From an optimization exercise on the open Yosys and OpenROAD flow, aimed at small area; shortcuts taken in it are not production practice. In this exercise RTL edits were held to simulation tests only and were not proved equivalent to the original. The series may have gaps, and a smaller design here may also do less where the tests do not look. Power is estimated from default activity; no workload was simulated.

===== design/flow/design.v =====
module uart_bps_1(clk,rst_n,cnt_start,bps_sig
    );
    input clk;
    input rst_n;
    input cnt_start;
    output bps_sig;
    reg [12:0]cnt_bps;
    wire bps_sig;
    parameter bps_t = 13'd5207;
    always@(posedge clk or negedge rst_n)
    begin
       if(!rst_n)
       begin
          cnt_bps <= 13'd0;
       end
       else if(cnt_bps == bps_t)
       begin
          cnt_bps <= 13'd0;
       end
       else if(cnt_start)
       begin
          cnt_bps <= cnt_bps + 1'b1;
       end
       else 
       begin
          cnt_bps <= 1'b0;
       end
    end
    assign bps_sig = (cnt_bps ==  13'd2604) ? 1'b1 : 1'b0;   
endmodule
module uart_receive_1(
	input	clk,
	input	rst_n,
	input	clk_bps, 
	input	data_rx, 
	output	reg	rx_int, 
	output	[7:0]	data_tx, 
	output	reg	bps_start	 
    );
reg	[1:0]	rx;
always@(posedge	clk	or	negedge	rst_n)begin
	if(!rst_n)	rx <= 2'b11;
	else	begin
		rx[0]	<=	data_rx;
		rx[1]	<=	rx[0];
	end
end
wire	nege_edge;
	assign nege_edge= rx[1]	&	~rx[0]; 
reg	[3:0]num;
always@(posedge	clk	or	negedge	rst_n)begin
	if(!rst_n)	begin	
		bps_start <= 1'b0;	
		rx_int <= 1'b0;
	end
	else	if(nege_edge)begin
		bps_start <= 1'b1;
		rx_int <= 1'b1;
	end
	else if(num == 4'd10)begin
		bps_start <= 1'b0;	
		rx_int <= 1'b0;
	end
end
reg	[7:0]	rx_data_temp_r; 
reg	[7:0]	rx_data_r; 
always@(posedge	clk	or	negedge	rst_n)begin
	if(!rst_n)	begin	
		rx_data_r	<= 8'd0;
		rx_data_temp_r	<= 8'd0;
		num <= 4'd0;
	end
	else	if(rx_int)begin
		if(clk_bps)begin
			num <= num + 1'b1;
			case(num)
				4'd1: rx_data_temp_r[0] <= data_rx;	 
				4'd2: rx_data_temp_r[1] <= data_rx;	 
				4'd3: rx_data_temp_r[2] <= data_rx;	 
				4'd4: rx_data_temp_r[3] <= data_rx;	 
				4'd5: rx_data_temp_r[4] <= data_rx;	 
				4'd6: rx_data_temp_r[5] <= data_rx;	 
				4'd7: rx_data_temp_r[6] <= data_rx;	 
				4'd8: rx_data_temp_r[7] <= data_rx;	 
				default: ;
			endcase
		end
		else if(num == 4'd10)begin
			rx_data_r	<=rx_data_temp_r;
			num <= 4'd0;
		end
	end
end
assign	data_tx = rx_data_r;
endmodule
module surf_internet_rx(
    input              		clk,
    input              		rst_n,
    input   [7:0]      		data_rx,
	input					rx_int, 
	output					flag_en_1,
	output	reg	[7:0]		addr_daohang_data,	
	output  reg [92:0] 		data_rx_end_internet
);
	reg	[1:0]	rx_int_r;	
	always@(posedge	clk	or	negedge	rst_n)begin
		if(!rst_n)	begin
			rx_int_r[0]	<=	1'b0;
			rx_int_r[1]	<=	1'b0;
		end
		else	begin
			rx_int_r[0]	<=	rx_int;
			rx_int_r[1]	<=	rx_int_r[0];
		end
	end
	wire	nege_edge	= 	rx_int_r[1]	&	~rx_int_r[0]; 
	reg	[7:0]	data_rx_r; 
	always@(posedge	clk	or	negedge	rst_n)begin
		if(!rst_n)	begin
			data_rx_r <= 8'd0;
		end
		else	if(nege_edge)begin
			data_rx_r <= data_rx;
		end
	end
parameter length = 11;  
parameter [length-1 : 0]                          
                S_IDLE    = 11'b0000_0000_001,
                S_State1  = 11'b0000_0000_010,
                S_State2  = 11'b0000_0000_100,
                S_State3  = 11'b0000_0001_000,
                S_State4  = 11'b0000_0010_000,
				S_State5  = 11'b0000_0100_000,
                S_State6  = 11'b0000_1000_000,
				S_State7  = 11'b0001_0000_000,				
                S_State8  = 11'b0010_0000_000,
                S_State9  = 11'b0100_0000_000,				
				S_State10 = 11'b1000_0000_000;
reg [length-1 : 0] c_state;
reg [length-1 : 0] n_state;
always @(posedge clk or negedge rst_n) begin
    if (!rst_n) begin
        c_state <= S_IDLE;  
    end
    else begin
        c_state <= n_state;  
    end
end
always @(*) begin    
    case(c_state)
        S_IDLE   : 
          if (data_rx_r == 8'h64 && nege_edge) 
            n_state = S_State1;
          else 
            n_state = S_IDLE;
        S_State1 :
          if (data_rx_r == 8'h69 && nege_edge) 
            n_state = S_State2;
          else 
            n_state = S_State1;
        S_State2 :
          if (data_rx_r == 8'h73 && nege_edge) 
            n_state = S_State3;
          else  
            n_state = S_State2;
        S_State3 :
          if (data_rx_r == 8'h74 && nege_edge) 
            n_state = S_State4;
          else 
            n_state = S_State3;
        S_State4 :
          if (data_rx_r == 8'h61 && nege_edge) 
            n_state = S_State5;
          else 
            n_state = S_State4; 
		S_State5 :
          if (data_rx_r == 8'h6e && nege_edge) 
            n_state = S_State6;
          else 
            n_state = S_State5;
		S_State6 :
          if (data_rx_r == 8'h63 && nege_edge) 
            n_state = S_State7;
          else 
            n_state = S_State6;			
		S_State7 :
          if (data_rx_r == 8'h65 && nege_edge) 
            n_state = S_State8;
          else 
            n_state = S_State7;			
		S_State8 :
          if (data_rx_r == 8'h22 && nege_edge) 
            n_state = S_State9;
          else 
            n_state = S_State8;	
		S_State9 :
          if (data_rx_r == 8'h3a && nege_edge) 
            n_state = S_State10;
          else 
            n_state = S_State9;		
		S_State10 :
		  if (data_rx_r && nege_edge)
            n_state = S_IDLE;
          else 
            n_state = S_IDLE;
        default :
            n_state = S_IDLE;
    endcase 
end
reg         detected_o;
always @ (posedge clk or negedge rst_n) begin   
	if(!rst_n) begin
		detected_o <= 1'b0;
		end
	else if( c_state == S_State10) begin
		detected_o <= 1'b1;
		end
	else begin
		detected_o <= 1'b0;
		end
	end
	reg [5:0] num;  
	reg	start_reg;
	reg timeout;
always@(posedge clk)
   start_reg <= detected_o;
	reg [7:0] count;
always@(posedge clk or negedge rst_n) begin
   if (!rst_n)
		timeout <= 0;
   else if(start_reg == 0 && detected_o ==1) 
		timeout <= 1;
   else if(count == 8'd85)                   
		timeout <= 0;
   else
		timeout <= timeout;
	end
	reg	[7:0]	data_pickup_r; 
	always@(posedge	clk or negedge rst_n)begin
		if(!rst_n)	begin
			data_pickup_r <= 8'd0;
		end
		else if(timeout) begin
			data_pickup_r <= data_rx_r;                
		end
	end
	always@(posedge clk or negedge rst_n)              
	begin
		if(!rst_n)
			count <= 7;
		else if(data_pickup_r==8'h2C && nege_edge)
			count <= count + 1;
		else if(start_reg == 0 && detected_o ==1)
			count <= 0;
		else
			count <= count;
	end
	always@(posedge	clk	or	negedge	rst_n)
	begin
		if(!rst_n)	
			num	<= 4'd0;
		else if( start_reg == 0 && detected_o ==1 )	
			num <= 0;
		else if( (timeout && nege_edge) || (timeout && start_reg))				
			num <= num + 1'b1;
		else	
			num <= num;
	end
	reg	[79:0]	Latitude;		 
	reg	[87:0]	longitude;		 
	reg	[23:0]	distance_1;	 
	always@(posedge	clk	or	negedge	rst_n)begin
		if(!rst_n)	begin
			Latitude <= 0;						
			longitude <= 0;						
			distance_1 <= 24'b0000_0000_0000_0000_1111_1111;
		end                                                           
		else if(count == 8'd0 && nege_edge && data_pickup_r!=8'h2C && data_pickup_r >= 8'h30 && data_pickup_r <= 8'h39)begin              
			case(num)
				4'd1:	distance_1[23:16] <= data_pickup_r;                     
				4'd2:	distance_1[15:8] <= data_pickup_r;
				4'd3:	distance_1[7:0] <= data_pickup_r;
			default:;	
			endcase
		end
		else if(count == 8'd3&&nege_edge&& data_pickup_r!=8'h2C)begin           
			case(num)
				4'd1:	Latitude[39:32] <= data_pickup_r;
				4'd2:	Latitude[31:24] <= data_pickup_r;
				4'd3:	Latitude[23:16] <= data_pickup_r;
				4'd4:   Latitude[15:8] 	<= data_pickup_r;
				4'd5:	Latitude[7:0]  	<= data_pickup_r;	
			default:;
			endcase
		end
		else begin
			if(count == 8'd5 && nege_edge && data_pickup_r != 8'h2C)begin       
			case(num)
				4'd1:	longitude[39:32] <= data_pickup_r;
				4'd2:	longitude[31:24] <= data_pickup_r;
				4'd3:	longitude[23:16] <= data_pickup_r;
				4'd4:	longitude[15:8]  <= data_pickup_r;
				4'd5:   longitude[7:0]   <= data_pickup_r;	
			default:;
			endcase
			end	
		end
	end			
reg	[8:0]	distance;
	always @(posedge clk)
	begin
		if(data_pickup_r == 8'h2c && num == 3)	 
		distance <= distance_1[19:16]*10 + distance_1[11:8];
		else								 
		distance <= distance_1[19:16]*100 + distance_1[11:8]*10 + distance_1[3:0];
	end	
reg		[23:0]		b0;
reg		[23:0]		b1;
reg		[23:0]		b2;
reg		[23:0]		b3;
reg		[23:0]		b4;
reg		[23:0]		b5;
reg		[23:0]		b6;
reg		[23:0]		b7;
always @(posedge clk or negedge rst_n)
	if(!rst_n)
	begin
	b0 <= 24'd0;
	b1 <= 24'd0;
	b2 <= 24'd0;
	b3 <= 24'd0;
	b4 <= 24'd0;
	b5 <= 24'd0;
	b6 <= 24'd0;
	b7 <= 24'd0;
	end
	else begin
	b0 <= distance_1;
	b1 <= b0;
	b2 <= b1;
	b3 <= b2;
	b4 <= b3;
    b5 <= b4;
    b6 <= b5;
    b7 <= b6;
	end
reg		flag;
always @(*)
	begin
	if( (b7 - b6) == 0  && distance >= 18 && distance <= 227 && num == 3)
	flag = 1;
	else
	flag = 0;
	end
	wire [7:0]	c;
	assign c = flag ? distance[7:0] : 8'd0;
	wire [7:0]	d;
	assign d = (c > 200) ? c+5 : c;
reg		g0;
reg     g1;
always @(posedge clk or negedge rst_n)
	if(!rst_n)
	begin
	g0 <= 1'b0;
	g1 <= 1'b0;
	end
	else 
	begin
	g0 <= flag;
	g1 <= g0;
	end
wire	flag_posedge;
wire	flag_negedge;	
assign flag_posedge= (g0 && ~g1)? 1 : 0;	
assign flag_negedge= (~g0 && g1)? 1 : 0;
reg		[7:0]		cnt;	
always @(posedge clk or negedge rst_n)
	begin
		if(!rst_n)
		cnt <= 8'b0;
		else if(flag_negedge)
		cnt <= 8'b0;
		else if(cnt == 51)
		cnt <= cnt;
		else if(flag)
		cnt <= cnt + 1;
		else
		cnt <= cnt;
	end
assign flag_en = (cnt == 50)?1:0;
parameter length_1 = 12;  
parameter [length_1-1 : 0]                          
                S_IDLE_1_1		= 12'b0000_0000_0001,
                S_State1_1		= 12'b0000_0000_0010,
                S_State2_1		= 12'b0000_0000_0100,
                S_State3_1		= 12'b0000_0000_1000,
                S_State4_1		= 12'b0000_0001_0000,
				S_State5_1		= 12'b0000_0010_0000,
                S_State6_1		= 12'b0000_0100_0000,
				S_State7_1		= 12'b0000_1000_0000,				
                S_State8_1		= 12'b0001_0000_0000,
                S_State9_1		= 12'b0010_0000_0000,				
				S_State10_1		= 12'b0100_0000_0000,
				S_State11_1		= 12'b1000_0000_0000;		
reg [length_1-1 : 0] c_state_1;
reg [length_1-1 : 0] n_state_1;
always @(posedge clk or negedge rst_n) begin
    if (!rst_n) begin
        c_state_1 <= S_IDLE_1_1;  
    end
    else begin
        c_state_1 <= n_state_1;  
    end
end
always @(*) begin    
    case(c_state_1)
        S_IDLE_1_1   : 
          if (data_rx_r == 8'h64 && nege_edge) 
            n_state_1 = S_State1_1;
          else 
            n_state_1 = S_IDLE_1_1;
        S_State1_1 :
          if (data_rx_r == 8'h69 && nege_edge) 
            n_state_1 = S_State2_1;
          else 
            n_state_1 = S_State1_1;
        S_State2_1 :
          if (data_rx_r == 8'h72 && nege_edge) 
            n_state_1 = S_State3_1;
          else  
            n_state_1 = S_State2_1;
        S_State3_1 :
          if (data_rx_r == 8'h65 && nege_edge) 
            n_state_1 = S_State4_1;
          else 
            n_state_1 = S_State3_1;
        S_State4_1 :
          if (data_rx_r == 8'h63 && nege_edge) 
            n_state_1 = S_State5_1;
          else 
            n_state_1 = S_State4_1; 
		S_State5_1 :
          if (data_rx_r == 8'h74 && nege_edge) 
            n_state_1 = S_State6_1;
          else 
            n_state_1 = S_State5_1;
		S_State6_1 :
          if (data_rx_r == 8'h69 && nege_edge) 
            n_state_1 = S_State7_1;
          else 
            n_state_1 = S_State6_1;			
		S_State7_1 :
          if (data_rx_r == 8'h6f && nege_edge) 
            n_state_1 = S_State8_1;
          else 
            n_state_1 = S_State7_1;		
		S_State8_1 :
          if (data_rx_r == 8'h6e && nege_edge) 
            n_state_1 = S_State9_1;
          else 
            n_state_1 = S_State8_1;	
		S_State9_1 :
          if (data_rx_r == 8'h22 && nege_edge) 
            n_state_1 = S_State10_1;
          else 
            n_state_1 = S_State9_1;	
		S_State10_1 :
          if (data_rx_r == 8'h3a && nege_edge) 
            n_state_1 = S_State11_1;
          else 
            n_state_1 = S_State10_1;		
		S_State11_1 :
		  if (data_rx_r && nege_edge)
            n_state_1 = S_IDLE_1_1;
          else 
            n_state_1 = S_IDLE_1_1;
        default :
            n_state_1 = S_IDLE_1_1;
    endcase 
end
reg         		detected_o_1;
always @ (posedge clk or negedge rst_n) begin   
	if(!rst_n) begin
		detected_o_1 <= 1'b0;
		end
	else if( c_state_1 == S_State11_1) begin
		detected_o_1 <= 1'b1;
		end
	else begin
		detected_o_1 <= 1'b0;
		end
	end
	reg [5:0] num_1;  
	reg	start_reg_1;
	reg timeout_1;
always@(posedge clk)
   start_reg_1 <= detected_o_1;
	reg [7:0] count_1;
always@(posedge clk or negedge rst_n) begin
   if (!rst_n)
		timeout_1 <= 0;
   else if(start_reg_1 == 0 && detected_o_1 ==1) 
		timeout_1 <= 1;
   else if(count_1 == 8'd85)                   
		timeout_1 <= 0;
   else
		timeout_1 <= timeout_1;
	end
	reg	[7:0]	data_pickup_r_1; 
	always@(posedge	clk or negedge rst_n)begin
		if(!rst_n)	begin
			data_pickup_r_1 <= 8'd0;
		end
		else if(timeout_1) begin
			data_pickup_r_1 <= data_rx_r;                
		end
	end
	always@(posedge clk or negedge rst_n)              
	begin
		if(!rst_n)
			count_1 <= 7;
		else if(data_pickup_r_1==8'h2C && nege_edge)
			count_1 <= count_1 + 1;
		else if(start_reg_1 == 0 && detected_o_1 ==1)
			count_1 <= 0;
		else
			count_1 <= count_1;
	end
	always@(posedge	clk	or	negedge	rst_n)
	begin
		if(!rst_n)	
			num_1	<= 4'd0;
		else if( start_reg_1 == 0 && detected_o_1 ==1 )	
			num_1 <= 0;
		else if((timeout_1 && nege_edge) || (timeout_1 && start_reg_1))				
			num_1 <= num_1 + 1'b1;
		else	
			num_1 <= num_1;
	end
	reg	[3:0]		direction;	
always@(posedge	clk	or	negedge	rst_n)begin
	if(!rst_n)						
		direction <= 8'b0;                                                         
	else if(count_1 == 8'd0 && nege_edge && data_pickup_r!=8'h2C && data_pickup_r >= 8'h30 && data_pickup_r <= 8'h39)             
		case(num_1)
			4'd1:	direction <= data_pickup_r[3:0];                     
		default:	direction <= 4'b0;	
		endcase
	end
always @(posedge clk or negedge rst_n)
	begin
		if(!rst_n)	
		data_rx_end_internet <= 93'b0000_0000_1000_0000_0000_0000_0000_0000_0000_0000_0000_0000_0000_0000_0000_0000_0000_0000_0000_0000_0000_0000_0000_0;
		else if(flag)
		data_rx_end_internet[92:85] <= d;
		else if(num_1 == 2)
		data_rx_end_internet[83:80] <= direction;
		else
		data_rx_end_internet <= data_rx_end_internet;
	end	
reg		[7:0]		cnt_1;	
always @(posedge clk or negedge rst_n)
	begin
		if(!rst_n)
		cnt_1 <= 8'b0;
		else if(num_1 == 3)
		cnt_1 <= 8'b0;
		else if(cnt_1 == 51)
		cnt_1 <= cnt_1;
		else if(num_1 == 2)
		cnt_1 <= cnt_1 + 1;
		else
		cnt_1 <= cnt_1;
	end
assign flag_en_1 = (cnt_1 == 50)?1:0;	
always @(posedge clk or negedge rst_n)
	begin
	if(!rst_n)
	addr_daohang_data <= 8'b0;
	else if(cnt_1 == 50 )
	addr_daohang_data <= addr_daohang_data + 1'b1;
	else
	addr_daohang_data <= addr_daohang_data;
	end	
endmodule
module top_rx_surf(
	input 			clk,
	input 			rst_n,
	input 			data_rx,
	output			flag_en_1, 
	output [7:0]	addr_daohang_data,
	output [12:0]	data_rx_end_internet
    );
	wire 	[7:0]	data_tx;
	wire	[92:0]	nav_data;
	assign	data_rx_end_internet = nav_data[92:80];
surf_internet_rx u_surf_internet_rx (
    .clk(clk), 
    .rst_n(rst_n), 
    .data_rx(data_tx), 
    .rx_int(rx_int), 
	.flag_en_1(flag_en_1),
	.addr_daohang_data(addr_daohang_data),
    .data_rx_end_internet(nav_data)
    );
uart_bps_1 u_uart_bps_1 (
    .clk(clk), 
    .rst_n(rst_n), 
    .cnt_start(bps_start),
    .bps_sig(clk_bps)
    );
uart_receive_1 u_uart_receive_1 (
    .clk(clk), 
    .rst_n(rst_n), 
    .clk_bps(clk_bps), 
    .data_rx(data_rx), 
    .rx_int(rx_int), 
    .data_tx(data_tx), 
    .bps_start(bps_start)
    );
endmodule

===== design/flow/run.sh =====
#!/bin/bash
# synth_recipe.tcl (not shown) runs the flow's synth.tcl, then flattens the netlist and writes it again
# the make line also repeats each setting of config.mk as NAME=value (left out here)
make -C /OpenROAD-flow-scripts/flow DESIGN_CONFIG=/design/flow/config.mk WORK_HOME=/design/flow/orfs CLKGATE_MAP_FILE= SYNTH_SCRIPT=/design/flow/synth_recipe.tcl finish

===== design/flow/config.mk =====
export PLATFORM = sky130hd
export DESIGN_NAME = top_rx_surf
export DESIGN_NICKNAME = top_rx_surf
export VERILOG_FILES = /design/flow/design.v
export SDC_FILE = /design/flow/constraint.sdc
export NUM_CORES = 4
export LEC_CHECK = 0
export CAP_MARGIN = 20
export CORE_MARGIN = 2
export CORE_UTILIZATION = 40
export SLEW_MARGIN = 20

===== design/flow/constraint.sdc =====
create_clock -name core_clock -period 10.0 [get_ports {clk}]
set_input_delay 2.0000 -clock core_clock [delete_from_list [all_inputs] [get_ports {clk}]]
set_output_delay 2.0000 -clock core_clock [all_outputs]
set_load 0.01 [all_outputs]

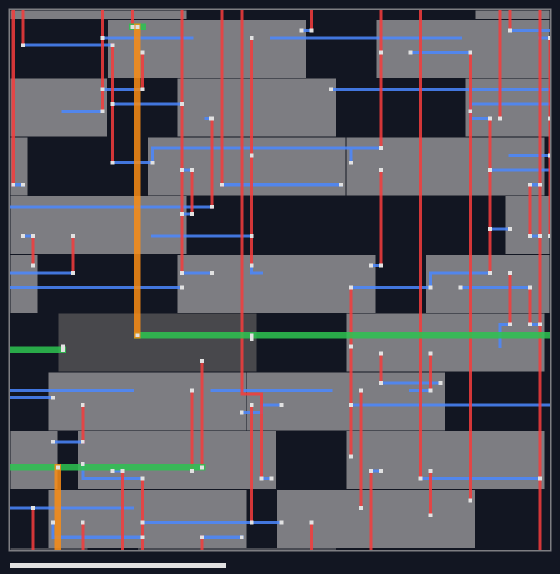
**Above:** run 1 (a small window of the routed layout).
Scale bar: 10 um. Window x 139 to 164, y 38 to 63 um. Cells in grey, sequential cells in the stronger grey; small squares are vias.
colour	layer
orange	metal 4
blue	metal 1
red	metal 2
green	metal 3
sequential cells in the window	15
most frequent	dfrtp_1 (14), clkbuf_16 (1), dfxtp_1 (1)
netlist names of flops here include	u_surf_internet_rx.b5 (5), u_surf_internet_rx.b3 (3), u_surf_internet_rx.b2 (2)
cells with their middle in the window	16

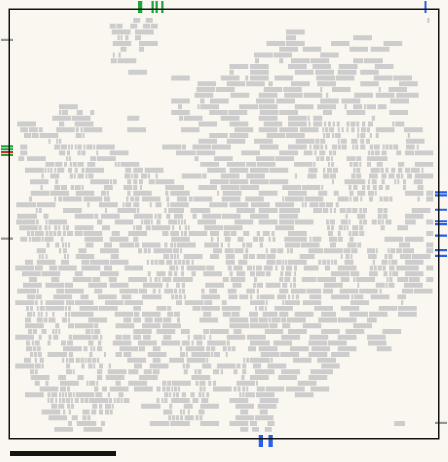
**Above:** run 1 (pin placement).
Scale bar: 50 um. Pins as bars across the die edge, other pins in grey.
colour	port	pins	direction	edge
blue	data_rx_end_internet	13	output	8 right, 4 bottom, 1 top
green	addr_daohang_data	8	output	5 top, 3 left
red	flag_en_1	1	output	left

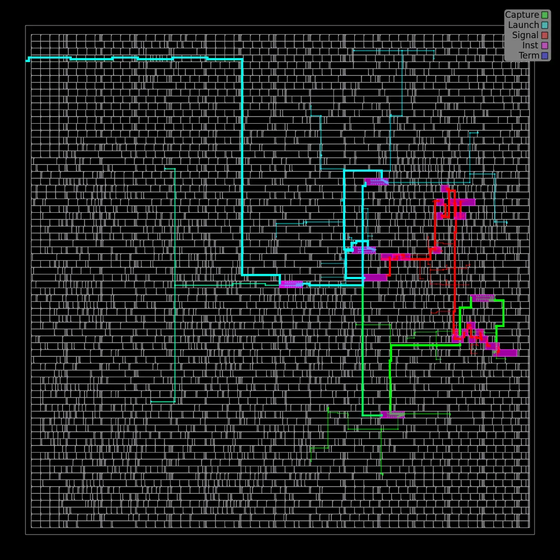
**Above:** run 1 (critical path on the layout).
Non-Filler Instances: 1889
final worst slack: 5.55 ns
Core Util, Final: 46.4%

==> out/results.ini, run 1 <==
[cells_and_area]
layout_commonest_cell=dfrtp_1
final_cell_mix=dfrtp_1, nor2_1, nand2_1
area_delta_synth_final_pct=14.4
finalNetCount=1422
drive_gt1_share_pct=13.0
antenna_cells=0

[floorplan]
core_area_sq_um=38700
rows=72
start_util_pct=40.5
dieWidth_um=202
die_area_sq_um=40800
ioPinCount=25
die_height_um=202

[logic_synthesis]
yosys_warnings=7
async_flop_share_pct=97.1
yosysUniqueCellTypes=85
synth_edf_count=0
ys_ff_latch=376
ys.flop_type=dfrtp_1
syn_area_sq_um=15700
synthCells=1298
ys_seq_area_share_pct=59.7
syn_avg_cell_area_sq_um=12.1
synthesis.nets=1381

[worst_hold_path]
hold_path.class=register to register

[power]
power_density_nw_per_um2=178
max-vdd-ir-drop_v=0.000125
p_leak_nw=8.72

[routing]
dr.pass1.iters=5
drt_wl_total_um=28100
drc_errors=0
drtIter0Drc=437
vias=9662
met2_length_um=13400
routed-wl-met3_um=1120
viasPerCell=5.11
wl_per_cell_um=14.9
wl_met1_um=12800
detail-route-antenna-nets=0
top_layer=met4

[global_routing]
overflow=0
grt_pass1_vias=9653
grt_first_pass_wirelength_um=47900
grt_use_total_pct=14.3
antenna_found_initial=0
grt_max_degree=195

[critical_path]
cp_cell_sequence=ha_1, a211o_1, o21ba_1, o211ai_1, a211oi_1, a31oi_1, a211oi_1, nand4_2, a2111oi_4, nand3_1, ha_1, nand2b_1, a211o_1, and3_1, o211ai_1, xnor2_1, mux2_4
slowest_delay_ns=0.56
critPathSlowestCell=a2111oi_4
cp_max_fo=10
end_kind=register
worstPathRequired_ns=10.43
start_kind=register
arrival_ns=4.88
critPathKind=register to register

[placement]
place.gp.congestion=0.873
dp_hpwl_um=19100
port_buffers=23

[clock_network]
clk_pin_slew_worst_paths_ns=0.06
postCtsSetupBuffers=0
cts_max_level=2
clk_path_buf_depth=3
cts_tree=done
hold_buffers=0
clock_latency_ns=0.56
cts_buffers=41
cts-root-buf=clkbuf_16
cts_resized=0
clock-sinks=376

[timing]
max_freq_ghz=0.225
min_period_ns=4.45
worst_pin_slew_ns=0.805
setup_violations=0
hold_viol_final=0
finalClockSkew_ns=0.0155
drv_slew=0
whs_ns=0.338
max_slew_margin_pct=45.8
finalSetupTns_ns=0
period_share_pct=44.5
rsz0062_at_grt=no

[run_status]
outcome=timing/DRC/antenna clean

[run]
max_cap_violations=0

run 1: final cells by class:
type                            count  area, sq um
Clock buffer                       59         1200
Clock inverter                     16          243
Fill cell                        3564        20800
Inverter                           77          289
Multi-Input combinational cell    814         5880
Sequential cell                   376         9380
Tap cell                          518          648
Timing Repair Buffer               29          317
run 1: synth_stat cells, types with 8 or more instances:
master / number / area (sq um)
ha_1: 73 / 913
dfstp_2: 18 / 473
a31oi_1: 11 / 68.8
nand4_1: 31 / 194
inv_1: 76 / 285
clkbuf_1: 23 / 86.3
mux2_2: 54 / 608
nor3_1: 17 / 85.1
dfrtp_1: 347 / 8680
nor4_1: 8 / 50.1
nor4b_1: 8 / 70.1
nand3_1: 53 / 265
nand3b_1: 10 / 75.1
nor2b_1: 14 / 87.6
a211oi_1: 8 / 60.1
o21ai_0: 57 / 285
a21oi_1: 39 / 195
mux2_4: 8 / 120
a21o_1: 14 / 105
xnor2_1: 28 / 245
or3_1: 11 / 68.8
nand2b_1: 16 / 100
nor2_1: 89 / 334
and3_1: 12 / 75.1
and2_1: 9 / 56.3
xor2_1: 41 / 359
nand2_1: 85 / 319
dfxtp_1: 11 / 220
run 1: power by group:
part           internal [mW]  switching, mW  total, mW
combinational         0.0216         0.0428     0.0644
clock                  0.971          0.599       1.57
sequential              1.54         0.0192       1.56
run 1: stage by stage:
stage | worst slack (ns) | std cells | area [sq um] | power, mW
after global routing | 5.23 | 1889 | 18000 | 3.33
after CTS | 5.57 | 1888 | 17900 | 3.25
after floorplan | 6.02 | 1298 | 15700 | 1.61
after global placement | 5.69 | 1813 | 16500 | 1.65
after detailed placement | 5.60 | 1813 | 16500 | 1.65
final | 5.55 | 1889 | 18000 | 3.19
run 1: kinds of logic (layout without fill, tap and decap cells):
| kind of cell | Yosys count | in the layout | share of synthesized area (%) |
|---|---|---|---|
| AND/OR/NAND/NOR | 393 | 393 | 13.1 |
| flip-flops | 376 | 376 | 59.7 |
| AO/OA/AOI/OAI | 202 | 202 | 8.69 |
| buffers and inverters | 108 | 181 | 2.81 |
| adder cells (fa/ha/maj) | 80 | 80 | 6.71 |
| XOR/XNOR | 69 | 69 | 3.85 |
| multiplexers | 69 | 69 | 5.12 |
| other | 1 | 1 | 0.0239 |
run 1: metal layers:
| layer | vias to the layer above | global-route usage (%) |
|---|---|---|
| met1 | 4809 | 18.9 |
| met2 | 173 | 23.4 |
| met3 | 58 | 2.64 |
| li1 | 4622 | - |
| met4 | 0 | 5.63 |
| met5 | - | 0 |
run 1: critical path: cells and delay by family, from the launching register on:
family	cells	cell delay (ns)
adders and majority gates	2	0.68
and+or+nand+nor	4	0.64
DFF	1	0.37
AOI/OAI and AO/OA	9	2.22
muxes	1	0.26
xor gates and xnor gates	1	0.14
run 1: final timing paths:
check / endpoint / slack, ns / startpoint / cells past startpoint
max: u_surf_internet_rx.data_rx_end_internet[89]$_DFFE_PN0N_ / 5.55 / u_surf_internet_rx.b7[7]$_DFF_PN0_ / 17
min: u_surf_internet_rx.b3[22]$_DFF_PN0_ / 0.34 / u_surf_internet_rx.b2[22]$_DFF_PN0_ / 0
min reg2reg: u_surf_internet_rx.b3[22]$_DFF_PN0_ / 0.34 / u_surf_internet_rx.b2[22]$_DFF_PN0_ / 0
min in group asynchronous: u_surf_internet_rx.b4[3]$_DFF_PN0_ / 1.49 / rst_n / 1
max in group asynchronous: u_surf_internet_rx.b7[11]$_DFF_PN0_ / 7.11 / rst_n / 3
max reg2reg: u_surf_internet_rx.data_rx_end_internet[89]$_DFFE_PN0N_ / 5.55 / u_surf_internet_rx.b7[7]$_DFF_PN0_ / 17
--- run 2 (changed files replaced; the others as in run 1) ---
==> design/flow/design.v <==
module uart_bps_1 #(
    parameter [12:0] BPS_T   = 13'd5207,
    parameter [12:0] BPS_MID = 13'd2604
) (
    input         clk,
    input         cnt_start,
    output        bps_sig,
    output        cnt_b1
);
    reg [12:0] cnt_bps;
    wire wrap = &(cnt_bps | ~BPS_T);
    always @(posedge clk)
        if (!cnt_start || wrap) cnt_bps <= 13'd0;
        else                    cnt_bps <= cnt_bps + 1'b1;
    assign bps_sig = (cnt_bps == BPS_MID);
    assign cnt_b1  = cnt_bps[1];
endmodule
module uart_receive_1 (
    input            clk,
    input            rst_n,
    input            clk_bps,
    input            data_rx,
    output reg       rx_int,
    output reg [7:0] data_tx,    
    output reg       shift       
);
    reg [1:0] rx;
    always @(posedge clk or negedge rst_n)
        if (!rst_n) rx <= 2'b11;
        else        rx <= {rx[0], data_rx};
    wire nege_edge = rx[1] & ~rx[0];
    reg [3:0] num;               
    wire num10 = num[3] & num[1];
    always @(posedge clk or negedge rst_n)
        if (!rst_n)         rx_int <= 1'b0;
        else if (nege_edge) rx_int <= 1'b1;
        else if (num10)     rx_int <= 1'b0;
    always @(posedge clk)
        if (!rx_int)      num <= 4'd0;
        else if (clk_bps) num <= num + 1'b1;
        else if (num10)   num <= 4'd0;
    always @(*) shift = clk_bps & ~(num[3] & num[0]);
    always @(posedge clk)
        if (shift) data_tx <= {data_rx, data_tx[7:1]};
endmodule
module surf_internet_rx (
    input             clk,
    input             rst_n,
    input      [7:0]  data_rx,      
    input             shift,        
    input             rx_int,
    input             cnt_b1,
    output            flag_en_1,
    output reg [7:0]  addr_daohang_data,
    output     [12:0] data_rx_end_internet
);
    reg nege, nege1, valid;
    always @(posedge clk or negedge rst_n)
        if (!rst_n) begin
            nege  <= 1'b0;
            nege1 <= 1'b0;
        end else begin
            nege  <= ~rx_int & cnt_b1;
            nege1 <= nege;
        end
    always @(posedge clk or negedge rst_n)
        if (!rst_n)     valid <= 1'b0;
        else if (nege)  valid <= 1'b1;
        else if (shift) valid <= 1'b0;
    wire b_digit = (data_rx[7:4] == 4'h3) && (data_rx[3:0] <= 4'h9);
    wire b_comma = (data_rx == 8'h2c);
    reg [3:0] s1, s2;
    reg       m1, m2;
    reg [7:0] ch1, ch2;
    always @(*) begin
        case (s1)
            4'd1: ch1 = 8'h69;   
            4'd2: ch1 = 8'h73;   
            4'd3: ch1 = 8'h74;   
            4'd4: ch1 = 8'h61;   
            4'd5: ch1 = 8'h6e;   
            4'd6: ch1 = 8'h63;   
            4'd7: ch1 = 8'h65;   
            4'd8: ch1 = 8'h22;   
            4'd9: ch1 = 8'h3a;   
            default: ch1 = 8'h64;   
        endcase
        case (s2)
            4'd1:  ch2 = 8'h69;   
            4'd2:  ch2 = 8'h72;   
            4'd3:  ch2 = 8'h65;   
            4'd4:  ch2 = 8'h63;   
            4'd5:  ch2 = 8'h74;   
            4'd6:  ch2 = 8'h69;   
            4'd7:  ch2 = 8'h6f;   
            4'd8:  ch2 = 8'h6e;   
            4'd9:  ch2 = 8'h22;   
            4'd10: ch2 = 8'h3a;   
            default: ch2 = 8'h64;   
        endcase
    end
    always @(posedge clk or negedge rst_n)
        if (!rst_n) begin
            m1 <= 1'b0;
            m2 <= 1'b0;
        end else if (valid) begin
            m1 <= (data_rx == ch1);
            m2 <= (data_rx == ch2);
        end
    always @(posedge clk or negedge rst_n)
        if (!rst_n) s1 <= 4'd0;
        else if (s1 == 4'd12)                   s1 <= 4'd0;
        else if ((s1 >= 4'd10) || (nege & m1))  s1 <= s1 + 1'b1;
    always @(posedge clk or negedge rst_n)
        if (!rst_n) s2 <= 4'd0;
        else if (s2 == 4'd13)                   s2 <= 4'd0;
        else if ((s2 >= 4'd11) || (nege & m2))  s2 <= s2 + 1'b1;
    wire rise  = (s1 == 4'd11);
    wire start = (s1 == 4'd12);
    wire rise_1  = (s2 == 4'd12);
    wire start_1 = (s2 == 4'd13);
    reg       timeout;
    reg [6:0] count;     
    reg [5:0] num;
    reg       pk_digit, pk_comma;
    reg [3:0] pk_nib;
    always @(posedge clk or negedge rst_n)
        if (!rst_n)              timeout <= 1'b0;
        else if (rise)           timeout <= 1'b1;
        else if (count == 7'd85) timeout <= 1'b0;
    always @(posedge clk)
        if (pk_comma & nege) count <= count + 1'b1;
        else if (rise)       count <= 7'd0;
    always @(posedge clk or negedge rst_n)
        if (!rst_n)                       num <= 6'd0;
        else if (rise)                    num <= 6'd0;
        else if (timeout & (nege | start)) num <= num + 1'b1;
    always @(posedge clk or negedge rst_n)
        if (!rst_n) begin
            pk_digit <= 1'b0;
            pk_comma <= 1'b0;
        end else if (timeout & valid) begin
            pk_digit <= b_digit;
            pk_comma <= b_comma;
        end
    always @(posedge clk)
        if (timeout & valid) pk_nib <= data_rx[3:0];
    reg [3:0] n0, n1, n2;
    wire ld  = nege1 & (count == 7'd0) & pk_digit;
    wire ld0 = ld & (num == 6'd2);
    wire ld1 = ld & (num == 6'd3);
    wire ld2 = ld & (num == 6'd4);
    wire chg = (ld0 & (n0 != pk_nib)) | (ld1 & (n1 != pk_nib)) | (ld2 & (n2 != pk_nib));
    always @(posedge clk or negedge rst_n)
        if (!rst_n) begin
            n0 <= 4'd10;
            n1 <= 4'd10;
            n2 <= 4'd15;
        end else begin
            if (ld0) n0 <= pk_nib;
            if (ld1) n1 <= pk_nib;
            if (ld2) n2 <= pk_nib;
        end
    reg [3:0] tmr;
    always @(posedge clk or negedge rst_n)
        if (!rst_n)       tmr <= 4'd0;
        else if (chg)     tmr <= 4'd1;
        else if (!tmr[3]) tmr <= tmr + 1'b1;
    wire stable = (tmr != 4'd7);
    reg two;
    always @(posedge clk) two <= pk_comma & (num == 6'd3);
    wire [3:0] d0 = {n0[3] & ~n0[1], n0[2], n0[1] & ~n0[3], n0[0]};
    wire [3:0] d1 = {n1[3] & ~n1[1], n1[2], n1[1] & ~n1[3], n1[0]};
    wire [6:0] x  = d0 * 4'd10 + d1;
    wire [8:0] distance = two ? {2'b00, x} : (x * 4'd10 + n2);
    wire flag = stable && (distance >= 9'd18) && (distance <= 9'd227) && (num == 6'd3);
    wire [7:0] d = (distance[7:0] > 8'd200) ? distance[7:0] + 8'd5 : distance[7:0];
    reg       timeout_1;
    reg [7:0] count_1;
    reg [5:0] num_1;
    reg       pk1_comma;
    reg [3:0] direction;
    reg [5:0] cnt_1;
    always @(posedge clk or negedge rst_n)
        if (!rst_n)                timeout_1 <= 1'b0;
        else if (rise_1)           timeout_1 <= 1'b1;
        else if (count_1 == 8'd85) timeout_1 <= 1'b0;
    always @(posedge clk or negedge rst_n)
        if (!rst_n)               count_1 <= 8'd7;
        else if (pk1_comma & nege) count_1 <= count_1 + 1'b1;
        else if (rise_1)          count_1 <= 8'd0;
    always @(posedge clk or negedge rst_n)
        if (!rst_n)                          num_1 <= 6'd0;
        else if (rise_1)                     num_1 <= 6'd0;
        else if (timeout_1 & (nege | start_1)) num_1 <= num_1 + 1'b1;
    always @(posedge clk or negedge rst_n)
        if (!rst_n)                 pk1_comma <= 1'b0;
        else if (timeout_1 & valid) pk1_comma <= b_comma;
    always @(posedge clk or negedge rst_n)
        if (!rst_n) direction <= 4'd0;
        else if ((count_1 == 8'd0) & nege & pk_digit)
            direction <= (num_1 == 6'd1) ? pk_nib : 4'd0;
    always @(posedge clk or negedge rst_n)
        if (!rst_n)                 cnt_1 <= 6'd0;
        else if (num_1 == 6'd3)     cnt_1 <= 6'd0;
        else if (cnt_1 == 6'd51)    cnt_1 <= cnt_1;
        else if (num_1 == 6'd2)     cnt_1 <= cnt_1 + 1'b1;
    assign flag_en_1 = (cnt_1 == 6'd50);
    always @(posedge clk or negedge rst_n)
        if (!rst_n)          addr_daohang_data <= 8'd0;
        else if (flag_en_1)  addr_daohang_data <= addr_daohang_data + 1'b1;
    reg [7:0] out_dist;
    reg [3:0] out_dir;
    always @(posedge clk or negedge rst_n)
        if (!rst_n) begin
            out_dist <= 8'd0;
            out_dir  <= 4'd0;
        end else if (flag)
            out_dist <= d;
        else if (num_1 == 6'd2)
            out_dir <= direction;
    assign data_rx_end_internet = {out_dist, 1'b1, out_dir};
endmodule
module top_rx_surf(
	input 			clk,
	input 			rst_n,
	input 			data_rx,
	output			flag_en_1,
	output [7:0]	addr_daohang_data,
	output [12:0]	data_rx_end_internet
    );
	wire	[7:0]	data_tx;
	wire			rx_int, clk_bps, cnt_b1, shift;
surf_internet_rx u_surf_internet_rx (
    .clk(clk),
    .rst_n(rst_n),
    .data_rx(data_tx),
    .shift(shift),
    .rx_int(rx_int),
    .cnt_b1(cnt_b1),
	.flag_en_1(flag_en_1),
	.addr_daohang_data(addr_daohang_data),
    .data_rx_end_internet(data_rx_end_internet)
    );
uart_bps_1 u_uart_bps_1 (
    .clk(clk),
    .cnt_start(rx_int),
    .bps_sig(clk_bps),
    .cnt_b1(cnt_b1)
    );
uart_receive_1 u_uart_receive_1 (
    .clk(clk),
    .rst_n(rst_n),
    .clk_bps(clk_bps),
    .data_rx(data_rx),
    .rx_int(rx_int),
    .data_tx(data_tx),
    .shift(shift)
    );
endmodule
==> design/flow/config.mk <==
export PLATFORM = sky130hd
export DESIGN_NAME = top_rx_surf
export DESIGN_NICKNAME = top_rx_surf
export VERILOG_FILES = /design/flow/design.v
export SDC_FILE = /design/flow/constraint.sdc
export NUM_CORES = 4
export LEC_CHECK = 0
export CAP_MARGIN = 20
export CORE_MARGIN = 2
export CORE_UTILIZATION = 40
export CTS_BUF_LIST = sky130_fd_sc_hd__clkbuf_4
export CTS_CLUSTER_DIAMETER = 100
export CTS_CLUSTER_SIZE = 30
export SLEW_MARGIN = 20
==> run 2 against run 1 <==
  * Clock skew is 0.00097 ns lower
  * Utilization fell by 0.82 points
  * Final area fell by 56%
  * Sequential share of layout area is 13 points lower
  * Synthesized cell count shrank 46%
  * Critical path depth did not move
  * Setup slack worse by 0.34 ns
  * Critical endpoint is now u_surf_internet_rx.out_dir[3]$_DFFE_PN0P_
  * Largest cell class is now multi-input combinational cells
==> out/results.ini, run 2 <==
[run_status]
outcome=timing/DRC/antenna clean

[cells_and_area]
drive_gt1_share_pct=11.0  ; -2.0 points
area_delta_synth_final_pct=10.7
layout_commonest_cell=dfrtp_1
finalNetCount=789  ; -45%
seq_area_sq_um=3120  ; -67%
top_register=u_uart_bps_1.cnt_bps
final_cell_mix=dfrtp_1, nor2_1, nand2_1
fillCellCount=1621  ; -55%
multi_input_area_sq_um=3800  ; -35%
largest_reg_flops=13

[timing]
drv_slew=0  ; unchanged
finalClockSkew_ns=0.0145  ; -0.000974 ns
hold_viol_final=0  ; unchanged
max_slew_margin_pct=37.4  ; -8.4 points
rsz0062_at_grt=no
setup_violations=0  ; unchanged
period_share_pct=47.9  ; +3.4 points
whs_ns=0.372  ; +0.0347 ns
max_freq_ghz=0.209  ; -7.1%
worst_pin_slew_ns=0.939  ; +0.134 ns

[logic_synthesis]
synth_top_area_share_pct=25.9  ; -29 points
synth_most_common_cell=dfrtp_1
synthesis.nets=763  ; -45%
yosysUniqueCellTypes=73  ; -14%
synth_edf_count=19  ; +19
synthCells=706  ; -46%
yosys_warnings=3  ; -4
synth_area_leaders=dfrtp_1, ha_1, edfxtp_1, xor2_1, dfxtp_1
ys_seq_area_share_pct=43.8  ; -16 points
syn_avg_cell_area_sq_um=10.1  ; -16%
ys.flop_type=dfrtp_1
async_flop_share_pct=70.2  ; -27 points
yosysTopAreaCell=dfrtp_1
syn_area_sq_um=7140  ; -55%
ys_ff_latch=124  ; -67%
synth_commonest_cells=dfrtp_1, nor2_1, nand2_1

[floorplan]
rows=48  ; -33%
core_area_sq_um=17400  ; -55%
die_area_sq_um=18900  ; -54%
start_util_pct=41.1  ; +0.60 points
ioPinCount=25  ; unchanged

[clock_network]
cts_tree=done
clock_latency_ns=0.52  ; -0.04 ns
cts_resized=0  ; unchanged
postCtsSetupBuffers=0  ; unchanged
cts_max_level=4  ; +2
cts_buffers=17  ; -59%
hold_buffers=0  ; unchanged
clk_pin_slew_worst_paths_ns=0.10  ; +0.04 ns
clock-sinks=124  ; -67%
clk_path_buf_depth=2  ; -1
cts-root-buf=clkbuf_4

[worst_hold_path]
hp-start=u_uart_receive_1.rx[0]$_DFF_PN1_
hold_depth=0  ; unchanged
hold_path.class=register to register
hold_end=u_uart_receive_1.rx[1]$_DFF_PN1_

[critical_path]
start_kind=register
rr_worst_depth=17  ; unchanged
worstReg2RegEnd=u_surf_internet_rx.out_dir[3]$_DFFE_PN0P_
cp_max_fo=5  ; -5
end_kind=register
timing.rr.start=u_surf_internet_rx.n0[1]$_DFFE_PN1P_
worstPathRequired_ns=10.41  ; -0.02 ns
arrival_ns=5.20  ; +0.32 ns
critPathKind=register to register
reg2reg_slack_ns=5.21  ; -0.34 ns

[routing]
detail-route-antenna-nets=0  ; unchanged
vias=5049  ; -48%
drt_wl_total_um=13600  ; -52%
drtIter0Drc=237  ; -46%
wl_per_cell_um=14.1  ; -5.7%
drc_errors=0  ; unchanged
viasPerCell=5.20  ; +1.7%
dr.pass1.iters=4  ; -1

[power]
combPwrFrac_pct=4.5  ; +2.5 points
swShare_pct=23.6  ; +2.8 points
max-vdd-ir-drop_v=0.000128  ; +2.5%
p_leak_nw=3.49  ; -60%
seqPwrFrac_pct=56.1  ; +7.3 points
power_frac_clock_pct=39.4  ; -9.8 points
finalPower_mw=0.971  ; -70%
p_switching_mw=0.229  ; -65%
power_density_nw_per_um2=123  ; -31%
cellInternalPower_mw=0.742  ; -71%

[global_routing]
grt_pass1_vias=4977  ; -48%
grt_max_degree=76  ; -61%
grt_use_total_pct=15.7  ; +1.4 points
overflow=0  ; unchanged
grt_first_pass_wirelength_um=23400  ; -51%
antenna_found_initial=1  ; +1

[run]
max_cap_violations=0  ; unchanged

[placement]
place.gp.congestion=0.861  ; -1.4%
dp_hpwl_um=10100  ; -47%
preCtsSetupSlack_ns=5.21  ; -0.399 ns

run 2: changes by cell type in the layout (fill, tap and decap cells not counted), sizes merged, moves of 23 or more:
cell,before,now
dfrtp,347,74
mux2,66,23
clkbuf,59,18
inv,79,38
nand3,53,27
o21ai,60,34
ha,73,50
nand2,86,63
run 2: layout make-up:
type | count | area share (%)
Sequential cell | 124 | 39.5
Antenna cell | 1 | 0.0317
Clock buffer | 18 | 1.71
Multi-Input combinational cell | 526 | 48.1
Clock inverter | 14 | 2.23
Tap cell | 225 | 3.56
Timing Repair Buffer | 25 | 3.07
Inverter | 38 | 1.80
run 2: worst max-delay path by stage:
stage	start	end	slack [ns]
floorplan	u_surf_internet_rx.n0[1]$_DFFE_PN1P_	u_surf_internet_rx.out_dir[0]$_DFFE_PN0P_	5.62
global placement	u_surf_internet_rx.n0[1]$_DFFE_PN1P_	u_surf_internet_rx.out_dir[2]$_DFFE_PN0P_	5.35
detailed placement	u_surf_internet_rx.n0[1]$_DFFE_PN1P_	u_surf_internet_rx.out_dir[3]$_DFFE_PN0P_	5.21
CTS	u_surf_internet_rx.n0[1]$_DFFE_PN1P_	u_surf_internet_rx.out_dir[2]$_DFFE_PN0P_	5.17
global route	u_surf_internet_rx.n0[1]$_DFFE_PN1P_	u_surf_internet_rx.out_dir[3]$_DFFE_PN0P_	4.88
finish	u_surf_internet_rx.n0[1]$_DFFE_PN1P_	u_surf_internet_rx.out_dir[3]$_DFFE_PN0P_	5.21
run 2: power groups by stage:
| stage | combinational [mW] | sequential, mW | clock (mW) |
|---|---|---|---|
| after floorplan | 0.0345 | 0.547 | 0 |
| after global placement | 0.0427 | 0.553 | 0 |
| after detailed placement | 0.0451 | 0.553 | 0 |
| after CTS | 0.0453 | 0.544 | 0.399 |
| after global routing | 0.0534 | 0.547 | 0.423 |
| final | 0.0441 | 0.544 | 0.383 |
run 2: critical path, cell delays in order (launching register included):
cell,delay [ns]
dfstp_2,0.58
inv_1,0.05
ha_1,0.29
inv_1,0.06
ha_1,0.13
inv_1,0.04
fa_1,0.49
and2b_1,0.19
a32oi_1,0.31
ha_1,0.31
ha_1,0.37
a21oi_1,0.21
a21oi_1,0.16
nor4b_4,0.29
xnor2_1,0.10
a221o_2,0.47
o21ai_4,0.27
mux2_2,0.37
run 2: cells by family after synthesis:
logic type | count (synthesis) | share of synthesized area (%)
xor gates and xnor gates | 76 | 9.71
adders and majority gates | 54 | 9.89
muxes | 32 | 4.89
AOI/OAI and AO/OA | 108 | 10.3
and+or+nand+nor | 255 | 18.4
buffers and inverters | 56 | 3.03
DFF | 124 | 43.8
other | 1 | 0.0525
run 2: per-layer routing:
layer	GRT usage [%]	wire length (um)
met5	0	0
met4	5.38	229
met3	3.79	425
met2	25.9	6750
met1	20.2	6240
run 2: through the flow:
step / area [sq um] / cells
2_1_floorplan: 7140 / 706
3_3_place_gp: 7590 / 938
3_5_place_dp: 7590 / 938
4_1_cts: 7900 / 970
5_1_grt: 7900 / 971
6_report: 7900 / 971
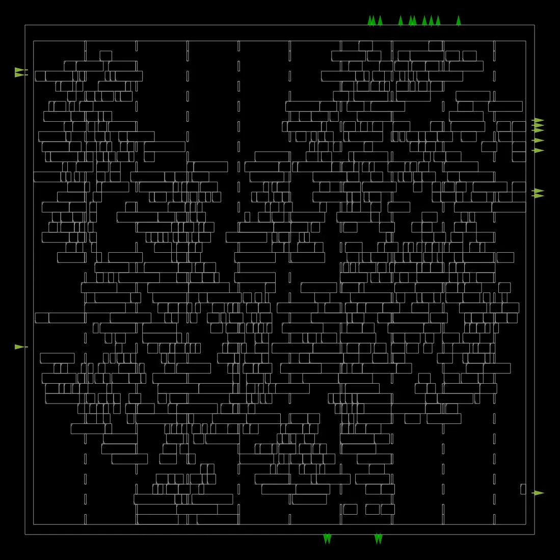
**Above:** run 2 (placement view).
sequential cells: 124
n_taps: 225
Seq area share: 39.5%
Non-Filler Instances: 971

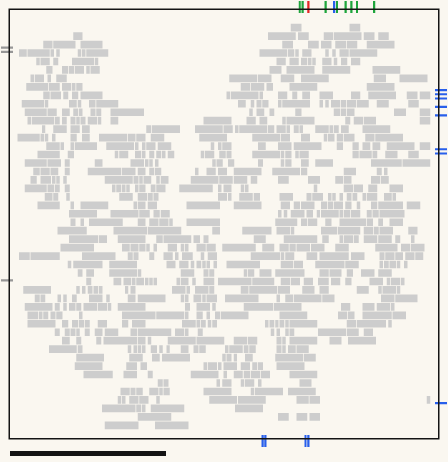
**Above:** run 2 (pin placement).
Scale bar: 50 um. Pins as bars across the die edge, other pins in grey.
colour	port	pins	direction	edge
green	addr_daohang_data	8	output	top
red	flag_en_1	1	output	top
blue	data_rx_end_internet	13	output	8 right, 4 bottom, 1 top
die width: 138 um
IO Port Bufs: 23
die span in y: 138 um

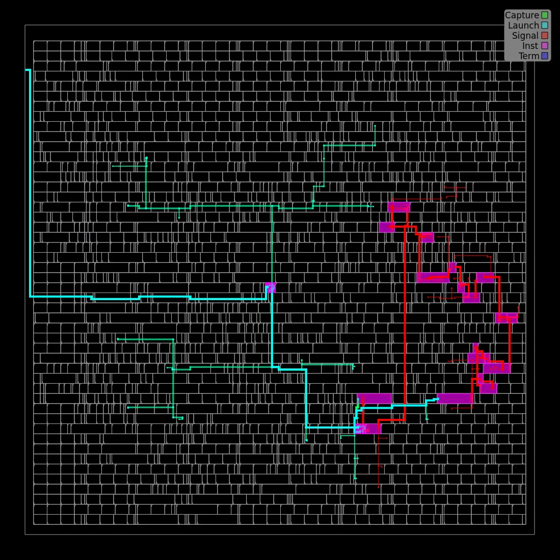
**Above:** run 2 (critical path on the layout).
Core Util, Final: 45.5%
TNS Setup: 0 ns
final worst slack: 5.21 ns
Tmin final: 4.79 ns

==> run 3, diff against run 2 <==
--- a/design/flow/config.mk
+++ b/design/flow/config.mk
@@ -8,7 +8,4 @@
 export CAP_MARGIN = 20
 export CORE_MARGIN = 2
 export CORE_UTILIZATION = 40
-export CTS_BUF_LIST = sky130_fd_sc_hd__clkbuf_4
-export CTS_CLUSTER_DIAMETER = 100
-export CTS_CLUSTER_SIZE = 30
 export SLEW_MARGIN = 20
==> run 3 against run 2 <==
  * Sequential power about the same
  * Combinational power about the same
  * First-iteration DRC count up 13%
  * Clock power up 64%
  * Still clean
  * Power up 26%
==> out/results.ini, run 3 <==
[timing]
setup_ws_ns=5.22  ; +0.00294 ns
max_freq_ghz=0.209  ; about the same
finalClockSkew_ns=0.00615  ; -0.00836 ns
worst_pin_slew_ns=0.941  ; +0.00214 ns
rsz0062_at_grt=no
max_slew_margin_pct=37.3  ; -0.14 points
min_period_ns=4.78  ; -0.00294 ns
period_share_pct=47.8  ; about the same
drv_slew=0  ; unchanged
finalSetupTns_ns=0  ; unchanged
setup_violations=0  ; unchanged
hold_viol_final=0  ; unchanged

[logic_synthesis]
ys_ff_latch=124  ; unchanged
synth_top_area_share_pct=25.9  ; unchanged
syn_avg_cell_area_sq_um=10.1  ; unchanged
synth_most_common_cell=dfrtp_1
synth_commonest_cells=dfrtp_1, nor2_1, nand2_1
ys_seq_area_share_pct=43.8  ; unchanged
yosysTopAreaCell=dfrtp_1
synth_area_leaders=dfrtp_1, ha_1, edfxtp_1, xor2_1, dfxtp_1
synth_edf_count=19  ; unchanged
ys.flop_type=dfrtp_1
synthesis.nets=763  ; unchanged
syn_area_sq_um=7140  ; unchanged
yosys_warnings=3  ; unchanged
synthCells=706  ; unchanged
async_flop_share_pct=70.2  ; unchanged
yosysUniqueCellTypes=73  ; unchanged

[cells_and_area]
final_cell_mix=dfrtp_1, nor2_1, nand2_1
layout_commonest_cell=dfrtp_1
area_delta_synth_final_pct=14.9
top_register=u_uart_bps_1.cnt_bps
finalNetCount=789  ; unchanged
antenna_cells=0  ; -1
largest_reg_flops=13  ; unchanged
drive_gt1_share_pct=11.0  ; unchanged

[critical_path]
arrival_ns=5.08  ; -0.12 ns
worstPathRequired_ns=10.29  ; -0.12 ns
timing.rr.start=u_surf_internet_rx.n0[1]$_DFFE_PN1P_
end_kind=register
cp_max_fo=5  ; unchanged
start_kind=register
startpoint=u_surf_internet_rx.n0[1]$_DFFE_PN1P_
critPathKind=register to register

[global_routing]
overflow=0  ; unchanged
grt_first_pass_wirelength_um=23700  ; +1.3%
grt_use_total_pct=16.0  ; +0.27 points
antenna_found_initial=0  ; -1
grt_max_degree=76  ; unchanged
grt_pass1_vias=5015  ; +0.76%

[clock_network]
clk_path_buf_depth=2  ; unchanged
clock-sinks=124  ; unchanged
cts_resized=0  ; unchanged
cts-root-buf=clkbuf_16
postCtsSetupBuffers=0  ; unchanged
cts_buffers=17  ; unchanged
cts_max_level=4  ; unchanged
hold_buffers=0  ; unchanged
clk_pin_slew_worst_paths_ns=0.05  ; -0.05 ns
clock_latency_ns=0.41  ; -0.11 ns
cts_tree=done

[routing]
vias=5054  ; +0.099%
drt_wl_total_um=13800  ; +1.3%
detail-route-antenna-nets=0  ; unchanged
drtIter0Drc=268  ; +13%
wl_per_cell_um=14.2  ; +1.4%
drc_errors=0  ; unchanged
viasPerCell=5.21  ; +0.20%
dr.pass1.iters=5  ; +1

[power]
max-vdd-ir-drop_v=0.000135  ; +6.0%
power_density_nw_per_um2=149  ; +21%
p_leak_nw=3.63  ; +3.8%

[floorplan]
start_util_pct=41.1  ; unchanged
die_area_sq_um=18900  ; unchanged
ioPinCount=25  ; unchanged
dieWidth_um=138  ; unchanged
die_height_um=138  ; unchanged

[run]
max_cap_violations=0  ; unchanged

[placement]
dp_hpwl_um=10100  ; unchanged
preCtsSetupSlack_ns=5.21  ; unchanged
port_buffers=23  ; unchanged
place.gp.congestion=0.861  ; unchanged

[worst_hold_path]
hp-start=u_uart_receive_1.rx[0]$_DFF_PN1_
hold_path.class=register to register

[run_status]
outcome=timing/DRC/antenna clean

==> run 3: metrics by stage <==
step	std cells	hold slack [ns]	power [mW]	area, sq um	utilization, %
after CTS	970	0.368	1.24	8200	47.2
after floorplan	706	0.352	0.581	7140	-
final	970	0.365	1.22	8200	47.2
after global placement	938	0.357	0.596	7590	43.7
after detailed placement	938	0.360	0.598	7590	43.7
after global routing	970	0.371	1.27	8200	47.2
==> run 3: final timing paths <==
path / to / slack [ns] / cells past startpoint
max reg2reg: u_surf_internet_rx.out_dir[3]$_DFFE_PN0P_ / 5.22 / 17
min reg2reg: u_uart_receive_1.rx[1]$_DFF_PN1_ / 0.37 / 0
min in group asynchronous: u_uart_receive_1.rx_int$_DFFE_PN0P_ / 1.43 / 1
max in group asynchronous: u_surf_internet_rx.out_dist[6]$_DFFE_PN0P_ / 7.39 / 2
min: u_uart_receive_1.rx[1]$_DFF_PN1_ / 0.37 / 0
max: u_surf_internet_rx.out_dir[3]$_DFFE_PN0P_ / 5.22 / 17
==> run 3: area by class of cell <==
class	count	area [sq um]
Timing Repair Buffer	25	243
Clock buffer	20	468
Multi-Input combinational cell	526	3800
Tap cell	225	282
Fill cell	1575	9160
Sequential cell	124	3120
Inverter	38	143
Clock inverter	12	143
==> run 3: metal layers <==
layer	up-vias	track usage [%]	wire (um)
met4	0	6.76	277
met1	2452	20.4	6380
met3	19	3.24	350
li1	2521	-	-
met2	62	26.5	6810
met5	-	0	0
==> run 3: worst max-delay path, stage by stage (launching register included) <==
cell and delay, ns:
dfstp_2 0.56, inv_1 0.05, ha_1 0.29, inv_1 0.06, ha_1 0.13, inv_1 0.04
fa_1 0.49, and2b_1 0.19, a32oi_1 0.31, ha_1 0.31, ha_1 0.37, a21oi_1 0.21
a21oi_1 0.16, nor4b_4 0.29, xnor2_1 0.10, a221o_2 0.47, o21ai_4 0.27, mux2_2 0.36
==> run 3: cell families (layout without fill, tap and decap cells) <==
group	after synthesis	after routing	share of synthesized area, %
fa+ha+maj	54	54	9.89
compound gates	108	108	10.3
other cells	1	1	0.0525
flops	124	124	43.8
simple gates	255	255	18.4
buf+inv	56	95	3.03
mux	32	32	4.89
xor+xnor	76	76	9.71
==> run 3: where the power goes <==
part / internal, mW / switching, mW
combinational: 0.0193 / 0.0248
sequential: 0.526 / 0.0194
clock: 0.410 / 0.220
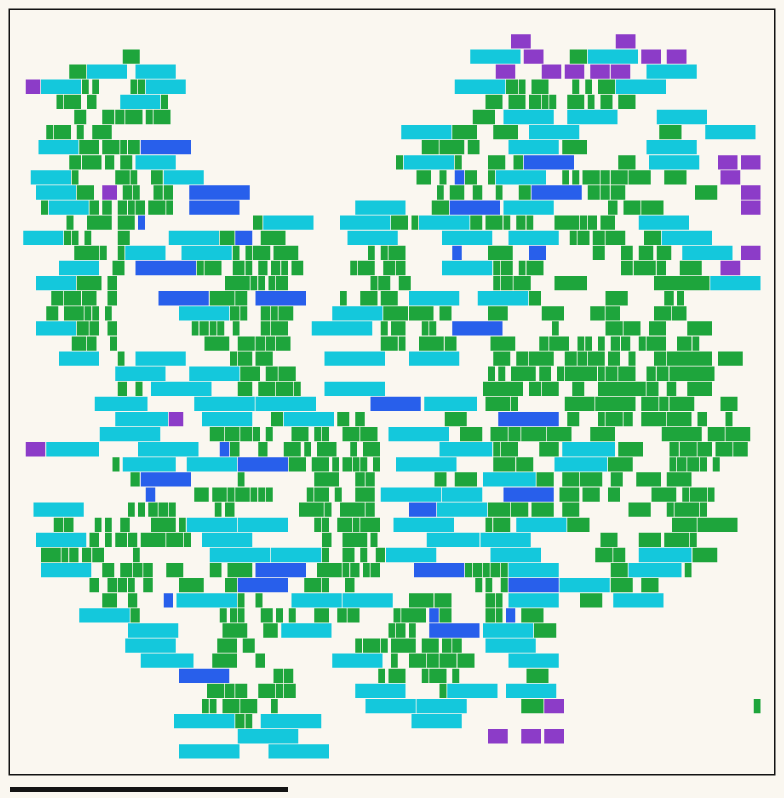
**Above:** run 3 (cells coloured by class).
Scale bar: 50 um.
colour	class	cells
blue	clock drivers and dummy loads	32
cyan	flops	124
purple	other buffers and delay cells	25
green	combinational and other logic	564

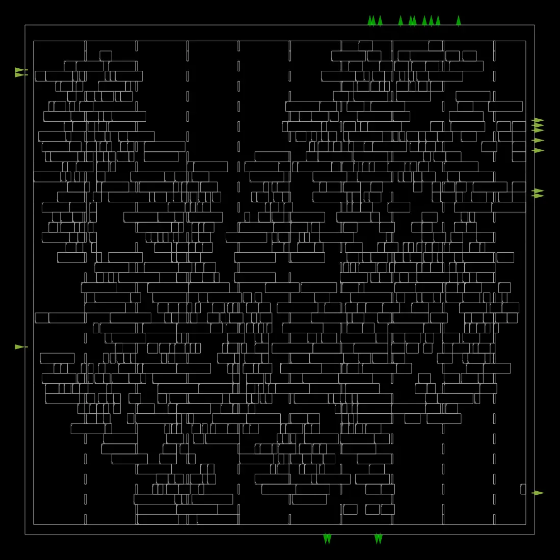
**Above:** run 3 (placement view).
Seq area share: 38.1%
core region area: 17400 sq um
Row Count: 48
Core Util, Final: 47.2%
Fill cells: 1575

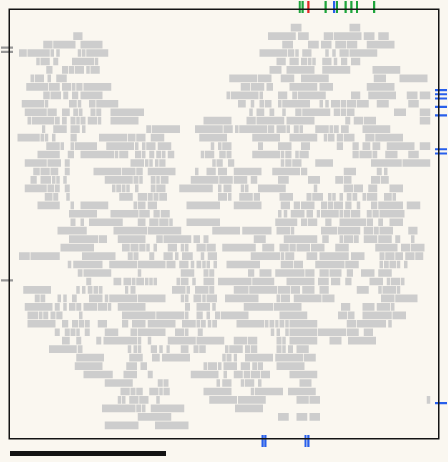
**Above:** run 3 (pin placement).
Scale bar: 50 um. Pins as bars across the die edge, other pins in grey.
colour	port	pins	direction	edge
blue	data_rx_end_internet	13	output	8 right, 4 bottom, 1 top
green	addr_daohang_data	8	output	top
red	flag_en_1	1	output	top
all pins by edge	10 top, 8 right, 4 bottom, 3 left

==> run 4: a larger rewrite; changed files in full <==
removed: design/flow/run.sh
==> design/flow/design.v <==
module uart_bps_1 #(
    parameter [12:0] CLR   = 13'b1011101110110,
    parameter [12:0] M_MID = 13'b0111101111101,
    parameter [12:0] V_MID = 13'b0000001011000,
    parameter [12:0] M_END = 13'b1111011110110,
    parameter [12:0] V_END = 13'b1111010000010,
    parameter        NBIT  = 0
) (
    input         clk,
    input         cnt_start,
    output        bps_sig,
    output        cnt_n
);
    reg [12:0] s;
    wire wrap = (s & M_END) == V_END;
    always @(posedge clk)
        if (!cnt_start || wrap) s <= CLR;
        else                    s <= {s[11:0], ~(s[12] ^ s[4] ^ s[1] ^ s[0])};
    assign bps_sig = (s & M_MID) == V_MID;
    assign cnt_n = s[NBIT];
endmodule
module uart_receive_1 (
    input            clk,
    input            rst_n,
    input            clk_bps,
    input            data_rx,
    output reg       rx_int,
    output reg [7:0] data_tx,    
    output reg       shift       
);
    reg [1:0] rx;
    always @(posedge clk or negedge rst_n)
        if (!rst_n) rx <= 2'b11;
        else        rx <= {rx[0], data_rx};
    wire nege_edge = rx[1] & ~rx[0];
    localparam [3:0] BN_CLR = 4'b1110;
    localparam [3:0] BN_M9  = 4'b1001, BN_V9  = 4'b1001;
    localparam [3:0] BN_M10 = 4'b0011, BN_V10 = 4'b0011;
    reg [3:0] num;
    wire num9  = (num & BN_M9)  == BN_V9;
    wire num10 = (num & BN_M10) == BN_V10;
    always @(posedge clk or negedge rst_n)
        if (!rst_n)         rx_int <= 1'b0;
        else if (nege_edge) rx_int <= 1'b1;
        else if (num10)     rx_int <= 1'b0;
    always @(posedge clk)
        if (!rx_int)      num <= BN_CLR;
        else if (clk_bps) num <= {num[2:0], ~(num[3] ^ num[0])};
        else if (num10)   num <= BN_CLR;
    always @(*) shift = clk_bps & ~num9;
    always @(posedge clk)
        if (shift) data_tx <= {data_rx, data_tx[7:1]};
endmodule
module surf_internet_rx (
    input             clk,
    input             rst_n,
    input      [7:0]  data_rx,      
    input             shift,        
    input             rx_int,
    input             cnt_b1,
    output            flag_en_1,
    output reg [7:0]  addr_daohang_data,
    output     [12:0] data_rx_end_internet
);
    localparam [6:0] CT_CLR = 7'b1101100;
    localparam [6:0] CT_M0  = 7'b1101100, CT_V0  = 7'b1101100;
    localparam [6:0] CT_M85 = 7'b0110011, CT_V85 = 7'b0110011;
    localparam [7:0] K1_CLR = 8'b01000100;
    localparam [7:0] K1_V0  = 8'b01000100;
    localparam [7:0] K1_M85 = 8'b00011011, K1_V85 = 8'b00011000;
    localparam [5:0] NM_CLR = 6'b000000;
    localparam [5:0] NM_V1  = 6'b000001, NM_V2 = 6'b000010;
    localparam [5:0] NM_V3  = 6'b000101, NM_V4 = 6'b001010;
    localparam [5:0] C1_CLR = 6'b000000;
    localparam [5:0] C1_M50 = 6'b100111, C1_V50 = 6'b100111;
    localparam [5:0] C1_M51 = 6'b001111, C1_V51 = 6'b001111;
    localparam [3:0] TM_CLR = 4'b0000, TM_S1 = 4'b0001;
    localparam [3:0] TM_M7  = 4'b0011, TM_V7 = 4'b0011;
    localparam [3:0] TM_M8  = 4'b0110, TM_V8 = 4'b0110;
    function [5:0] nm_step(input [5:0] v);
        nm_step = {v[4:0], ~(v[5] ^ v[0]) ^ (&v[4:0])};
    endfunction
    reg nege, nege1, valid;
    always @(posedge clk or negedge rst_n)
        if (!rst_n) nege <= 1'b0;
        else        nege <= ~rx_int & cnt_b1;
    always @(posedge clk) nege1 <= nege;
    always @(posedge clk or negedge rst_n)
        if (!rst_n)     valid <= 1'b0;
        else if (nege)  valid <= 1'b1;
        else if (shift) valid <= 1'b0;
    wire b_digit = (data_rx[7:4] == 4'h3) && (data_rx[3:0] <= 4'h9);
    wire b_comma = (data_rx == 8'h2c);
    reg [3:0] s1, s2;
    reg       m1, m2;
    reg [7:0] ch1, ch2;
    always @(*) begin
        case (s1)
            4'd1: ch1 = 8'h69;   
            4'd2: ch1 = 8'h73;   
            4'd3: ch1 = 8'h74;   
            4'd4: ch1 = 8'h61;   
            4'd5: ch1 = 8'h6e;   
            4'd6: ch1 = 8'h63;   
            4'd7: ch1 = 8'h65;   
            4'd8: ch1 = 8'h22;   
            4'd9: ch1 = 8'h3a;   
            default: ch1 = 8'h64;   
        endcase
        case (s2)
            4'd1:  ch2 = 8'h69;   
            4'd2:  ch2 = 8'h72;   
            4'd3:  ch2 = 8'h65;   
            4'd4:  ch2 = 8'h63;   
            4'd5:  ch2 = 8'h74;   
            4'd6:  ch2 = 8'h69;   
            4'd7:  ch2 = 8'h6f;   
            4'd8:  ch2 = 8'h6e;   
            4'd9:  ch2 = 8'h22;   
            4'd10: ch2 = 8'h3a;   
            default: ch2 = 8'h64;   
        endcase
    end
    always @(posedge clk or negedge rst_n)
        if (!rst_n) begin
            m1 <= 1'b0;
            m2 <= 1'b0;
        end else if (valid) begin
            m1 <= (data_rx == ch1);
            m2 <= (data_rx == ch2);
        end
    always @(posedge clk or negedge rst_n)
        if (!rst_n) s1 <= 4'd0;
        else if (s1 == 4'd12)                   s1 <= 4'd0;
        else if ((s1 >= 4'd10) || (nege & m1))  s1 <= s1 + 1'b1;
    always @(posedge clk or negedge rst_n)
        if (!rst_n) s2 <= 4'd0;
        else if (s2 == 4'd13)                   s2 <= 4'd0;
        else if ((s2 >= 4'd11) || (nege & m2))  s2 <= s2 + 1'b1;
    wire rise  = (s1 == 4'd11);
    wire start = (s1 == 4'd12);
    wire rise_1  = (s2 == 4'd12);
    wire start_1 = (s2 == 4'd13);
    reg       timeout;
    reg [6:0] count;     
    reg [5:0] num;
    reg       pk_digit, pk_comma;
    reg [3:0] pk_nib;
    always @(posedge clk or negedge rst_n)
        if (!rst_n)              timeout <= 1'b0;
        else if (rise)           timeout <= 1'b1;
        else if (count85)        timeout <= 1'b0;
    wire count0  = (count & CT_M0)  == CT_V0;
    wire count85 = (count & CT_M85) == CT_V85;
    always @(posedge clk)
        if (pk_comma & nege) count <= {count[5:0], ~(count[6] ^ count[2])};
        else if (rise)       count <= CT_CLR;
    wire [5:0] num_nx = rise ? NM_CLR : nm_step(num);
    wire       num_en = rise | (timeout & (nege | start));
    always @(posedge clk or negedge rst_n)
        if (!rst_n)      num[5] <= 1'b1;
        else if (num_en) num[5] <= num_nx[5];
    always @(posedge clk)
        if (num_en)      num[4:0] <= num_nx[4:0];
    wire num2 = (num == NM_V2);
    wire num3 = (num == NM_V3);
    wire num4 = (num == NM_V4);
    always @(posedge clk or negedge rst_n)
        if (!rst_n) begin
            pk_digit <= 1'b0;
            pk_comma <= 1'b0;
        end else if (timeout & valid) begin
            pk_digit <= b_digit;
            pk_comma <= b_comma;
        end
    always @(posedge clk)
        if (timeout & valid) pk_nib <= data_rx[3:0];
    reg [3:0] n0, n1, n2;
    wire ld  = nege1 & count0 & pk_digit;
    wire ld0 = ld & num2;
    wire ld1 = ld & num3;
    wire ld2 = ld & num4;
    wire chg = (ld0 & (n0 != pk_nib)) | (ld1 & (n1 != pk_nib)) | (ld2 & (n2 != pk_nib));
    always @(posedge clk or negedge rst_n)
        if (!rst_n) begin
            n0 <= 4'd10;
            n1 <= 4'd10;
            n2 <= 4'd15;
        end else begin
            if (ld0) n0 <= pk_nib;
            if (ld1) n1 <= pk_nib;
            if (ld2) n2 <= pk_nib;
        end
    reg [3:0] tmr;
    wire tmr8 = (tmr & TM_M8) == TM_V8;
    always @(posedge clk or negedge rst_n)
        if (!rst_n)     tmr <= TM_CLR;
        else if (chg)   tmr <= TM_S1;
        else if (!tmr8) tmr <= {tmr[2:0], ~(tmr[3] ^ tmr[0])};
    wire stable = (tmr & TM_M7) != TM_V7;
    reg two;
    always @(posedge clk) two <= pk_comma & num3;
    wire [3:0] d0 = {n0[3] & ~n0[1], n0[2], n0[1] & ~n0[3], n0[0]};
    wire [3:0] d1 = {n1[3] & ~n1[1], n1[2], n1[1] & ~n1[3], n1[0]};
    wire [6:0] x  = d0 * 4'd10 + d1;
    wire [8:0] distance = two ? {2'b00, x} : (x * 4'd10 + n2);
    wire flag = stable && (distance >= 9'd18) && (distance <= 9'd227) && num3;
    wire [7:0] d = (distance[7:0] > 8'd200) ? distance[7:0] + 8'd5 : distance[7:0];
    reg       timeout_1;
    reg [7:0] count_1;
    reg [5:0] num_1;
    reg       pk1_comma;
    reg [3:0] direction;
    reg [5:0] cnt_1;
    wire count_1_0  = (count_1 == K1_V0);
    wire count_1_85 = (count_1 & K1_M85) == K1_V85;
    always @(posedge clk or negedge rst_n)
        if (!rst_n)           timeout_1 <= 1'b0;
        else if (rise_1)      timeout_1 <= 1'b1;
        else if (count_1_85)  timeout_1 <= 1'b0;
    wire [7:0] count_1_nx = rise_1 & ~(pk1_comma & nege) ? K1_CLR :
        {count_1[6:0], ~(count_1[7] ^ count_1[6] ^ count_1[1] ^ count_1[0]) ^ (&count_1[6:0])};
    wire       count_1_en = (pk1_comma & nege) | rise_1;
    always @(posedge clk or negedge rst_n)
        if (!rst_n)          count_1[7] <= 1'b1;
        else if (count_1_en) count_1[7] <= count_1_nx[7];
    always @(posedge clk)
        if (count_1_en)      count_1[6:0] <= count_1_nx[6:0];
    wire [5:0] num_1_nx = rise_1 ? NM_CLR : nm_step(num_1);
    wire       num_1_en = rise_1 | (timeout_1 & (nege | start_1));
    always @(posedge clk or negedge rst_n)
        if (!rst_n)        num_1[5] <= 1'b1;
        else if (num_1_en) num_1[5] <= num_1_nx[5];
    always @(posedge clk)
        if (num_1_en)      num_1[4:0] <= num_1_nx[4:0];
    wire num_1_1 = (num_1 == NM_V1);
    wire num_1_2 = (num_1 == NM_V2);
    wire num_1_3 = (num_1 == NM_V3);
    always @(posedge clk or negedge rst_n)
        if (!rst_n)                 pk1_comma <= 1'b0;
        else if (timeout_1 & valid) pk1_comma <= b_comma;
    always @(posedge clk or negedge rst_n)
        if (!rst_n) direction <= 4'd0;
        else if (count_1_0 & nege & pk_digit)
            direction <= num_1_1 ? pk_nib : 4'd0;
    always @(posedge clk or negedge rst_n)
        if (!rst_n)                              cnt_1 <= C1_CLR;
        else if (num_1_3)                        cnt_1 <= C1_CLR;
        else if ((cnt_1 & C1_M51) == C1_V51)     cnt_1 <= cnt_1;
        else if (num_1_2)                        cnt_1 <= {cnt_1[4:0], ~(cnt_1[5] ^ cnt_1[0])};
    assign flag_en_1 = (cnt_1 & C1_M50) == C1_V50;
    always @(posedge clk or negedge rst_n)
        if (!rst_n)          addr_daohang_data <= 8'd0;
        else if (flag_en_1)  addr_daohang_data <= addr_daohang_data + 1'b1;
    reg [7:0] out_dist;
    reg [3:0] out_dir;
    always @(posedge clk or negedge rst_n)
        if (!rst_n) begin
            out_dist <= 8'd0;
            out_dir  <= 4'd0;
        end else if (flag)
            out_dist <= d;
        else if (num_1_2)
            out_dir <= direction;
    assign data_rx_end_internet = {out_dist, 1'b1, out_dir};
endmodule
module top_rx_surf(
	input 			clk,
	input 			rst_n,
	input 			data_rx,
	output			flag_en_1,
	output [7:0]	addr_daohang_data,
	output [12:0]	data_rx_end_internet
    );
	wire	[7:0]	data_tx;
	wire			rx_int, clk_bps, cnt_b1, shift;
surf_internet_rx u_surf_internet_rx (
    .clk(clk),
    .rst_n(rst_n),
    .data_rx(data_tx),
    .shift(shift),
    .rx_int(rx_int),
    .cnt_b1(cnt_b1),
	.flag_en_1(flag_en_1),
	.addr_daohang_data(addr_daohang_data),
    .data_rx_end_internet(data_rx_end_internet)
    );
uart_bps_1 u_uart_bps_1 (
    .clk(clk),
    .cnt_start(rx_int),
    .bps_sig(clk_bps),
    .cnt_n(cnt_b1)
    );
uart_receive_1 u_uart_receive_1 (
    .clk(clk),
    .rst_n(rst_n),
    .clk_bps(clk_bps),
    .data_rx(data_rx),
    .rx_int(rx_int),
    .data_tx(data_tx),
    .shift(shift)
    );
endmodule
==> design/flow/flow/run.sh <==
#!/bin/bash
# Layout flow: the standard flow (standard.sh: ORFS with the standard
# synthesis), with two changes to how the layout is made:
#  - the port buffers are the smallest buffer (buf_1) instead of the cell
#    buffer_ports picks by itself;
#  - clock tree synthesis inserts no dummy loads.
# Each tool's output is in the ORFS logs; make's output goes to flow.log.
set -euo pipefail
cd "$(dirname "$0")/.."
bash standard.sh \
  BUFFER_PORTS_ARGS="-buffer_cell sky130_fd_sc_hd__buf_1" \
  CTS_ARGS="-sink_clustering_enable -repair_clock_nets -sink_clustering_size 30 -sink_clustering_max_diameter 100 -buf_list sky130_fd_sc_hd__clkbuf_4 -dont_use_dummy_load" \
  finish > flow.log 2>&1
==> design/flow/standard.sh <==
#!/bin/bash
# synth_recipe.tcl (not shown) runs the flow's synth.tcl, then flattens the netlist and writes it again
# the make line also repeats each setting of config.mk as NAME=value (left out here)
make -C /OpenROAD-flow-scripts/flow DESIGN_CONFIG=/design/flow/config.mk WORK_HOME=/design/flow/orfs CLKGATE_MAP_FILE= SYNTH_SCRIPT=/design/flow/synth_recipe.tcl "${@:-finish}"
==> design/flow/config.mk <==
export PLATFORM = sky130hd
export DESIGN_NAME = top_rx_surf
export DESIGN_NICKNAME = top_rx_surf
export VERILOG_FILES = /design/flow/design.v
export SDC_FILE = /design/flow/constraint.sdc
export NUM_CORES = 4
export LEC_CHECK = 0
export CAP_MARGIN = 20
export CORE_MARGIN = 2
export CORE_UTILIZATION = 40
export CTS_BUF_LIST = sky130_fd_sc_hd__clkbuf_4
export CTS_CLUSTER_DIAMETER = 100
export CTS_CLUSTER_SIZE = 30
export SLEW_MARGIN = 20
==> run 4 against run 3 <==
  * Final cell count decreased by 12%
  * Sequential share of layout area is 8.0 points higher
  * Die area is 8.5% lower
  * Register-to-register slack got worse by 0.19 ns
  * Clock skew rose by 0.025 ns
  * Sequential power is 6.0% higher
  * Utilization down 3.5 points
  * Via count is 12% lower
  * First-iteration DRC count shrank 12%
  * Still clean
  * Power down 30%
==> out/results.ini, run 4 <==
[run_status]
outcome=timing/DRC/antenna clean

[routing]
dr.pass1.iters=4  ; -1
detail-route-antenna-nets=0  ; unchanged
drt_wl_total_um=12100  ; -12%
drtIter0Drc=235  ; -12%
vias=4438  ; -12%
wl_per_cell_um=14.2  ; about the same
viasPerCell=5.23  ; +0.33%
drc_errors=0  ; unchanged

[critical_path]
rr_worst_depth=15  ; -2
arrival_ns=5.34  ; +0.26 ns
cp_cell_sequence=inv_1, ha_1, ha_1, a211oi_1, nor2_1, xor2_1, ha_1, fa_1, nand2_1, nor3_1, nor4b_1, xor2_1, a221oi_2, and3_1, mux2_2
cp_top_family=adder cells
worstPathRequired_ns=10.37  ; +0.08 ns
start_kind=register
end_kind=register
crit_buf_inv=1  ; -2
slowest_delay_ns=0.64  ; +0.08 ns
cp_common_cell=ha_1
cp.depth=15  ; -2
cp_max_fo=8  ; +3
critPathKind=register to register
critPathSlowestCell=fa_1

[logic_synthesis]
synth_top_area_share_pct=21.5  ; -4.4 points
synth_area_leaders=dfrtp_1, edfxtp_1, ha_1, dfxtp_1, dfstp_2
yosysUniqueCellTypes=59  ; -19%
synth_commonest_cells=nand2_1, dfrtp_1, nor2_1
synth_edf_count=36  ; +17
ys_seq_area_share_pct=49.2  ; +5.4 points
synthesis.nets=647  ; -15%
yosys_warnings=3  ; unchanged
yosysTopAreaCell=dfrtp_1
ys_ff_latch=124  ; unchanged
syn_area_sq_um=6510  ; -8.7%
ys.flop_type=dfrtp_1
synth_most_common_cell=nand2_1
syn_avg_cell_area_sq_um=10.8  ; +6.3%
async_flop_share_pct=55.6  ; -15 points
synthCells=606  ; -14%

[run]
max_cap_violations=0  ; unchanged

[clock_network]
clk_path_buf_depth=2  ; unchanged
cts-root-buf=clkbuf_4
clock-sinks=124  ; unchanged
clock_latency_ns=0.51  ; +0.10 ns
clk_pin_slew_worst_paths_ns=0.10  ; +0.05 ns
cts_resized=0  ; unchanged
cts_tree=done
cts_max_level=4  ; unchanged
cts_buffers=17  ; unchanged
postCtsSetupBuffers=0  ; unchanged
hold_buffers=0  ; unchanged

[global_routing]
antenna_found_initial=0  ; unchanged
grt_first_pass_wirelength_um=21000  ; -12%
grt_max_degree=70  ; -7.9%
overflow=0  ; unchanged
grt_use_total_pct=14.8  ; -1.1 points
grt_pass1_vias=4386  ; -13%

[placement]
dp_hpwl_um=8880  ; -12%
place.gp.congestion=0.873  ; +1.4%
port_buffers=23  ; unchanged
preCtsSetupSlack_ns=5.10  ; -0.104 ns

[timing]
setup_ws_ns=5.02  ; -0.191 ns
period_share_pct=49.8  ; +1.9 points
min_period_ns=4.98  ; +0.191 ns
finalSetupTns_ns=0  ; unchanged
max_slew_margin_pct=37.8  ; +0.49 points
worst_pin_slew_ns=0.921  ; -0.0194 ns
max_freq_ghz=0.201  ; -3.8%
rsz0062_at_grt=no
drv_slew=0  ; unchanged
hold_viol_final=0  ; unchanged
setup_violations=0  ; unchanged
finalClockSkew_ns=0.0307  ; +0.0245 ns

[floorplan]
dieWidth_um=132  ; -4.3%
die_height_um=132  ; -4.3%
ioPinCount=25  ; unchanged
start_util_pct=41.0  ; -0.11 points
die_area_sq_um=17300  ; -8.5%

[cells_and_area]
top_register=u_uart_bps_1.s
drive_gt1_share_pct=11.2  ; +0.21 points
antenna_cells=0  ; unchanged
layout_commonest_cell=nand2_1
largest_reg_flops=13  ; unchanged
finalNetCount=676  ; -14%
area_delta_synth_final_pct=6.66
final_cell_mix=nand2_1, dfrtp_1, nor2_1

[worst_hold_path]
hold_depth=0  ; unchanged
hold_path.class=register to register

[power]
p_leak_nw=2.98  ; -18%
max-vdd-ir-drop_v=0.0000790  ; -42%
power_density_nw_per_um2=123  ; -17%

-- run 4: final timing paths --
path / startpoint / to / slack (ns)
worst max-delay path: u_surf_internet_rx.n0[3]$_DFFE_PN1P_ / u_surf_internet_rx.out_dist[4]$_DFFE_PN0P_ / 5.02
worst min-delay path: u_uart_receive_1.rx[0]$_DFF_PN1_ / u_uart_receive_1.rx[1]$_DFF_PN1_ / 0.37
worst max register to register: u_surf_internet_rx.n0[3]$_DFFE_PN1P_ / u_surf_internet_rx.out_dist[4]$_DFFE_PN0P_ / 5.02
worst min register to register: u_uart_receive_1.rx[0]$_DFF_PN1_ / u_uart_receive_1.rx[1]$_DFF_PN1_ / 0.37
max in group asynchronous: rst_n / u_surf_internet_rx.m2$_DFFE_PN0P_ / 7.69
min in group asynchronous: rst_n / u_surf_internet_rx.addr_daohang_data[6]$_DFFE_PN0P_ / 1.71
-- run 4: power by group --
group	total [mW]	internal (mW)	switching, mW
Clock	0.224	0.0776	0.146
Sequential	0.579	0.552	0.0264
Combinational	0.0543	0.0312	0.0231
-- run 4: per-layer routing --
layer / global-route usage (%) / vias to the layer above / wire, um
li1: - / 2183 / -
met1: 19.5 / 2161 / 5830
met2: 23.4 / 80 / 5720
met3: 4.09 / 14 / 392
met4: 5.56 / 0 / 155
met5: 0 / - / 0
-- run 4: layout make-up --
cell class,instances,area (sq um)
fill,1537,8940
sequential,124,3200
multi-input combinational,439,3140
tap,216,270
clock buffer,17,128
inverter,29,109
timing repair buffer,24,95.1
-- run 4: stage by stage --
step | utilization, % | hold WS, ns | power (mW) | std cells | instance area [sq um]
finish | 43.7 | 0.370 | 0.857 | 849 | 6950
global route | 43.7 | 0.381 | 0.904 | 849 | 6950
CTS | 43.7 | 0.372 | 0.873 | 849 | 6940
detailed placement | 42.9 | 0.358 | 0.645 | 832 | 6820
global placement | 42.9 | 0.357 | 0.642 | 832 | 6820
floorplan | - | 0.352 | 0.624 | 606 | 6520
-- run 4: logic make-up after synthesis --
kind of cell               share of synthesized area (%)
and+or+nand+nor                                     18.2
DFF                                                 49.2
AOI/OAI and AO/OA                                   8.09
xor gates and xnor gates                            8.22
buffers and inverters                               2.67
adders and majority gates                           7.76
muxes                                               5.86
other                                             0.0576
-- run 4: worst reg2reg max path: stages, from the launching register on --
cell	delay, ns
dfstp_2	0.56
inv_1	0.06
ha_1	0.22
ha_1	0.28
a211oi_1	0.47
nor2_1	0.12
xor2_1	0.18
ha_1	0.36
fa_1	0.64
nand2_1	0.08
nor3_1	0.26
nor4b_1	0.33
xor2_1	0.16
a221oi_2	0.33
and3_1	0.42
mux2_2	0.38
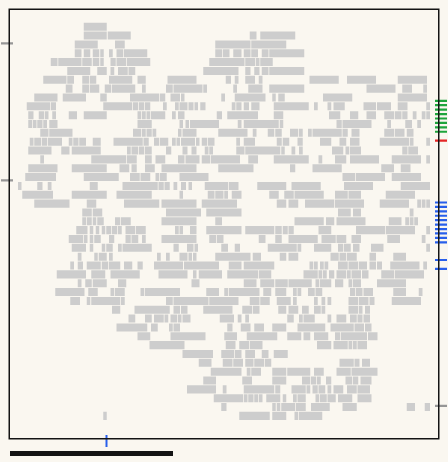
**Above:** run 4 (pin placement).
Scale bar: 50 um. Pins as bars across the die edge, other pins in grey.
colour	port	pins	direction	edge
red	flag_en_1	1	output	right
green	addr_daohang_data	8	output	right
blue	data_rx_end_internet	13	output	12 right, 1 bottom

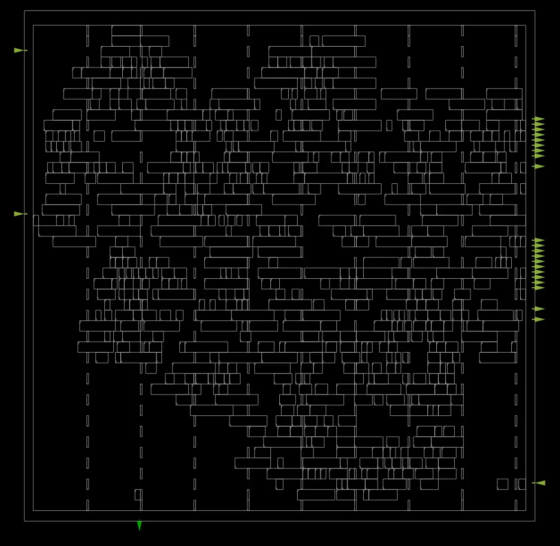
**Above:** run 4 (placement view).
Row Count: 46
Non-Filler Instances: 849
core region area: 15900 sq um
n_taps: 216

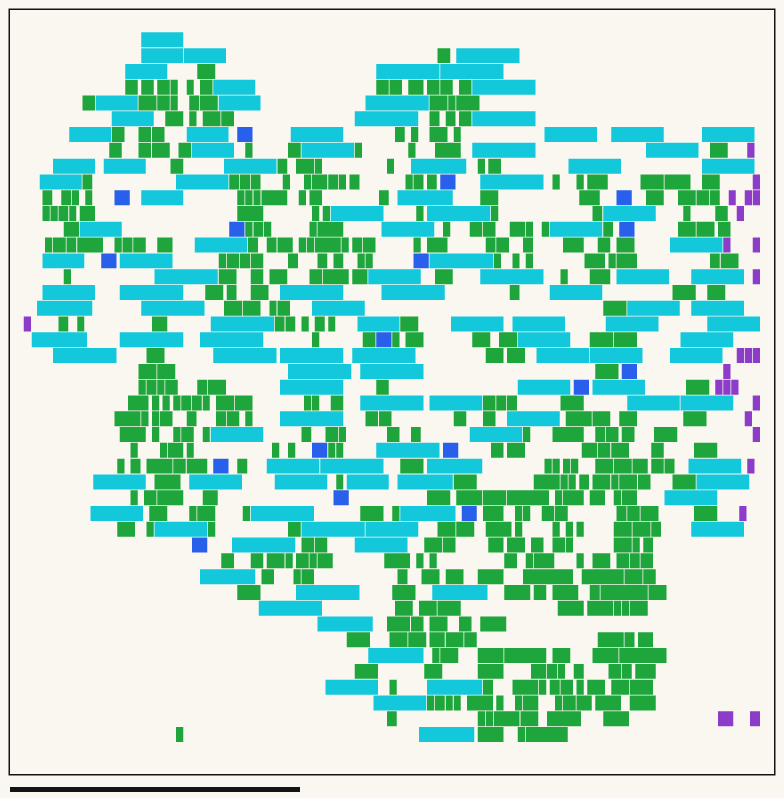
**Above:** run 4 (cells coloured by class).
Scale bar: 50 um.
colour	class	cells
blue	clock drivers	17
purple	other buffers and delay cells	24
cyan	flops	124
green	combinational and other logic	468

==> run 5, diff against run 4 <==
==> design/flow/run.sh (new file) <==
#!/bin/bash
# synth_recipe.tcl (not shown) runs the flow's synth.tcl, then flattens the netlist and writes it again
# the make line also repeats each setting of config.mk as NAME=value (left out here)
make -C /OpenROAD-flow-scripts/flow DESIGN_CONFIG=/design/flow/config.mk WORK_HOME=/design/flow/orfs CLKGATE_MAP_FILE= SYNTH_SCRIPT=/design/flow/synth_recipe.tcl finish
removed: design/flow/flow/run.sh
removed: design/flow/standard.sh
==> run 5 against run 4 <==
  * Fmax is 1.0% higher
  * Final cell count grew 1.9%
  * Utilization rose by 1.8 points
  * Worst hold slack better by 0.0036 ns
  * First-iteration DRC count grew 16%
  * Synthesized cell count is the same
  * Highest routed layer unchanged
==> out/results.ini, run 5 <==
[global_routing]
antenna_found_initial=1  ; +1
grt_pass1_vias=4477  ; +2.1%
grt_use_total_pct=15.3  ; +0.45 points
grt_first_pass_wirelength_um=21500  ; +2.6%
grt_max_degree=70  ; unchanged
overflow=0  ; unchanged

[timing]
max_freq_ghz=0.203  ; +1.0%
max_slew_margin_pct=39.8  ; +2.0 points
finalSetupTns_ns=0  ; unchanged
setup_violations=0  ; unchanged
whs_ns=0.374  ; +0.00362 ns
min_period_ns=4.93  ; -0.0493 ns
finalClockSkew_ns=0.0191  ; -0.0116 ns
rsz0062_at_grt=no
setup_ws_ns=5.07  ; +0.0493 ns
drv_slew=0  ; unchanged
period_share_pct=49.3  ; -0.49 points
worst_pin_slew_ns=0.903  ; -0.0179 ns
hold_viol_final=0  ; unchanged

[placement]
place_area_sq_um=6950  ; +2.0%
preCtsSetupSlack_ns=5.11  ; +0.0134 ns
place.gp.congestion=0.854  ; -2.2%
dp_hpwl_um=9110  ; +2.6%
port_buffers=23  ; unchanged
placed_cells=832  ; unchanged

[logic_synthesis]
ys_ff_latch=124  ; unchanged
yosys_warnings=3  ; unchanged
synth_commonest_cells=nand2_1, dfrtp_1, nor2_1
synthesis.nets=647  ; unchanged
synthCells=606  ; unchanged
ys_seq_area_share_pct=49.2  ; unchanged
ys.flop_type=dfrtp_1
syn_avg_cell_area_sq_um=10.8  ; unchanged
yosysUniqueCellTypes=59  ; unchanged
syn_area_sq_um=6510  ; unchanged
synth_edf_count=36  ; unchanged
synth_area_leaders=dfrtp_1, edfxtp_1, ha_1, dfxtp_1, dfstp_2
synth_top_area_share_pct=21.5  ; unchanged
yosysTopAreaCell=dfrtp_1
synth_most_common_cell=nand2_1
async_flop_share_pct=55.6  ; unchanged

[cells_and_area]
layout_commonest_cell=nand2_1
top_register=u_uart_bps_1.s
largest_reg_flops=13  ; unchanged
finalNetCount=676  ; unchanged
drive_gt1_share_pct=13.3  ; +2.1 points
area_delta_synth_final_pct=11.0
fin_area_sq_um=7230  ; +4.1%
fin_util_pct=45.5  ; +1.8 points
final_cell_mix=nand2_1, dfrtp_1, nor2_1

[routing]
drtIter0Drc=272  ; +16%
dr.pass1.iters=4  ; unchanged
drc_errors=0  ; unchanged
viasPerCell=5.13  ; -1.9%
detail-route-antenna-nets=0  ; unchanged
wl_per_cell_um=14.4  ; +0.79%

[clock_network]
postCtsSetupBuffers=0  ; unchanged
cts_max_level=4  ; unchanged
cts_tree=done
hold_buffers=0  ; unchanged
clock-sinks=124  ; unchanged
cts_buffers=17  ; unchanged
cts-root-buf=clkbuf_4
clk_pin_slew_worst_paths_ns=0.12  ; +0.02 ns
clock_latency_ns=0.54  ; +0.03 ns
clk_path_buf_depth=2  ; unchanged
cts_resized=0  ; unchanged

[critical_path]
cp_max_fo=8  ; unchanged
start_kind=register
crit_buf_inv=1  ; unchanged
timing.rr.start=u_surf_internet_rx.n0[3]$_DFFE_PN1P_
critPathKind=register to register
end_kind=register
cp_common_cell=ha_1
cp_cell_sequence=inv_1, ha_1, ha_1, a211oi_1, nor2_1, xor2_1, ha_1, fa_1, nand2_1, nor3_1, nor4b_1, xor2_1, a221oi_2, and3_1, mux2_2
cp_top_family=adder cells
worstReg2RegEnd=u_surf_internet_rx.out_dist[2]$_DFFE_PN0P_
critPathSlowestCell=fa_1
arrival_ns=5.35  ; about the same
reg2reg_slack_ns=5.07  ; +0.05 ns
worstPathRequired_ns=10.42  ; +0.05 ns
rr_worst_depth=15  ; unchanged
slowest_delay_ns=0.63  ; about the same

[floorplan]
die_area_sq_um=17300  ; unchanged
core_area_sq_um=15900  ; unchanged
die_height_um=132  ; unchanged
ioPinCount=25  ; unchanged
rows=46  ; unchanged
start_util_pct=41.0  ; unchanged
dieWidth_um=132  ; unchanged

[power]
finalPower_mw=0.969  ; +13%
power_density_nw_per_um2=134  ; +8.7%
p_leak_nw=3.10  ; +4.2%
max-vdd-ir-drop_v=0.0000947  ; +20%

[worst_hold_path]
hold_depth=0  ; unchanged
hold_path.class=register to register
hp-start=u_uart_receive_1.rx[0]$_DFF_PN1_
hold_end=u_uart_receive_1.rx[1]$_DFF_PN1_

[run]
max_cap_violations=0  ; unchanged

[run_status]
outcome=timing/DRC/antenna clean

-- run 5: worst max path at each step --
| stage | slack, ns | cells past startpoint | endpoint | start |
|---|---|---|---|---|
| 2_1_floorplan | 5.65 | 16 | u_surf_internet_rx.out_dist[0]$_DFFE_PN0P_ | u_surf_internet_rx.n0[3]$_DFFE_PN1P_ |
| 3_3_place_gp | 5.35 | 15 | u_surf_internet_rx.out_dist[2]$_DFFE_PN0P_ | u_surf_internet_rx.n0[3]$_DFFE_PN1P_ |
| 3_5_place_dp | 5.11 | 15 | u_surf_internet_rx.out_dist[1]$_DFFE_PN0P_ | u_surf_internet_rx.n0[3]$_DFFE_PN1P_ |
| 5_1_grt | 4.83 | 15 | u_surf_internet_rx.out_dist[2]$_DFFE_PN0P_ | u_surf_internet_rx.n0[3]$_DFFE_PN1P_ |
| 4_1_cts | 5.09 | 15 | u_surf_internet_rx.out_dist[2]$_DFFE_PN0P_ | u_surf_internet_rx.n0[3]$_DFFE_PN1P_ |
| 6_report | 5.07 | 15 | u_surf_internet_rx.out_dist[2]$_DFFE_PN0P_ | u_surf_internet_rx.n0[3]$_DFFE_PN1P_ |
-- run 5: cell type report --
class	instances	area, sq um
Tap cell	216	270
Antenna cell	1	2.50
Inverter	29	109
Fill cell	1543	8650
Timing Repair Buffer	24	233
Clock inverter	15	134
Clock buffer	17	128
Sequential cell	124	3200
Multi-Input combinational cell	439	3150
-- run 5: routing by layer --
layer  track usage [%]  wire [um]  up-vias  part of all wire, %
met2              25.3       5940       81                   48
met4              5.25        192        0                  1.5
met5                 0          0        -                    0
met1              19.6       5850     2137                   47
li1                  -          -     2200                    -
met3              3.78        434       18                  3.5
-- run 5: cells by family (layout without fill, tap and decap cells) --
kind of cell | after synthesis | after routing | share of synthesized area (%)
AOI/OAI and AO/OA | 81 | 81 | 8.09
xor gates and xnor gates | 58 | 58 | 8.22
adders and majority gates | 38 | 38 | 7.76
buffers and inverters | 43 | 85 | 2.67
DFF | 124 | 124 | 49.2
muxes | 35 | 35 | 5.86
other | 1 | 2 | 0.0576
and+or+nand+nor | 226 | 226 | 18.2
-- run 5: worst register-to-register path, cell delays in order, from the launching register on --
cell and delay, ns:
dfstp_2 0.57, inv_1 0.06, ha_1 0.23, ha_1 0.28
a211oi_1 0.42, nor2_1 0.11, xor2_1 0.17, ha_1 0.36
fa_1 0.63, nand2_1 0.07, nor3_1 0.26, nor4b_1 0.35
xor2_1 0.15, a221oi_2 0.34, and3_1 0.42, mux2_2 0.38
-- run 5: report_power, final --
part / switching (mW) / internal (mW)
Sequential: 0.0275 / 0.552
Clock: 0.206 / 0.128
Combinational: 0.0238 / 0.0315
Total: 0.257 / 0.712
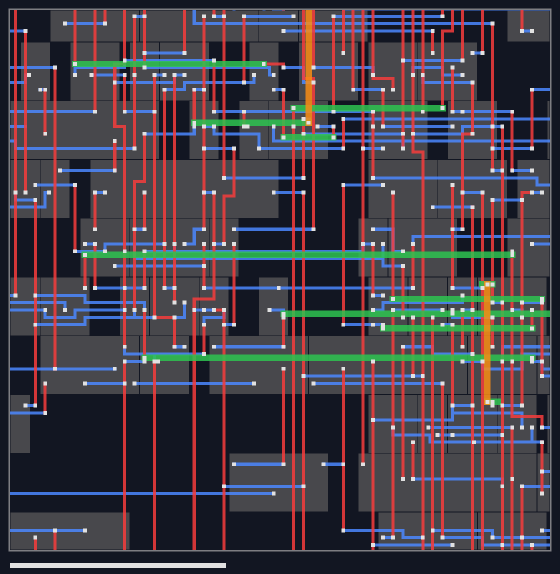
**Above:** run 5 (a small window of the routed layout).
Scale bar: 10 um. Window x 86 to 111, y 20 to 45 um. Cells in grey, sequential cells in the stronger grey; small squares are vias.
colour	layer
green	metal 3
blue	metal 1
orange	metal 4
red	metal 2
cells with their middle in the window	53
sequential cells in the window	0
most frequent	nand2_1 (6), inv_1 (5), ha_1 (4)

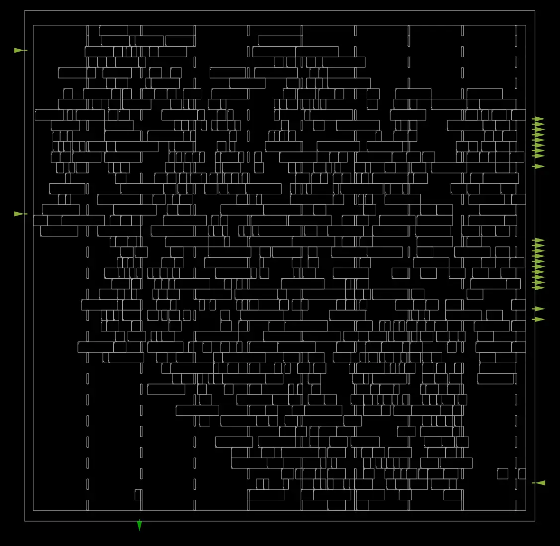
**Above:** run 5 (placement view).
Non-Filler Instances: 865
Fill cells: 1543
Seq area share: 44.3%

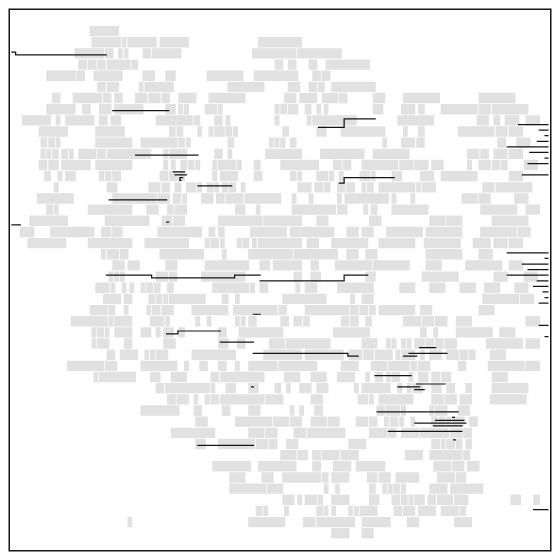
**Above:** run 5 (the metal 3 layer).
wire length on this layer	434 um
share of all routed wire	3.5%
nets with wire on the layer	40
main direction	horizontal
longest straight run	23.0 um
Global Route met3 Usage: 3.78%
final WL: 12400 um
DR vias: 4436

==> run 6, diff against run 5 <==
--- a/design/flow/design.v
+++ b/design/flow/design.v
@@ -74,9 +74,6 @@
     localparam [5:0] C1_CLR = 6'b000000;
     localparam [5:0] C1_M50 = 6'b100111, C1_V50 = 6'b100111;
     localparam [5:0] C1_M51 = 6'b001111, C1_V51 = 6'b001111;
-    localparam [3:0] TM_CLR = 4'b0000, TM_S1 = 4'b0001;
-    localparam [3:0] TM_M7  = 4'b0011, TM_V7 = 4'b0011;
-    localparam [3:0] TM_M8  = 4'b0110, TM_V8 = 4'b0110;
     function [5:0] nm_step(input [5:0] v);
         nm_step = {v[4:0], ~(v[5] ^ v[0]) ^ (&v[4:0])};
     endfunction
@@ -180,10 +177,10 @@
     wire ld0 = ld & num2;
     wire ld1 = ld & num3;
     wire ld2 = ld & num4;
-    wire chg = (ld0 & (n0 != pk_nib)) | (ld1 & (n1 != pk_nib)) | (ld2 & (n2 != pk_nib));
-    always @(posedge clk or negedge rst_n)
-        if (!rst_n) begin
-            n0 <= 4'd10;
+    wire chg = ld1 & (n1 != pk_nib);
+    always @(posedge clk or negedge rst_n)
+        if (!rst_n) begin
+            n0 <= 4'd0;
             n1 <= 4'd10;
             n2 <= 4'd15;
         end else begin
@@ -191,16 +188,14 @@
             if (ld1) n1 <= pk_nib;
             if (ld2) n2 <= pk_nib;
         end
-    reg [3:0] tmr;
-    wire tmr8 = (tmr & TM_M8) == TM_V8;
-    always @(posedge clk or negedge rst_n)
-        if (!rst_n)     tmr <= TM_CLR;
-        else if (chg)   tmr <= TM_S1;
-        else if (!tmr8) tmr <= {tmr[2:0], ~(tmr[3] ^ tmr[0])};
-    wire stable = (tmr & TM_M7) != TM_V7;
+    reg [2:0] tmr;
+    always @(posedge clk)
+        if (chg)              tmr <= 3'd1;
+        else if (tmr != 3'd0) tmr <= tmr + 1'b1;
+    wire stable = (tmr != 3'd7);
     reg two;
     always @(posedge clk) two <= pk_comma & num3;
-    wire [3:0] d0 = {n0[3] & ~n0[1], n0[2], n0[1] & ~n0[3], n0[0]};
+    wire [3:0] d0 = n0;
     wire [3:0] d1 = {n1[3] & ~n1[1], n1[2], n1[1] & ~n1[3], n1[0]};
     wire [6:0] x  = d0 * 4'd10 + d1;
     wire [8:0] distance = two ? {2'b00, x} : (x * 4'd10 + n2);
@@ -218,14 +213,9 @@
         if (!rst_n)           timeout_1 <= 1'b0;
         else if (rise_1)      timeout_1 <= 1'b1;
         else if (count_1_85)  timeout_1 <= 1'b0;
-    wire [7:0] count_1_nx = rise_1 & ~(pk1_comma & nege) ? K1_CLR :
-        {count_1[6:0], ~(count_1[7] ^ count_1[6] ^ count_1[1] ^ count_1[0]) ^ (&count_1[6:0])};
-    wire       count_1_en = (pk1_comma & nege) | rise_1;
-    always @(posedge clk or negedge rst_n)
-        if (!rst_n)          count_1[7] <= 1'b1;
-        else if (count_1_en) count_1[7] <= count_1_nx[7];
-    always @(posedge clk)
-        if (count_1_en)      count_1[6:0] <= count_1_nx[6:0];
+    always @(posedge clk)
+        if (pk1_comma & nege) count_1 <= {count_1[6:0], ~(count_1[7] ^ count_1[6] ^ count_1[1] ^ count_1[0]) ^ (&count_1[6:0])};
+        else if (rise_1)      count_1 <= K1_CLR;
     wire [5:0] num_1_nx = rise_1 ? NM_CLR : nm_step(num_1);
     wire       num_1_en = rise_1 | (timeout_1 & (nege | start_1));
     always @(posedge clk or negedge rst_n)
==> run 6 against run 5 <==
  * Still clean
  * Final cell count decreased by 3.5%
  * Via count decreased by 3.8%
  * Sequential power decreased by 0.9%
  * Critical path depth decreased by 1
  * Wire length decreased by 6.9%
  * Clock power decreased by 9.3%
  * Global-route usage decreased by 0.67 points
  * Synthesized cell count decreased by 5.6%
  * Setup slack improved by 0.45 ns
  * Critical endpoint is now u_surf_internet_rx.out_dir[0]$_DFFE_PN0P_
  * Largest power group unchanged
==> out/results.ini, run 6 <==
[worst_hold_path]
hold_depth=0  ; unchanged
hp-start=u_uart_receive_1.rx[0]$_DFF_PN1_
hold_path.class=register to register
hold_end=u_uart_receive_1.rx[1]$_DFF_PN1_

[logic_synthesis]
synth_most_common_cell=dfrtp_1
synth_area_leaders=dfrtp_1, edfxtp_1, ha_1, dfxtp_1, mux2_2
syn_area_sq_um=6350  ; -2.5%
synth_commonest_cells=dfrtp_1, nand2_1, nor2_1
ys_ff_latch=123  ; -0.81%
ys_seq_area_share_pct=49.9  ; +0.67 points
synthCells=572  ; -5.6%
yosys_warnings=3  ; unchanged
ys.flop_type=dfrtp_1
syn_avg_cell_area_sq_um=11.1  ; +3.3%
async_flop_share_pct=52.0  ; -3.6 points
yosysTopAreaCell=dfrtp_1
synth_top_area_share_pct=21.3  ; -0.23 points
synth_edf_count=37  ; +2.8%
synthesis.nets=615  ; -4.9%
yosysUniqueCellTypes=62  ; +5.1%

[routing]
detail-route-antenna-nets=0  ; unchanged
dr.pass1.iters=5  ; +1
wl_per_cell_um=13.9  ; -3.5%
drc_errors=0  ; unchanged
drtIter0Drc=194  ; -29%
viasPerCell=5.11  ; -0.35%
drt_wl_total_um=11600  ; -6.9%
vias=4267  ; -3.8%

[power]
seqPwrFrac_pct=61.6  ; +1.7 points
cellInternalPower_mw=0.682  ; -4.1%
max-vdd-ir-drop_v=0.000181  ; +91%
swShare_pct=26.9  ; +0.37 points
combPwrFrac_pct=6.0  ; +0.3 points
p_switching_mw=0.251  ; -2.3%
power_density_nw_per_um2=132  ; -1.3%
p_leak_nw=3.07  ; -1.0%
power_frac_clock_pct=32.5  ; -1.9 points

[floorplan]
die_area_sq_um=16900  ; -2.5%
ioPinCount=25  ; unchanged
rows=46  ; unchanged
start_util_pct=40.4  ; -0.60 points
die_height_um=130  ; -1.2%
dieWidth_um=130  ; -1.2%

[clock_network]
clock_latency_ns=0.52  ; -0.02 ns
cts-root-buf=clkbuf_4
clk_pin_slew_worst_paths_ns=0.12  ; about the same
cts_tree=done
clock-sinks=123  ; -0.81%
cts_max_level=4  ; unchanged
cts_resized=0  ; unchanged
cts_buffers=17  ; unchanged
postCtsSetupBuffers=0  ; unchanged
clk_path_buf_depth=2  ; unchanged
hold_buffers=0  ; unchanged

[cells_and_area]
instances_no_fill=835  ; -3.5%
area_delta_synth_final_pct=11.2
layout_commonest_cell=dfrtp_1
finalNetCount=649  ; -4.0%
final_cell_mix=dfrtp_1, nand2_1, nor2_1
top_register=u_uart_bps_1.s
antenna_cells=0  ; -1
drive_gt1_share_pct=15.0  ; +1.8 points
largest_reg_flops=13  ; unchanged

[critical_path]
cp_max_fo=4  ; -4
arrival_ns=4.88  ; -0.47 ns
start_kind=register
timing.rr.start=u_surf_internet_rx.n1[3]$_DFFE_PN1P_
worstPathRequired_ns=10.41  ; about the same
critPathKind=register to register
rr_worst_depth=14  ; -1
reg2reg_slack_ns=5.52  ; +0.45 ns
end_kind=register
worstReg2RegEnd=u_surf_internet_rx.out_dir[0]$_DFFE_PN0P_

[timing]
period_share_pct=44.8  ; -4.5 points
rsz0062_at_grt=no
worst_pin_slew_ns=0.814  ; -0.0892 ns
finalSetupTns_ns=0  ; unchanged
max_slew_margin_pct=45.7  ; +5.9 points
min_period_ns=4.48  ; -0.449 ns
setup_ws_ns=5.52  ; +0.449 ns
finalClockSkew_ns=0.0217  ; +0.00262 ns
setup_violations=0  ; unchanged
drv_slew=0  ; unchanged
hold_viol_final=0  ; unchanged
max_freq_ghz=0.223  ; +10%

[global_routing]
antenna_found_initial=0  ; -1
grt_use_total_pct=14.6  ; -0.67 points
grt_busiest_layer=met2
overflow=0  ; unchanged
met3_usage_pct=4.10  ; +0.32 points
use_met1_pct=19.3  ; -0.27 points
grt_pass1_vias=4021  ; -10%
grtUsageMet2_pct=23.3  ; -2.1 points
grt_first_pass_wirelength_um=19600  ; -9.0%
grt_max_degree=65  ; -7.1%

[run_status]
outcome=timing/DRC/antenna clean

[placement]
placed_cells=803  ; -3.5%
dp_hpwl_um=8430  ; -7.5%
place_area_sq_um=6820  ; -2.0%
port_buffers=23  ; unchanged
preCtsSetupSlack_ns=5.54  ; +0.423 ns
place.gp.congestion=0.821  ; -3.8%

[run]
max_cap_violations=0  ; unchanged

[run 6: how the worst max path moves through the flow]
stage	slack (ns)	cells after the start	start	to
final	5.52	14	u_surf_internet_rx.n1[3]$_DFFE_PN1P_	u_surf_internet_rx.out_dir[0]$_DFFE_PN0P_
after CTS	5.53	14	u_surf_internet_rx.n1[3]$_DFFE_PN1P_	u_surf_internet_rx.out_dir[0]$_DFFE_PN0P_
after floorplan	5.89	14	u_surf_internet_rx.n1[3]$_DFFE_PN1P_	u_surf_internet_rx.out_dir[0]$_DFFE_PN0P_
after detailed placement	5.54	15	u_surf_internet_rx.n0[1]$_DFFE_PN0P_	u_surf_internet_rx.out_dir[0]$_DFFE_PN0P_
after global routing	5.25	15	u_surf_internet_rx.n0[1]$_DFFE_PN0P_	u_surf_internet_rx.out_dir[0]$_DFFE_PN0P_
after global placement	5.64	14	u_surf_internet_rx.n1[3]$_DFFE_PN1P_	u_surf_internet_rx.out_dir[2]$_DFFE_PN0P_
[run 6: power by group through the flow]
stage	logic [mW]	clock network [mW]	registers, mW
after floorplan	0.0446	0	0.576
after global placement	0.0537	0	0.584
after detailed placement	0.0555	0	0.584
after CTS	0.0558	0.316	0.574
after global routing	0.0649	0.338	0.581
final	0.0556	0.303	0.575
[run 6: stage by stage]
stage	hold slack, ns	power (mW)	utilization (%)
2_1_floorplan	0.352	0.621	-
3_3_place_gp	0.357	0.638	43.4
3_5_place_dp	0.363	0.640	43.4
4_1_cts	0.379	0.946	44.9
5_1_grt	0.385	0.983	44.9
6_report	0.377	0.934	44.9
[run 6: layout make-up]
class / instances / area, sq um
inverter: 31 / 116
fill: 1483 / 8650
clock buffer: 17 / 128
timing repair buffer: 24 / 233
multi-input combinational: 409 / 3040
tap: 216 / 270
clock inverter: 15 / 111
sequential: 123 / 3170
[run 6: worst max-delay path, cell delays in order (launching register included)]
cell and delay [ns]:
dfstp_2 0.57, nor2b_1 0.05, ha_1 0.20, fa_1 0.43, xor2_1 0.29, ha_1 0.29
ha_1 0.23, fa_1 0.42, xnor2_1 0.18, a211oi_1 0.27, xnor3_1 0.34, nor3_1 0.31
a311oi_2 0.18, a21oi_2 0.27, mux2_1 0.35
[run 6: logic make-up (layout without fill, tap and decap cells)]
kind of cell | count (synthesis) | in the layout | synth area share (%)
flops | 123 | 123 | 49.9
buf+inv | 40 | 87 | 2.42
mux | 43 | 43 | 7.47
compound gates | 73 | 73 | 7.98
other cells | 1 | 1 | 0.0591
fa+ha+maj | 40 | 40 | 8.35
xor+xnor | 45 | 45 | 6.64
simple gates | 207 | 207 | 17.2
[run 6: per-layer routing]
layer  vias to the layer above  share of wire, %
met1                      2088                49
li1                       2119                 -
met5                         -                 0
met2                        47                47
met3                        13               2.6
met4                         0               1.3
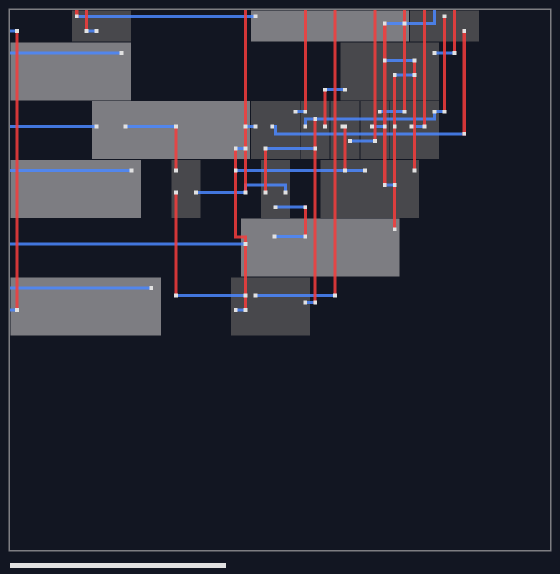
**Above:** run 6 (a small window of the routed layout).
Scale bar: 10 um. Window x 85 to 110, y 20 to 45 um. Cells in grey, sequential cells in the stronger grey; small squares are vias.
colour	layer
red	metal 2
blue	metal 1
cells with their middle in the window	18
netlist names of flops here include	u_surf_internet_rx.num (3), u_surf_internet_rx.tmr (3)
sequential cells in the window	6
most frequent	edfxtp_1 (3), dfxtp_1 (3)

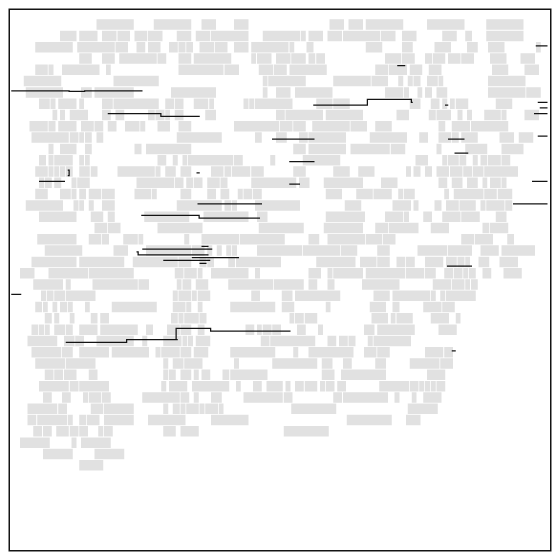
**Above:** run 6 (the metal 3 layer).
wire length on this layer	307 um
longest straight run	19.1 um

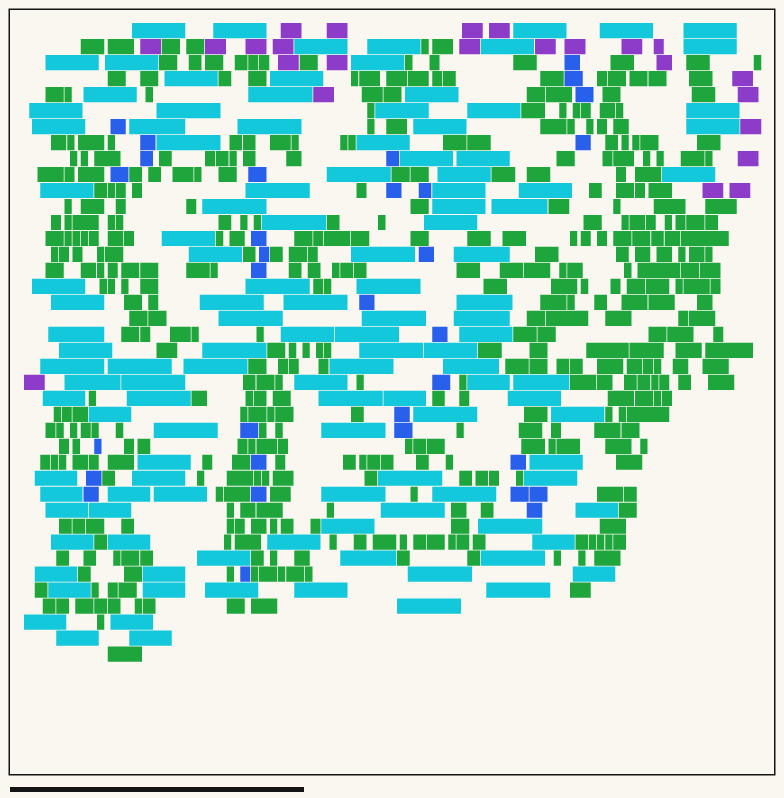
**Above:** run 6 (cells coloured by class).
Scale bar: 50 um.
colour	class	cells
green	combinational and other logic	440
cyan	flops	123
purple	other buffers and delay cells	24
blue	clock drivers and dummy loads	32
Seq area share: 44.8%
core region area: 15700 sq um
Post-Layout Inst Area: 7060 sq um
Core Util, Final: 44.9%

==> run 7, diff against run 6 <==
==> design/flow/flow/run.sh (new file) <==
#!/bin/bash
# Layout flow: the standard flow (standard.sh: ORFS with the standard
# synthesis), with two changes to how the layout is made:
#  - the port buffers are the smallest buffer (buf_1) instead of the cell
#    buffer_ports picks by itself;
#  - clock tree synthesis inserts no dummy loads.
# Each tool's output is in the ORFS logs; make's output goes to flow.log.
set -euo pipefail
cd "$(dirname "$0")/.."
bash standard.sh \
  BUFFER_PORTS_ARGS="-buffer_cell sky130_fd_sc_hd__buf_1" \
  CTS_ARGS="-sink_clustering_enable -repair_clock_nets -sink_clustering_size 30 -sink_clustering_max_diameter 100 -buf_list sky130_fd_sc_hd__clkbuf_4 -dont_use_dummy_load" \
  finish > flow.log 2>&1
==> design/flow/standard.sh (new file) <==
#!/bin/bash
# synth_recipe.tcl (not shown) runs the flow's synth.tcl, then flattens the netlist and writes it again
# the make line also repeats each setting of config.mk as NAME=value (left out here)
make -C /OpenROAD-flow-scripts/flow DESIGN_CONFIG=/design/flow/config.mk WORK_HOME=/design/flow/orfs CLKGATE_MAP_FILE= SYNTH_SCRIPT=/design/flow/synth_recipe.tcl "${@:-finish}"
removed: design/flow/run.sh
==> run 7 against run 6 <==
  * Still clean on timing, DRC and antenna
  * Critical path depth is the same
  * Die area is the same
  * Sequential cell count is the same
  * Register-to-register slack is essentially flat
  * Sequential share of layout area grew 1.6 points
  * Non-clock buffer count is the same
  * Clock skew grew 0.022 ns
  * Clock power shrank 26%
  * Sequential power is essentially flat
  * Fmax is essentially flat
  * Power shrank 8.4%
  * Worst hold slack lost 0.036 ns
==> out/results.ini, run 7 <==
[timing]
whs_ns=0.341  ; -0.0355 ns
setup_violations=0  ; unchanged
period_share_pct=44.7  ; about the same
rsz0062_at_grt=no
hold_viol_final=0  ; unchanged
finalSetupTns_ns=0  ; unchanged
drv_slew=0  ; unchanged
max_slew_margin_pct=45.8  ; +0.068 points
finalClockSkew_ns=0.0436  ; +0.0219 ns
worst_pin_slew_ns=0.813  ; -0.00102 ns
max_freq_ghz=0.224  ; about the same

[worst_hold_path]
hold_path.class=register to register

[power]
max-vdd-ir-drop_v=0.000124  ; -32%
finalPower_mw=0.855  ; -8.4%
p_leak_nw=2.96  ; -3.6%
power_density_nw_per_um2=125  ; -5.1%

[logic_synthesis]
ys_ff_latch=123  ; unchanged
synthCells=572  ; unchanged
synth_top_area_share_pct=21.3  ; unchanged
yosys_warnings=3  ; unchanged
synth_area_leaders=dfrtp_1, edfxtp_1, ha_1, dfxtp_1, mux2_2
synth_most_common_cell=dfrtp_1
syn_avg_cell_area_sq_um=11.1  ; unchanged
synth_edf_count=37  ; unchanged
async_flop_share_pct=52.0  ; unchanged
syn_area_sq_um=6350  ; unchanged
yosysUniqueCellTypes=62  ; unchanged
ys.flop_type=dfrtp_1
synthesis.nets=615  ; unchanged
ys_seq_area_share_pct=49.9  ; unchanged
synth_commonest_cells=dfrtp_1, nand2_1, nor2_1
yosysTopAreaCell=dfrtp_1

[clock_network]
cts_resized=0  ; unchanged
cts-root-buf=clkbuf_4
cts_max_level=4  ; unchanged
hold_buffers=0  ; unchanged
cts_buffers=17  ; unchanged
cts_tree=done
clk_path_buf_depth=2  ; unchanged
clock-sinks=123  ; unchanged
clk_pin_slew_worst_paths_ns=0.10  ; -0.02 ns
clock_latency_ns=0.52  ; about the same
postCtsSetupBuffers=0  ; unchanged

[placement]
place.gp.congestion=0.802  ; -2.4%
placed_cells=803  ; unchanged
port_buffers=23  ; unchanged
place_area_sq_um=6680  ; -2.0%
dp_hpwl_um=8390  ; -0.52%
preCtsSetupSlack_ns=5.52  ; -0.0187 ns

[floorplan]
ioPinCount=25  ; unchanged
core_area_sq_um=15700  ; unchanged
rows=46  ; unchanged
die_area_sq_um=16900  ; unchanged
start_util_pct=40.4  ; unchanged

[global_routing]
grt_pass1_vias=4091  ; +1.7%
grt_max_degree=65  ; unchanged
grt_use_total_pct=14.6  ; about the same
grt_first_pass_wirelength_um=19600  ; +0.10%
antenna_found_initial=0  ; unchanged
overflow=0  ; unchanged

[routing]
drtIter0Drc=180  ; -7.2%
viasPerCell=5.11  ; about the same
dr.pass1.iters=4  ; -1
drc_errors=0  ; unchanged
wl_per_cell_um=13.8  ; -0.12%
vias=4190  ; -1.8%
drt_wl_total_um=11300  ; -1.9%
detail-route-antenna-nets=0  ; unchanged

[critical_path]
cp_cell_sequence=nor2b_1, ha_1, fa_1, xor2_1, ha_1, ha_1, fa_1, xnor2_1, a211oi_1, xnor3_1, nor3_1, a311oi_2, a21oi_2, mux2_1
critPathSlowestCell=dfstp_2
critPathKind=register to register
end_kind=register
start_kind=register
slowest_delay_ns=0.56  ; about the same
arrival_ns=4.85  ; -0.03 ns
cp_max_fo=4  ; unchanged
worstPathRequired_ns=10.38  ; -0.03 ns
reg2reg_slack_ns=5.53  ; about the same
cp_common_cell=ha_1

[cells_and_area]
multi_input_area_sq_um=3040  ; unchanged
finalNetCount=649  ; unchanged
final_cell_mix=dfrtp_1, nand2_1, nor2_1
drive_gt1_share_pct=13.1  ; -1.9 points
seq_area_sq_um=3170  ; unchanged
largest_reg_flops=13  ; unchanged
layout_commonest_cell=dfrtp_1
fin_area_sq_um=6810  ; -3.5%
antenna_cells=0  ; unchanged
area_delta_synth_final_pct=7.29
top_register=u_uart_bps_1.s

[run]
max_cap_violations=0  ; unchanged

[run_status]
outcome=timing/DRC/antenna clean

[run 7: cell counts after synthesis]
Identical to the previous run, type by type.
[run 7: layout make-up]
type | count | area share [%]
Clock buffer | 17 | 1.87
Timing Repair Buffer | 24 | 1.40
Inverter | 31 | 1.71
Sequential cell | 123 | 46.5
Tap cell | 216 | 3.97
Multi-Input combinational cell | 409 | 44.6
[run 7: critical path: cells and delay by family (launching register included)]
family	cells	cell delay, ns
mux	1	0.35
simple gates	2	0.35
xor+xnor	3	0.83
flops	1	0.56
fa+ha+maj	5	1.56
compound gates	3	0.72
[run 7: metal layers]
layer,GRT usage [%],vias to the layer above,wire length [um]
li1,-,2093,-
met1,19.4,2034,5550
met2,23.4,47,5360
met3,3.73,16,258
met4,5.12,0,180
met5,0,-,0
[run 7: path summary, 6_finish.rpt]
path,start,endpoint,cells after the start
setup reg to reg,u_surf_internet_rx.n1[3]$_DFFE_PN1P_,u_surf_internet_rx.out_dir[2]$_DFFE_PN0P_,14
max in group asynchronous,rst_n,u_surf_internet_rx.n0[3]$_DFFE_PN0P_,2
hold / removal,u_uart_receive_1.rx[0]$_DFF_PN1_,u_uart_receive_1.rx[1]$_DFF_PN1_,0
setup / recovery,u_surf_internet_rx.n1[3]$_DFFE_PN1P_,u_surf_internet_rx.out_dir[2]$_DFFE_PN0P_,14
hold reg to reg,u_uart_receive_1.rx[0]$_DFF_PN1_,u_uart_receive_1.rx[1]$_DFF_PN1_,0
min in group asynchronous,rst_n,u_surf_internet_rx.out_dist[4]$_DFFE_PN0P_,2
[run 7: report_power, final]
group          switching [mW]  internal [mW]
Clock                   0.148         0.0776
Combinational          0.0238         0.0315
Sequential             0.0259          0.549
[run 7: kinds of logic (layout without fill, tap and decap cells)]
logic type	after synthesis	count (layout)	share of synthesized area, %
buf+inv	40	72	2.42
xor+xnor	45	45	6.64
mux	43	43	7.47
fa+ha+maj	40	40	8.35
simple gates	207	207	17.2
compound gates	73	73	7.98
other cells	1	1	0.0591
flops	123	123	49.9
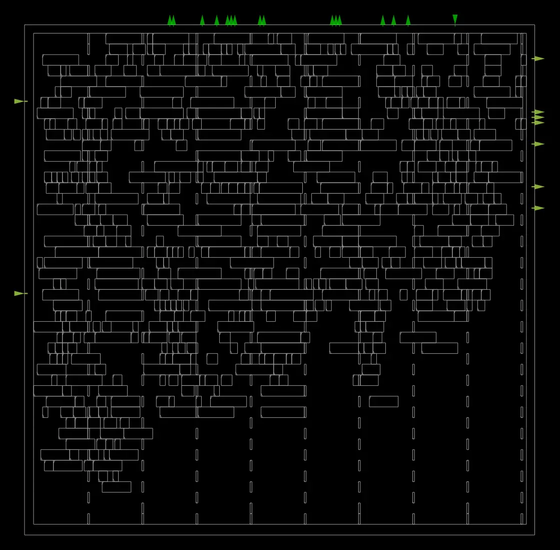
**Above:** run 7 (placement view).
Fill cells: 1500
sequential cells: 123
Core Util, Final: 43.4%
Seq area share: 46.5%
Non-Filler Instances: 820

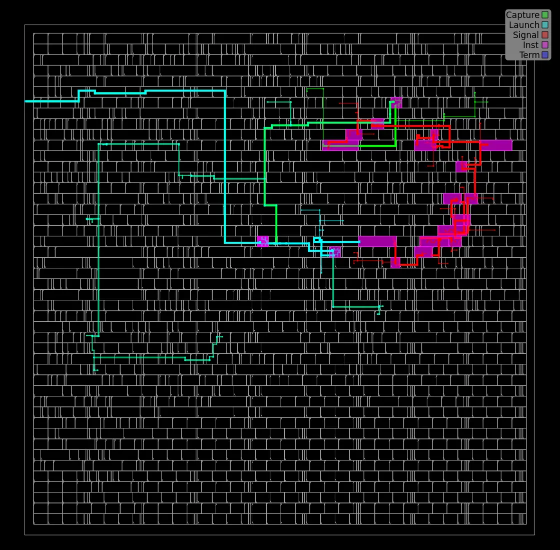
**Above:** run 7 (critical path on the layout).
Tmin final: 4.47 ns
final worst slack: 5.53 ns

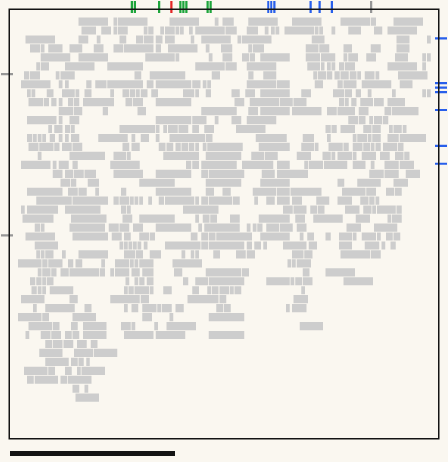
**Above:** run 7 (pin placement).
Scale bar: 50 um. Pins as bars across the die edge, other pins in grey.
colour	port	pins	direction	edge
red	flag_en_1	1	output	top
blue	data_rx_end_internet	13	output	7 right, 6 top
green	addr_daohang_data	8	output	top
all pins by edge	16 top, 7 right, 2 left
die span in y: 130 um
die width: 130 um

## Run 8: large edit since run 7, in outline
design/flow/design.v: 293 -> 1677 lines; modules unchanged: 1
  uart_bps_1: edited, 21 -> 129 lines
  uart_receive_1: edited, 32 -> 112 lines
  surf_internet_rx: edited, 203 -> 1399 lines
==> module uart_receive_1 as of run 8 <==
module uart_receive_1(clk, rst_n, clk_bps, data_rx, rx_int, data_tx, shift);
  input clk;
  wire clk;
  input rst_n;
  wire rst_n;
  input clk_bps;
  wire clk_bps;
  input data_rx;
  wire data_rx;
  output rx_int;
  reg rx_int;
  output [7:0] data_tx;
  reg [7:0] data_tx;
  output shift;
  wire shift;
  wire g0;
  wire g1;
  wire g10;
  wire g11;
  wire g12;
  wire g13;
  wire g14;
  wire g15;
  wire g16;
  wire g17;
  wire g18;
  wire g19;
  wire g2;
  wire g20;
  wire g21;
  wire g22;
  wire g23;
  wire g24;
  wire g25;
  wire g26;
  wire g27;
  wire g28;
  wire g29;
  wire g3;
  wire g4;
  wire g5;
  wire g6;
  wire g7;
  wire g8;
  wire g9;
  reg [3:0] num;
  reg [1:0] rx;
  assign g16 = clk_bps & ~(num[3]);
  assign g17 = num[0] & ~(g16);
  assign shift = clk_bps & ~(g17);
  assign g18 = num[1] & num[0];
  assign g19 = ~(g18 | clk_bps);
  assign g20 = num[1] & ~(g19);
  assign g21 = ~rx_int;
  assign g22 = g19 & num[2];
  assign g23 = g22 | g21;
  assign g11 = g23 | g20;
  assign g24 = num[1] & ~(clk_bps);
  assign g25 = rx_int & ~(g24);
  assign g26 = ~(clk_bps & num[0]);
  assign g10 = ~(g26 & g25);
  assign g27 = ~(g16 ^ num[0]);
  assign g9 = g25 & ~(g27);
  assign g8 = shift ? data_tx[7] : data_tx[6];
  assign g7 = shift ? data_tx[6] : data_tx[5];
  assign g6 = shift ? data_tx[5] : data_tx[4];
  assign g5 = shift ? data_rx : data_tx[7];
  assign g4 = shift ? data_tx[4] : data_tx[3];
  assign g28 = rx_int & ~(g18);
  assign g29 = rx[1] & ~(rx[0]);
  assign g3 = g29 | g28;
  assign g12 = shift ? data_tx[3] : data_tx[2];
  assign g13 = shift ? data_tx[2] : data_tx[1];
  assign g14 = shift ? data_tx[1] : data_tx[0];
  assign g0 = num[2] | ~(clk_bps);
  assign g1 = g19 & ~(num[3]);
  assign g2 = g0 & ~(g1);
  assign g15 = g2 | g21;
  always @(posedge clk)
    num[2] <= g11;
  always @(posedge clk)
    data_tx[1] <= g13;
  always @(posedge clk)
    data_tx[2] <= g12;
  always @(posedge clk, negedge rst_n)
    if (!rst_n) rx[0] <= 1'h1;
    else rx[0] <= data_rx;
  always @(posedge clk, negedge rst_n)
    if (!rst_n) rx_int <= 1'h0;
    else rx_int <= g3;
  always @(posedge clk)
    data_tx[3] <= g4;
  always @(posedge clk)
    data_tx[7] <= g5;
  always @(posedge clk)
    data_tx[4] <= g6;
  always @(posedge clk)
    data_tx[5] <= g7;
  always @(posedge clk)
    data_tx[6] <= g8;
  always @(posedge clk)
    num[0] <= g9;
  always @(posedge clk, negedge rst_n)
    if (!rst_n) rx[1] <= 1'h1;
    else rx[1] <= rx[0];
  always @(posedge clk)
    num[3] <= g15;
  always @(posedge clk)
    num[1] <= g10;
  always @(posedge clk)
    data_tx[0] <= g14;
endmodule
--- a/design/flow/flow/run.sh
+++ b/design/flow/flow/run.sh
@@ -10,4 +10,4 @@
 bash standard.sh \
   BUFFER_PORTS_ARGS="-buffer_cell sky130_fd_sc_hd__buf_1" \
-  CTS_ARGS="-sink_clustering_enable -repair_clock_nets -sink_clustering_size 30 -sink_clustering_max_diameter 100 -buf_list sky130_fd_sc_hd__clkbuf_4 -dont_use_dummy_load" \
+  CTS_ARGS="-sink_clustering_enable -repair_clock_nets -sink_clustering_size 30 -sink_clustering_max_diameter 100 -buf_list sky130_fd_sc_hd__clkbuf_8 -dont_use_dummy_load" \
   finish > flow.log 2>&1
==> run 8 against run 7 <==
  * Critical endpoint is now u_surf_internet_rx.g1112$_DFFE_PN0P_
  * Highest routed layer unchanged
  * Worst hold slack better by 0.025 ns
  * Via count is 2.3% lower
  * Utilization fell by 0.32 points
  * Still clean on timing, DRC and antenna
  * Sequential cell count stayed put
  * First-iteration DRC count rose by 21%
  * Setup slack worse by 0.66 ns
==> out/results.ini, run 8 <==
[power]
power_density_nw_per_um2=142  ; +13%
p_leak_nw=2.84  ; -4.1%

[logic_synthesis]
synth_commonest_cells=nand2_1, dfrtp_1, o21ai_0
async_flop_share_pct=52.0  ; unchanged
syn_area_sq_um=6080  ; -4.2%
syn_avg_cell_area_sq_um=10.4  ; -6.7%
ys_seq_area_share_pct=47.9  ; -1.9 points
synth_edf_count=12  ; -68%
synth_area_leaders=dfrtp_1, dfxtp_1, ha_1, edfxtp_1, dfstp_2
ys_ff_latch=123  ; unchanged
ys.flop_type=dfrtp_1
synthCells=587  ; +2.6%
synth_top_area_share_pct=22.2  ; +0.94 points
yosys_warnings=3  ; unchanged
yosysUniqueCellTypes=62  ; unchanged
synthesis.nets=631  ; +2.6%
synth_most_common_cell=nand2_1
yosysTopAreaCell=dfrtp_1

[floorplan]
start_util_pct=40.5  ; +0.045 points
die_height_um=127  ; -2.1%
dieWidth_um=127  ; -2.1%
die_area_sq_um=16200  ; -4.1%

[global_routing]
grt_pass1_vias=3930  ; -3.9%
grt_use_total_pct=14.3  ; -0.29 points
overflow=0  ; unchanged
grt_first_pass_wirelength_um=18800  ; -4.0%
grt_max_degree=34  ; -48%

[placement]
port_buffers=23  ; unchanged
place.gp.congestion=0.819  ; +2.1%
preCtsSetupSlack_ns=4.88  ; -0.642 ns
place_area_sq_um=6240  ; -6.6%
dp_hpwl_um=8020  ; -4.4%

[routing]
wl_per_cell_um=13.9  ; +0.69%
dr.pass1.iters=4  ; unchanged
drt_wl_total_um=10900  ; -3.5%
viasPerCell=5.21  ; +1.9%
drc_errors=0  ; unchanged
detail-route-antenna-nets=0  ; unchanged
vias=4092  ; -2.3%
drtIter0Drc=218  ; +21%

[critical_path]
critPathKind=register to register
rr_worst_depth=18  ; +4
cp_max_fo=11  ; +7
end_kind=register
arrival_ns=5.44  ; +0.59 ns
start_kind=register

[worst_hold_path]
hold_path.class=register to register
hold_depth=0  ; unchanged

[clock_network]
cts-root-buf=clkbuf_8
postCtsSetupBuffers=0  ; unchanged
clock-sinks=123  ; unchanged
cts_resized=0  ; unchanged
hold_buffers=0  ; unchanged
clock_latency_ns=0.42  ; -0.10 ns
clk_pin_slew_worst_paths_ns=0.07  ; -0.03 ns
clk_path_buf_depth=2  ; unchanged
cts_max_level=4  ; unchanged
cts_buffers=17  ; unchanged
cts_tree=done

[timing]
period_share_pct=51.4  ; +6.6 points
drv_slew=0  ; unchanged
rsz0062_at_grt=no
finalSetupTns_ns=0  ; unchanged
hold_viol_final=0  ; unchanged
max_slew_margin_pct=49.9  ; +4.1 points
max_freq_ghz=0.195  ; -13%
worst_pin_slew_ns=0.744  ; -0.0689 ns
min_period_ns=5.14  ; +0.663 ns
finalClockSkew_ns=0.0215  ; -0.0221 ns
whs_ns=0.367  ; +0.0255 ns

[cells_and_area]
area_delta_synth_final_pct=6.38
finalNetCount=644  ; -0.77%
final_cell_mix=nand2_1, dfrtp_1, o21ai_0
layout_commonest_cell=nand2_1
antenna_cells=0  ; unchanged

[run_status]
outcome=timing/DRC/antenna clean

run 8: metal layers:
layer	wire length, um	global-route usage (%)
met3	409	4.36
met1	5250	18.4
met4	148	4.85
met2	5140	23.2
met5	0	0
run 8: path summary, 6_finish.rpt:
kind	start	end	slack, ns
max in group asynchronous	rst_n	u_surf_internet_rx.g1149$_DFFE_PN1N_	7.44
max reg2reg	u_surf_internet_rx.g1089$_DFFE_PN1N_	u_surf_internet_rx.g1112$_DFFE_PN0P_	4.86
max	u_surf_internet_rx.g1089$_DFFE_PN1N_	u_surf_internet_rx.g1112$_DFFE_PN0P_	4.86
min	u_uart_receive_1.rx[0]$_DFF_PN1_	u_uart_receive_1.rx[1]$_DFF_PN1_	0.37
min in group asynchronous	rst_n	u_surf_internet_rx.g1118$_DFFE_PN0P_	1.63
min reg2reg	u_uart_receive_1.rx[0]$_DFF_PN1_	u_uart_receive_1.rx[1]$_DFF_PN1_	0.37
run 8: cells by family after synthesis:
family	Yosys count	synth area share (%)
simple gates	185	15.7
buf+inv	67	5.18
mux	28	5.49
fa+ha+maj	41	9.42
xor+xnor	24	3.46
flops	123	47.9
other cells	1	0.0617
compound gates	118	12.7
run 8: cell type report:
class | count | area (sq um)
inverters | 37 | 139
fillers | 1436 | 8560
clock buffers | 17 | 234
flip-flops and latches | 123 | 2920
repair buffers | 24 | 95.1
multi-input cells | 397 | 2850
well taps | 188 | 235
run 8: critical path: stages, from the launching register on:
cell and delay [ns]:
dfstp_2 0.55, nor2b_1 0.05, ha_1 0.17, inv_1 0.06, fa_1 0.16, inv_1 0.05, fa_1 0.60, inv_1 0.09
fa_1 0.45, fa_1 0.42, inv_1 0.09, fa_1 0.19, fa_1 0.46, a21boi_0 0.16, nor4_1 0.27, o32ai_1 0.15
o211ai_2 0.47, nor2b_4 0.33, mux2_4 0.32
run 8: report_power, final:
group / switching [mW] / internal, mW
logic: 0.0255 / 0.0297
clock network: 0.159 / 0.149
registers: 0.0183 / 0.535
run 8: through the flow:
step	power (mW)	std cells
2_1_floorplan	0.601	587
4_1_cts	0.933	786
3_3_place_gp	0.617	769
6_report	0.916	786
5_1_grt	0.965	786
3_5_place_dp	0.619	769
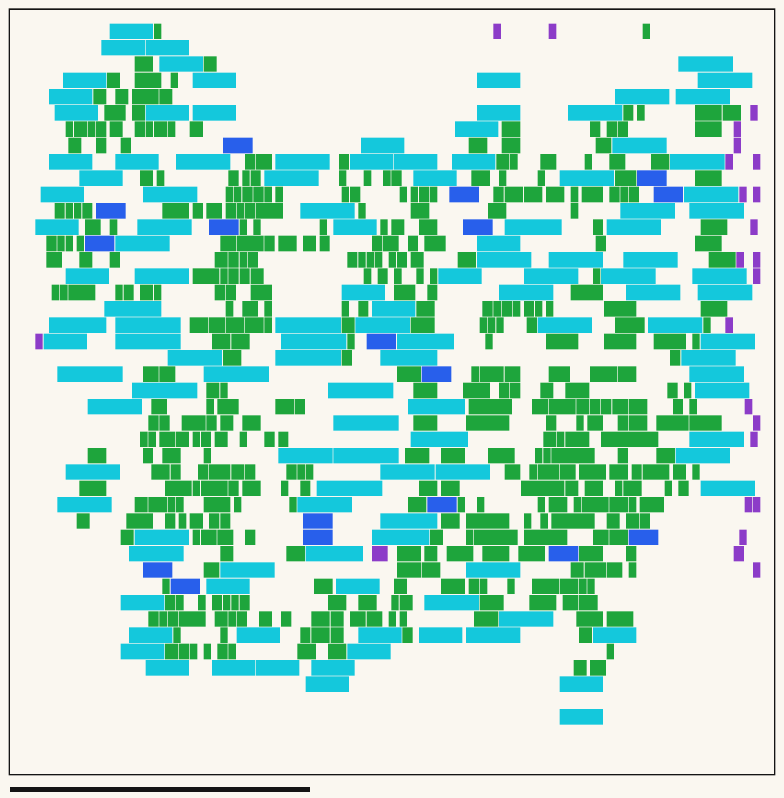
**Above:** run 8 (cells coloured by class).
Scale bar: 50 um.
colour	class	cells
cyan	flops	123
green	combinational and other logic	434
blue	clock drivers	17
purple	other buffers and delay cells	24
Seq area share: 45.1%
Row Count: 45
Post-Layout Inst Area: 6470 sq um
Core Util, Final: 43.0%
core region area: 15000 sq um

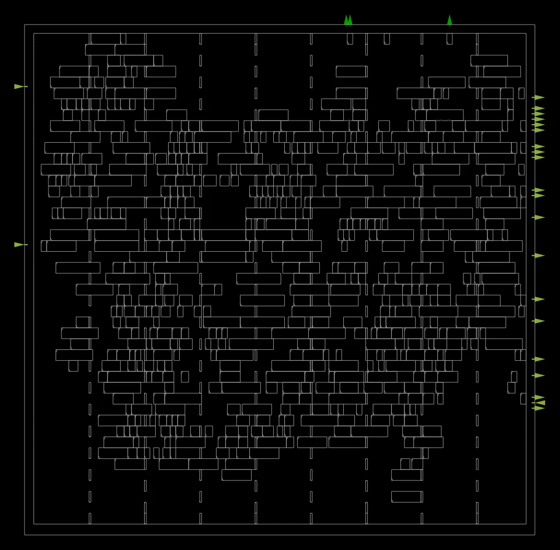
**Above:** run 8 (placement view).
Non-Filler Instances: 786
n_taps: 188
Fill cells: 1436

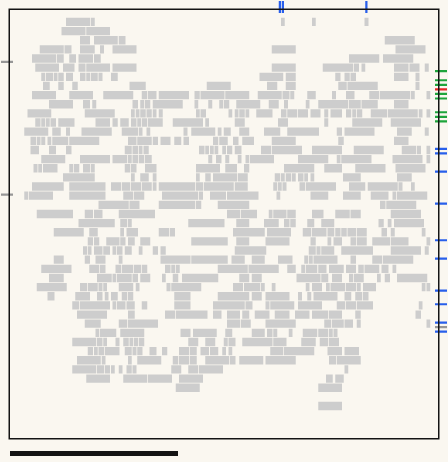
**Above:** run 8 (pin placement).
Scale bar: 50 um. Pins as bars across the die edge, other pins in grey.
colour	port	pins	direction	edge
blue	data_rx_end_internet	13	output	10 right, 3 top
red	flag_en_1	1	output	right
green	addr_daohang_data	8	output	right
all pins by edge	20 right, 3 top, 2 left

Check on run 8: ideal ports give 4.862 ns setup slack; a clkbuf_16 on the clock port and buf_2 on the inputs give 4.862 ns; moving port delays by the midpoint clock arrival (0.444 ns) as well gives 4.862 ns.
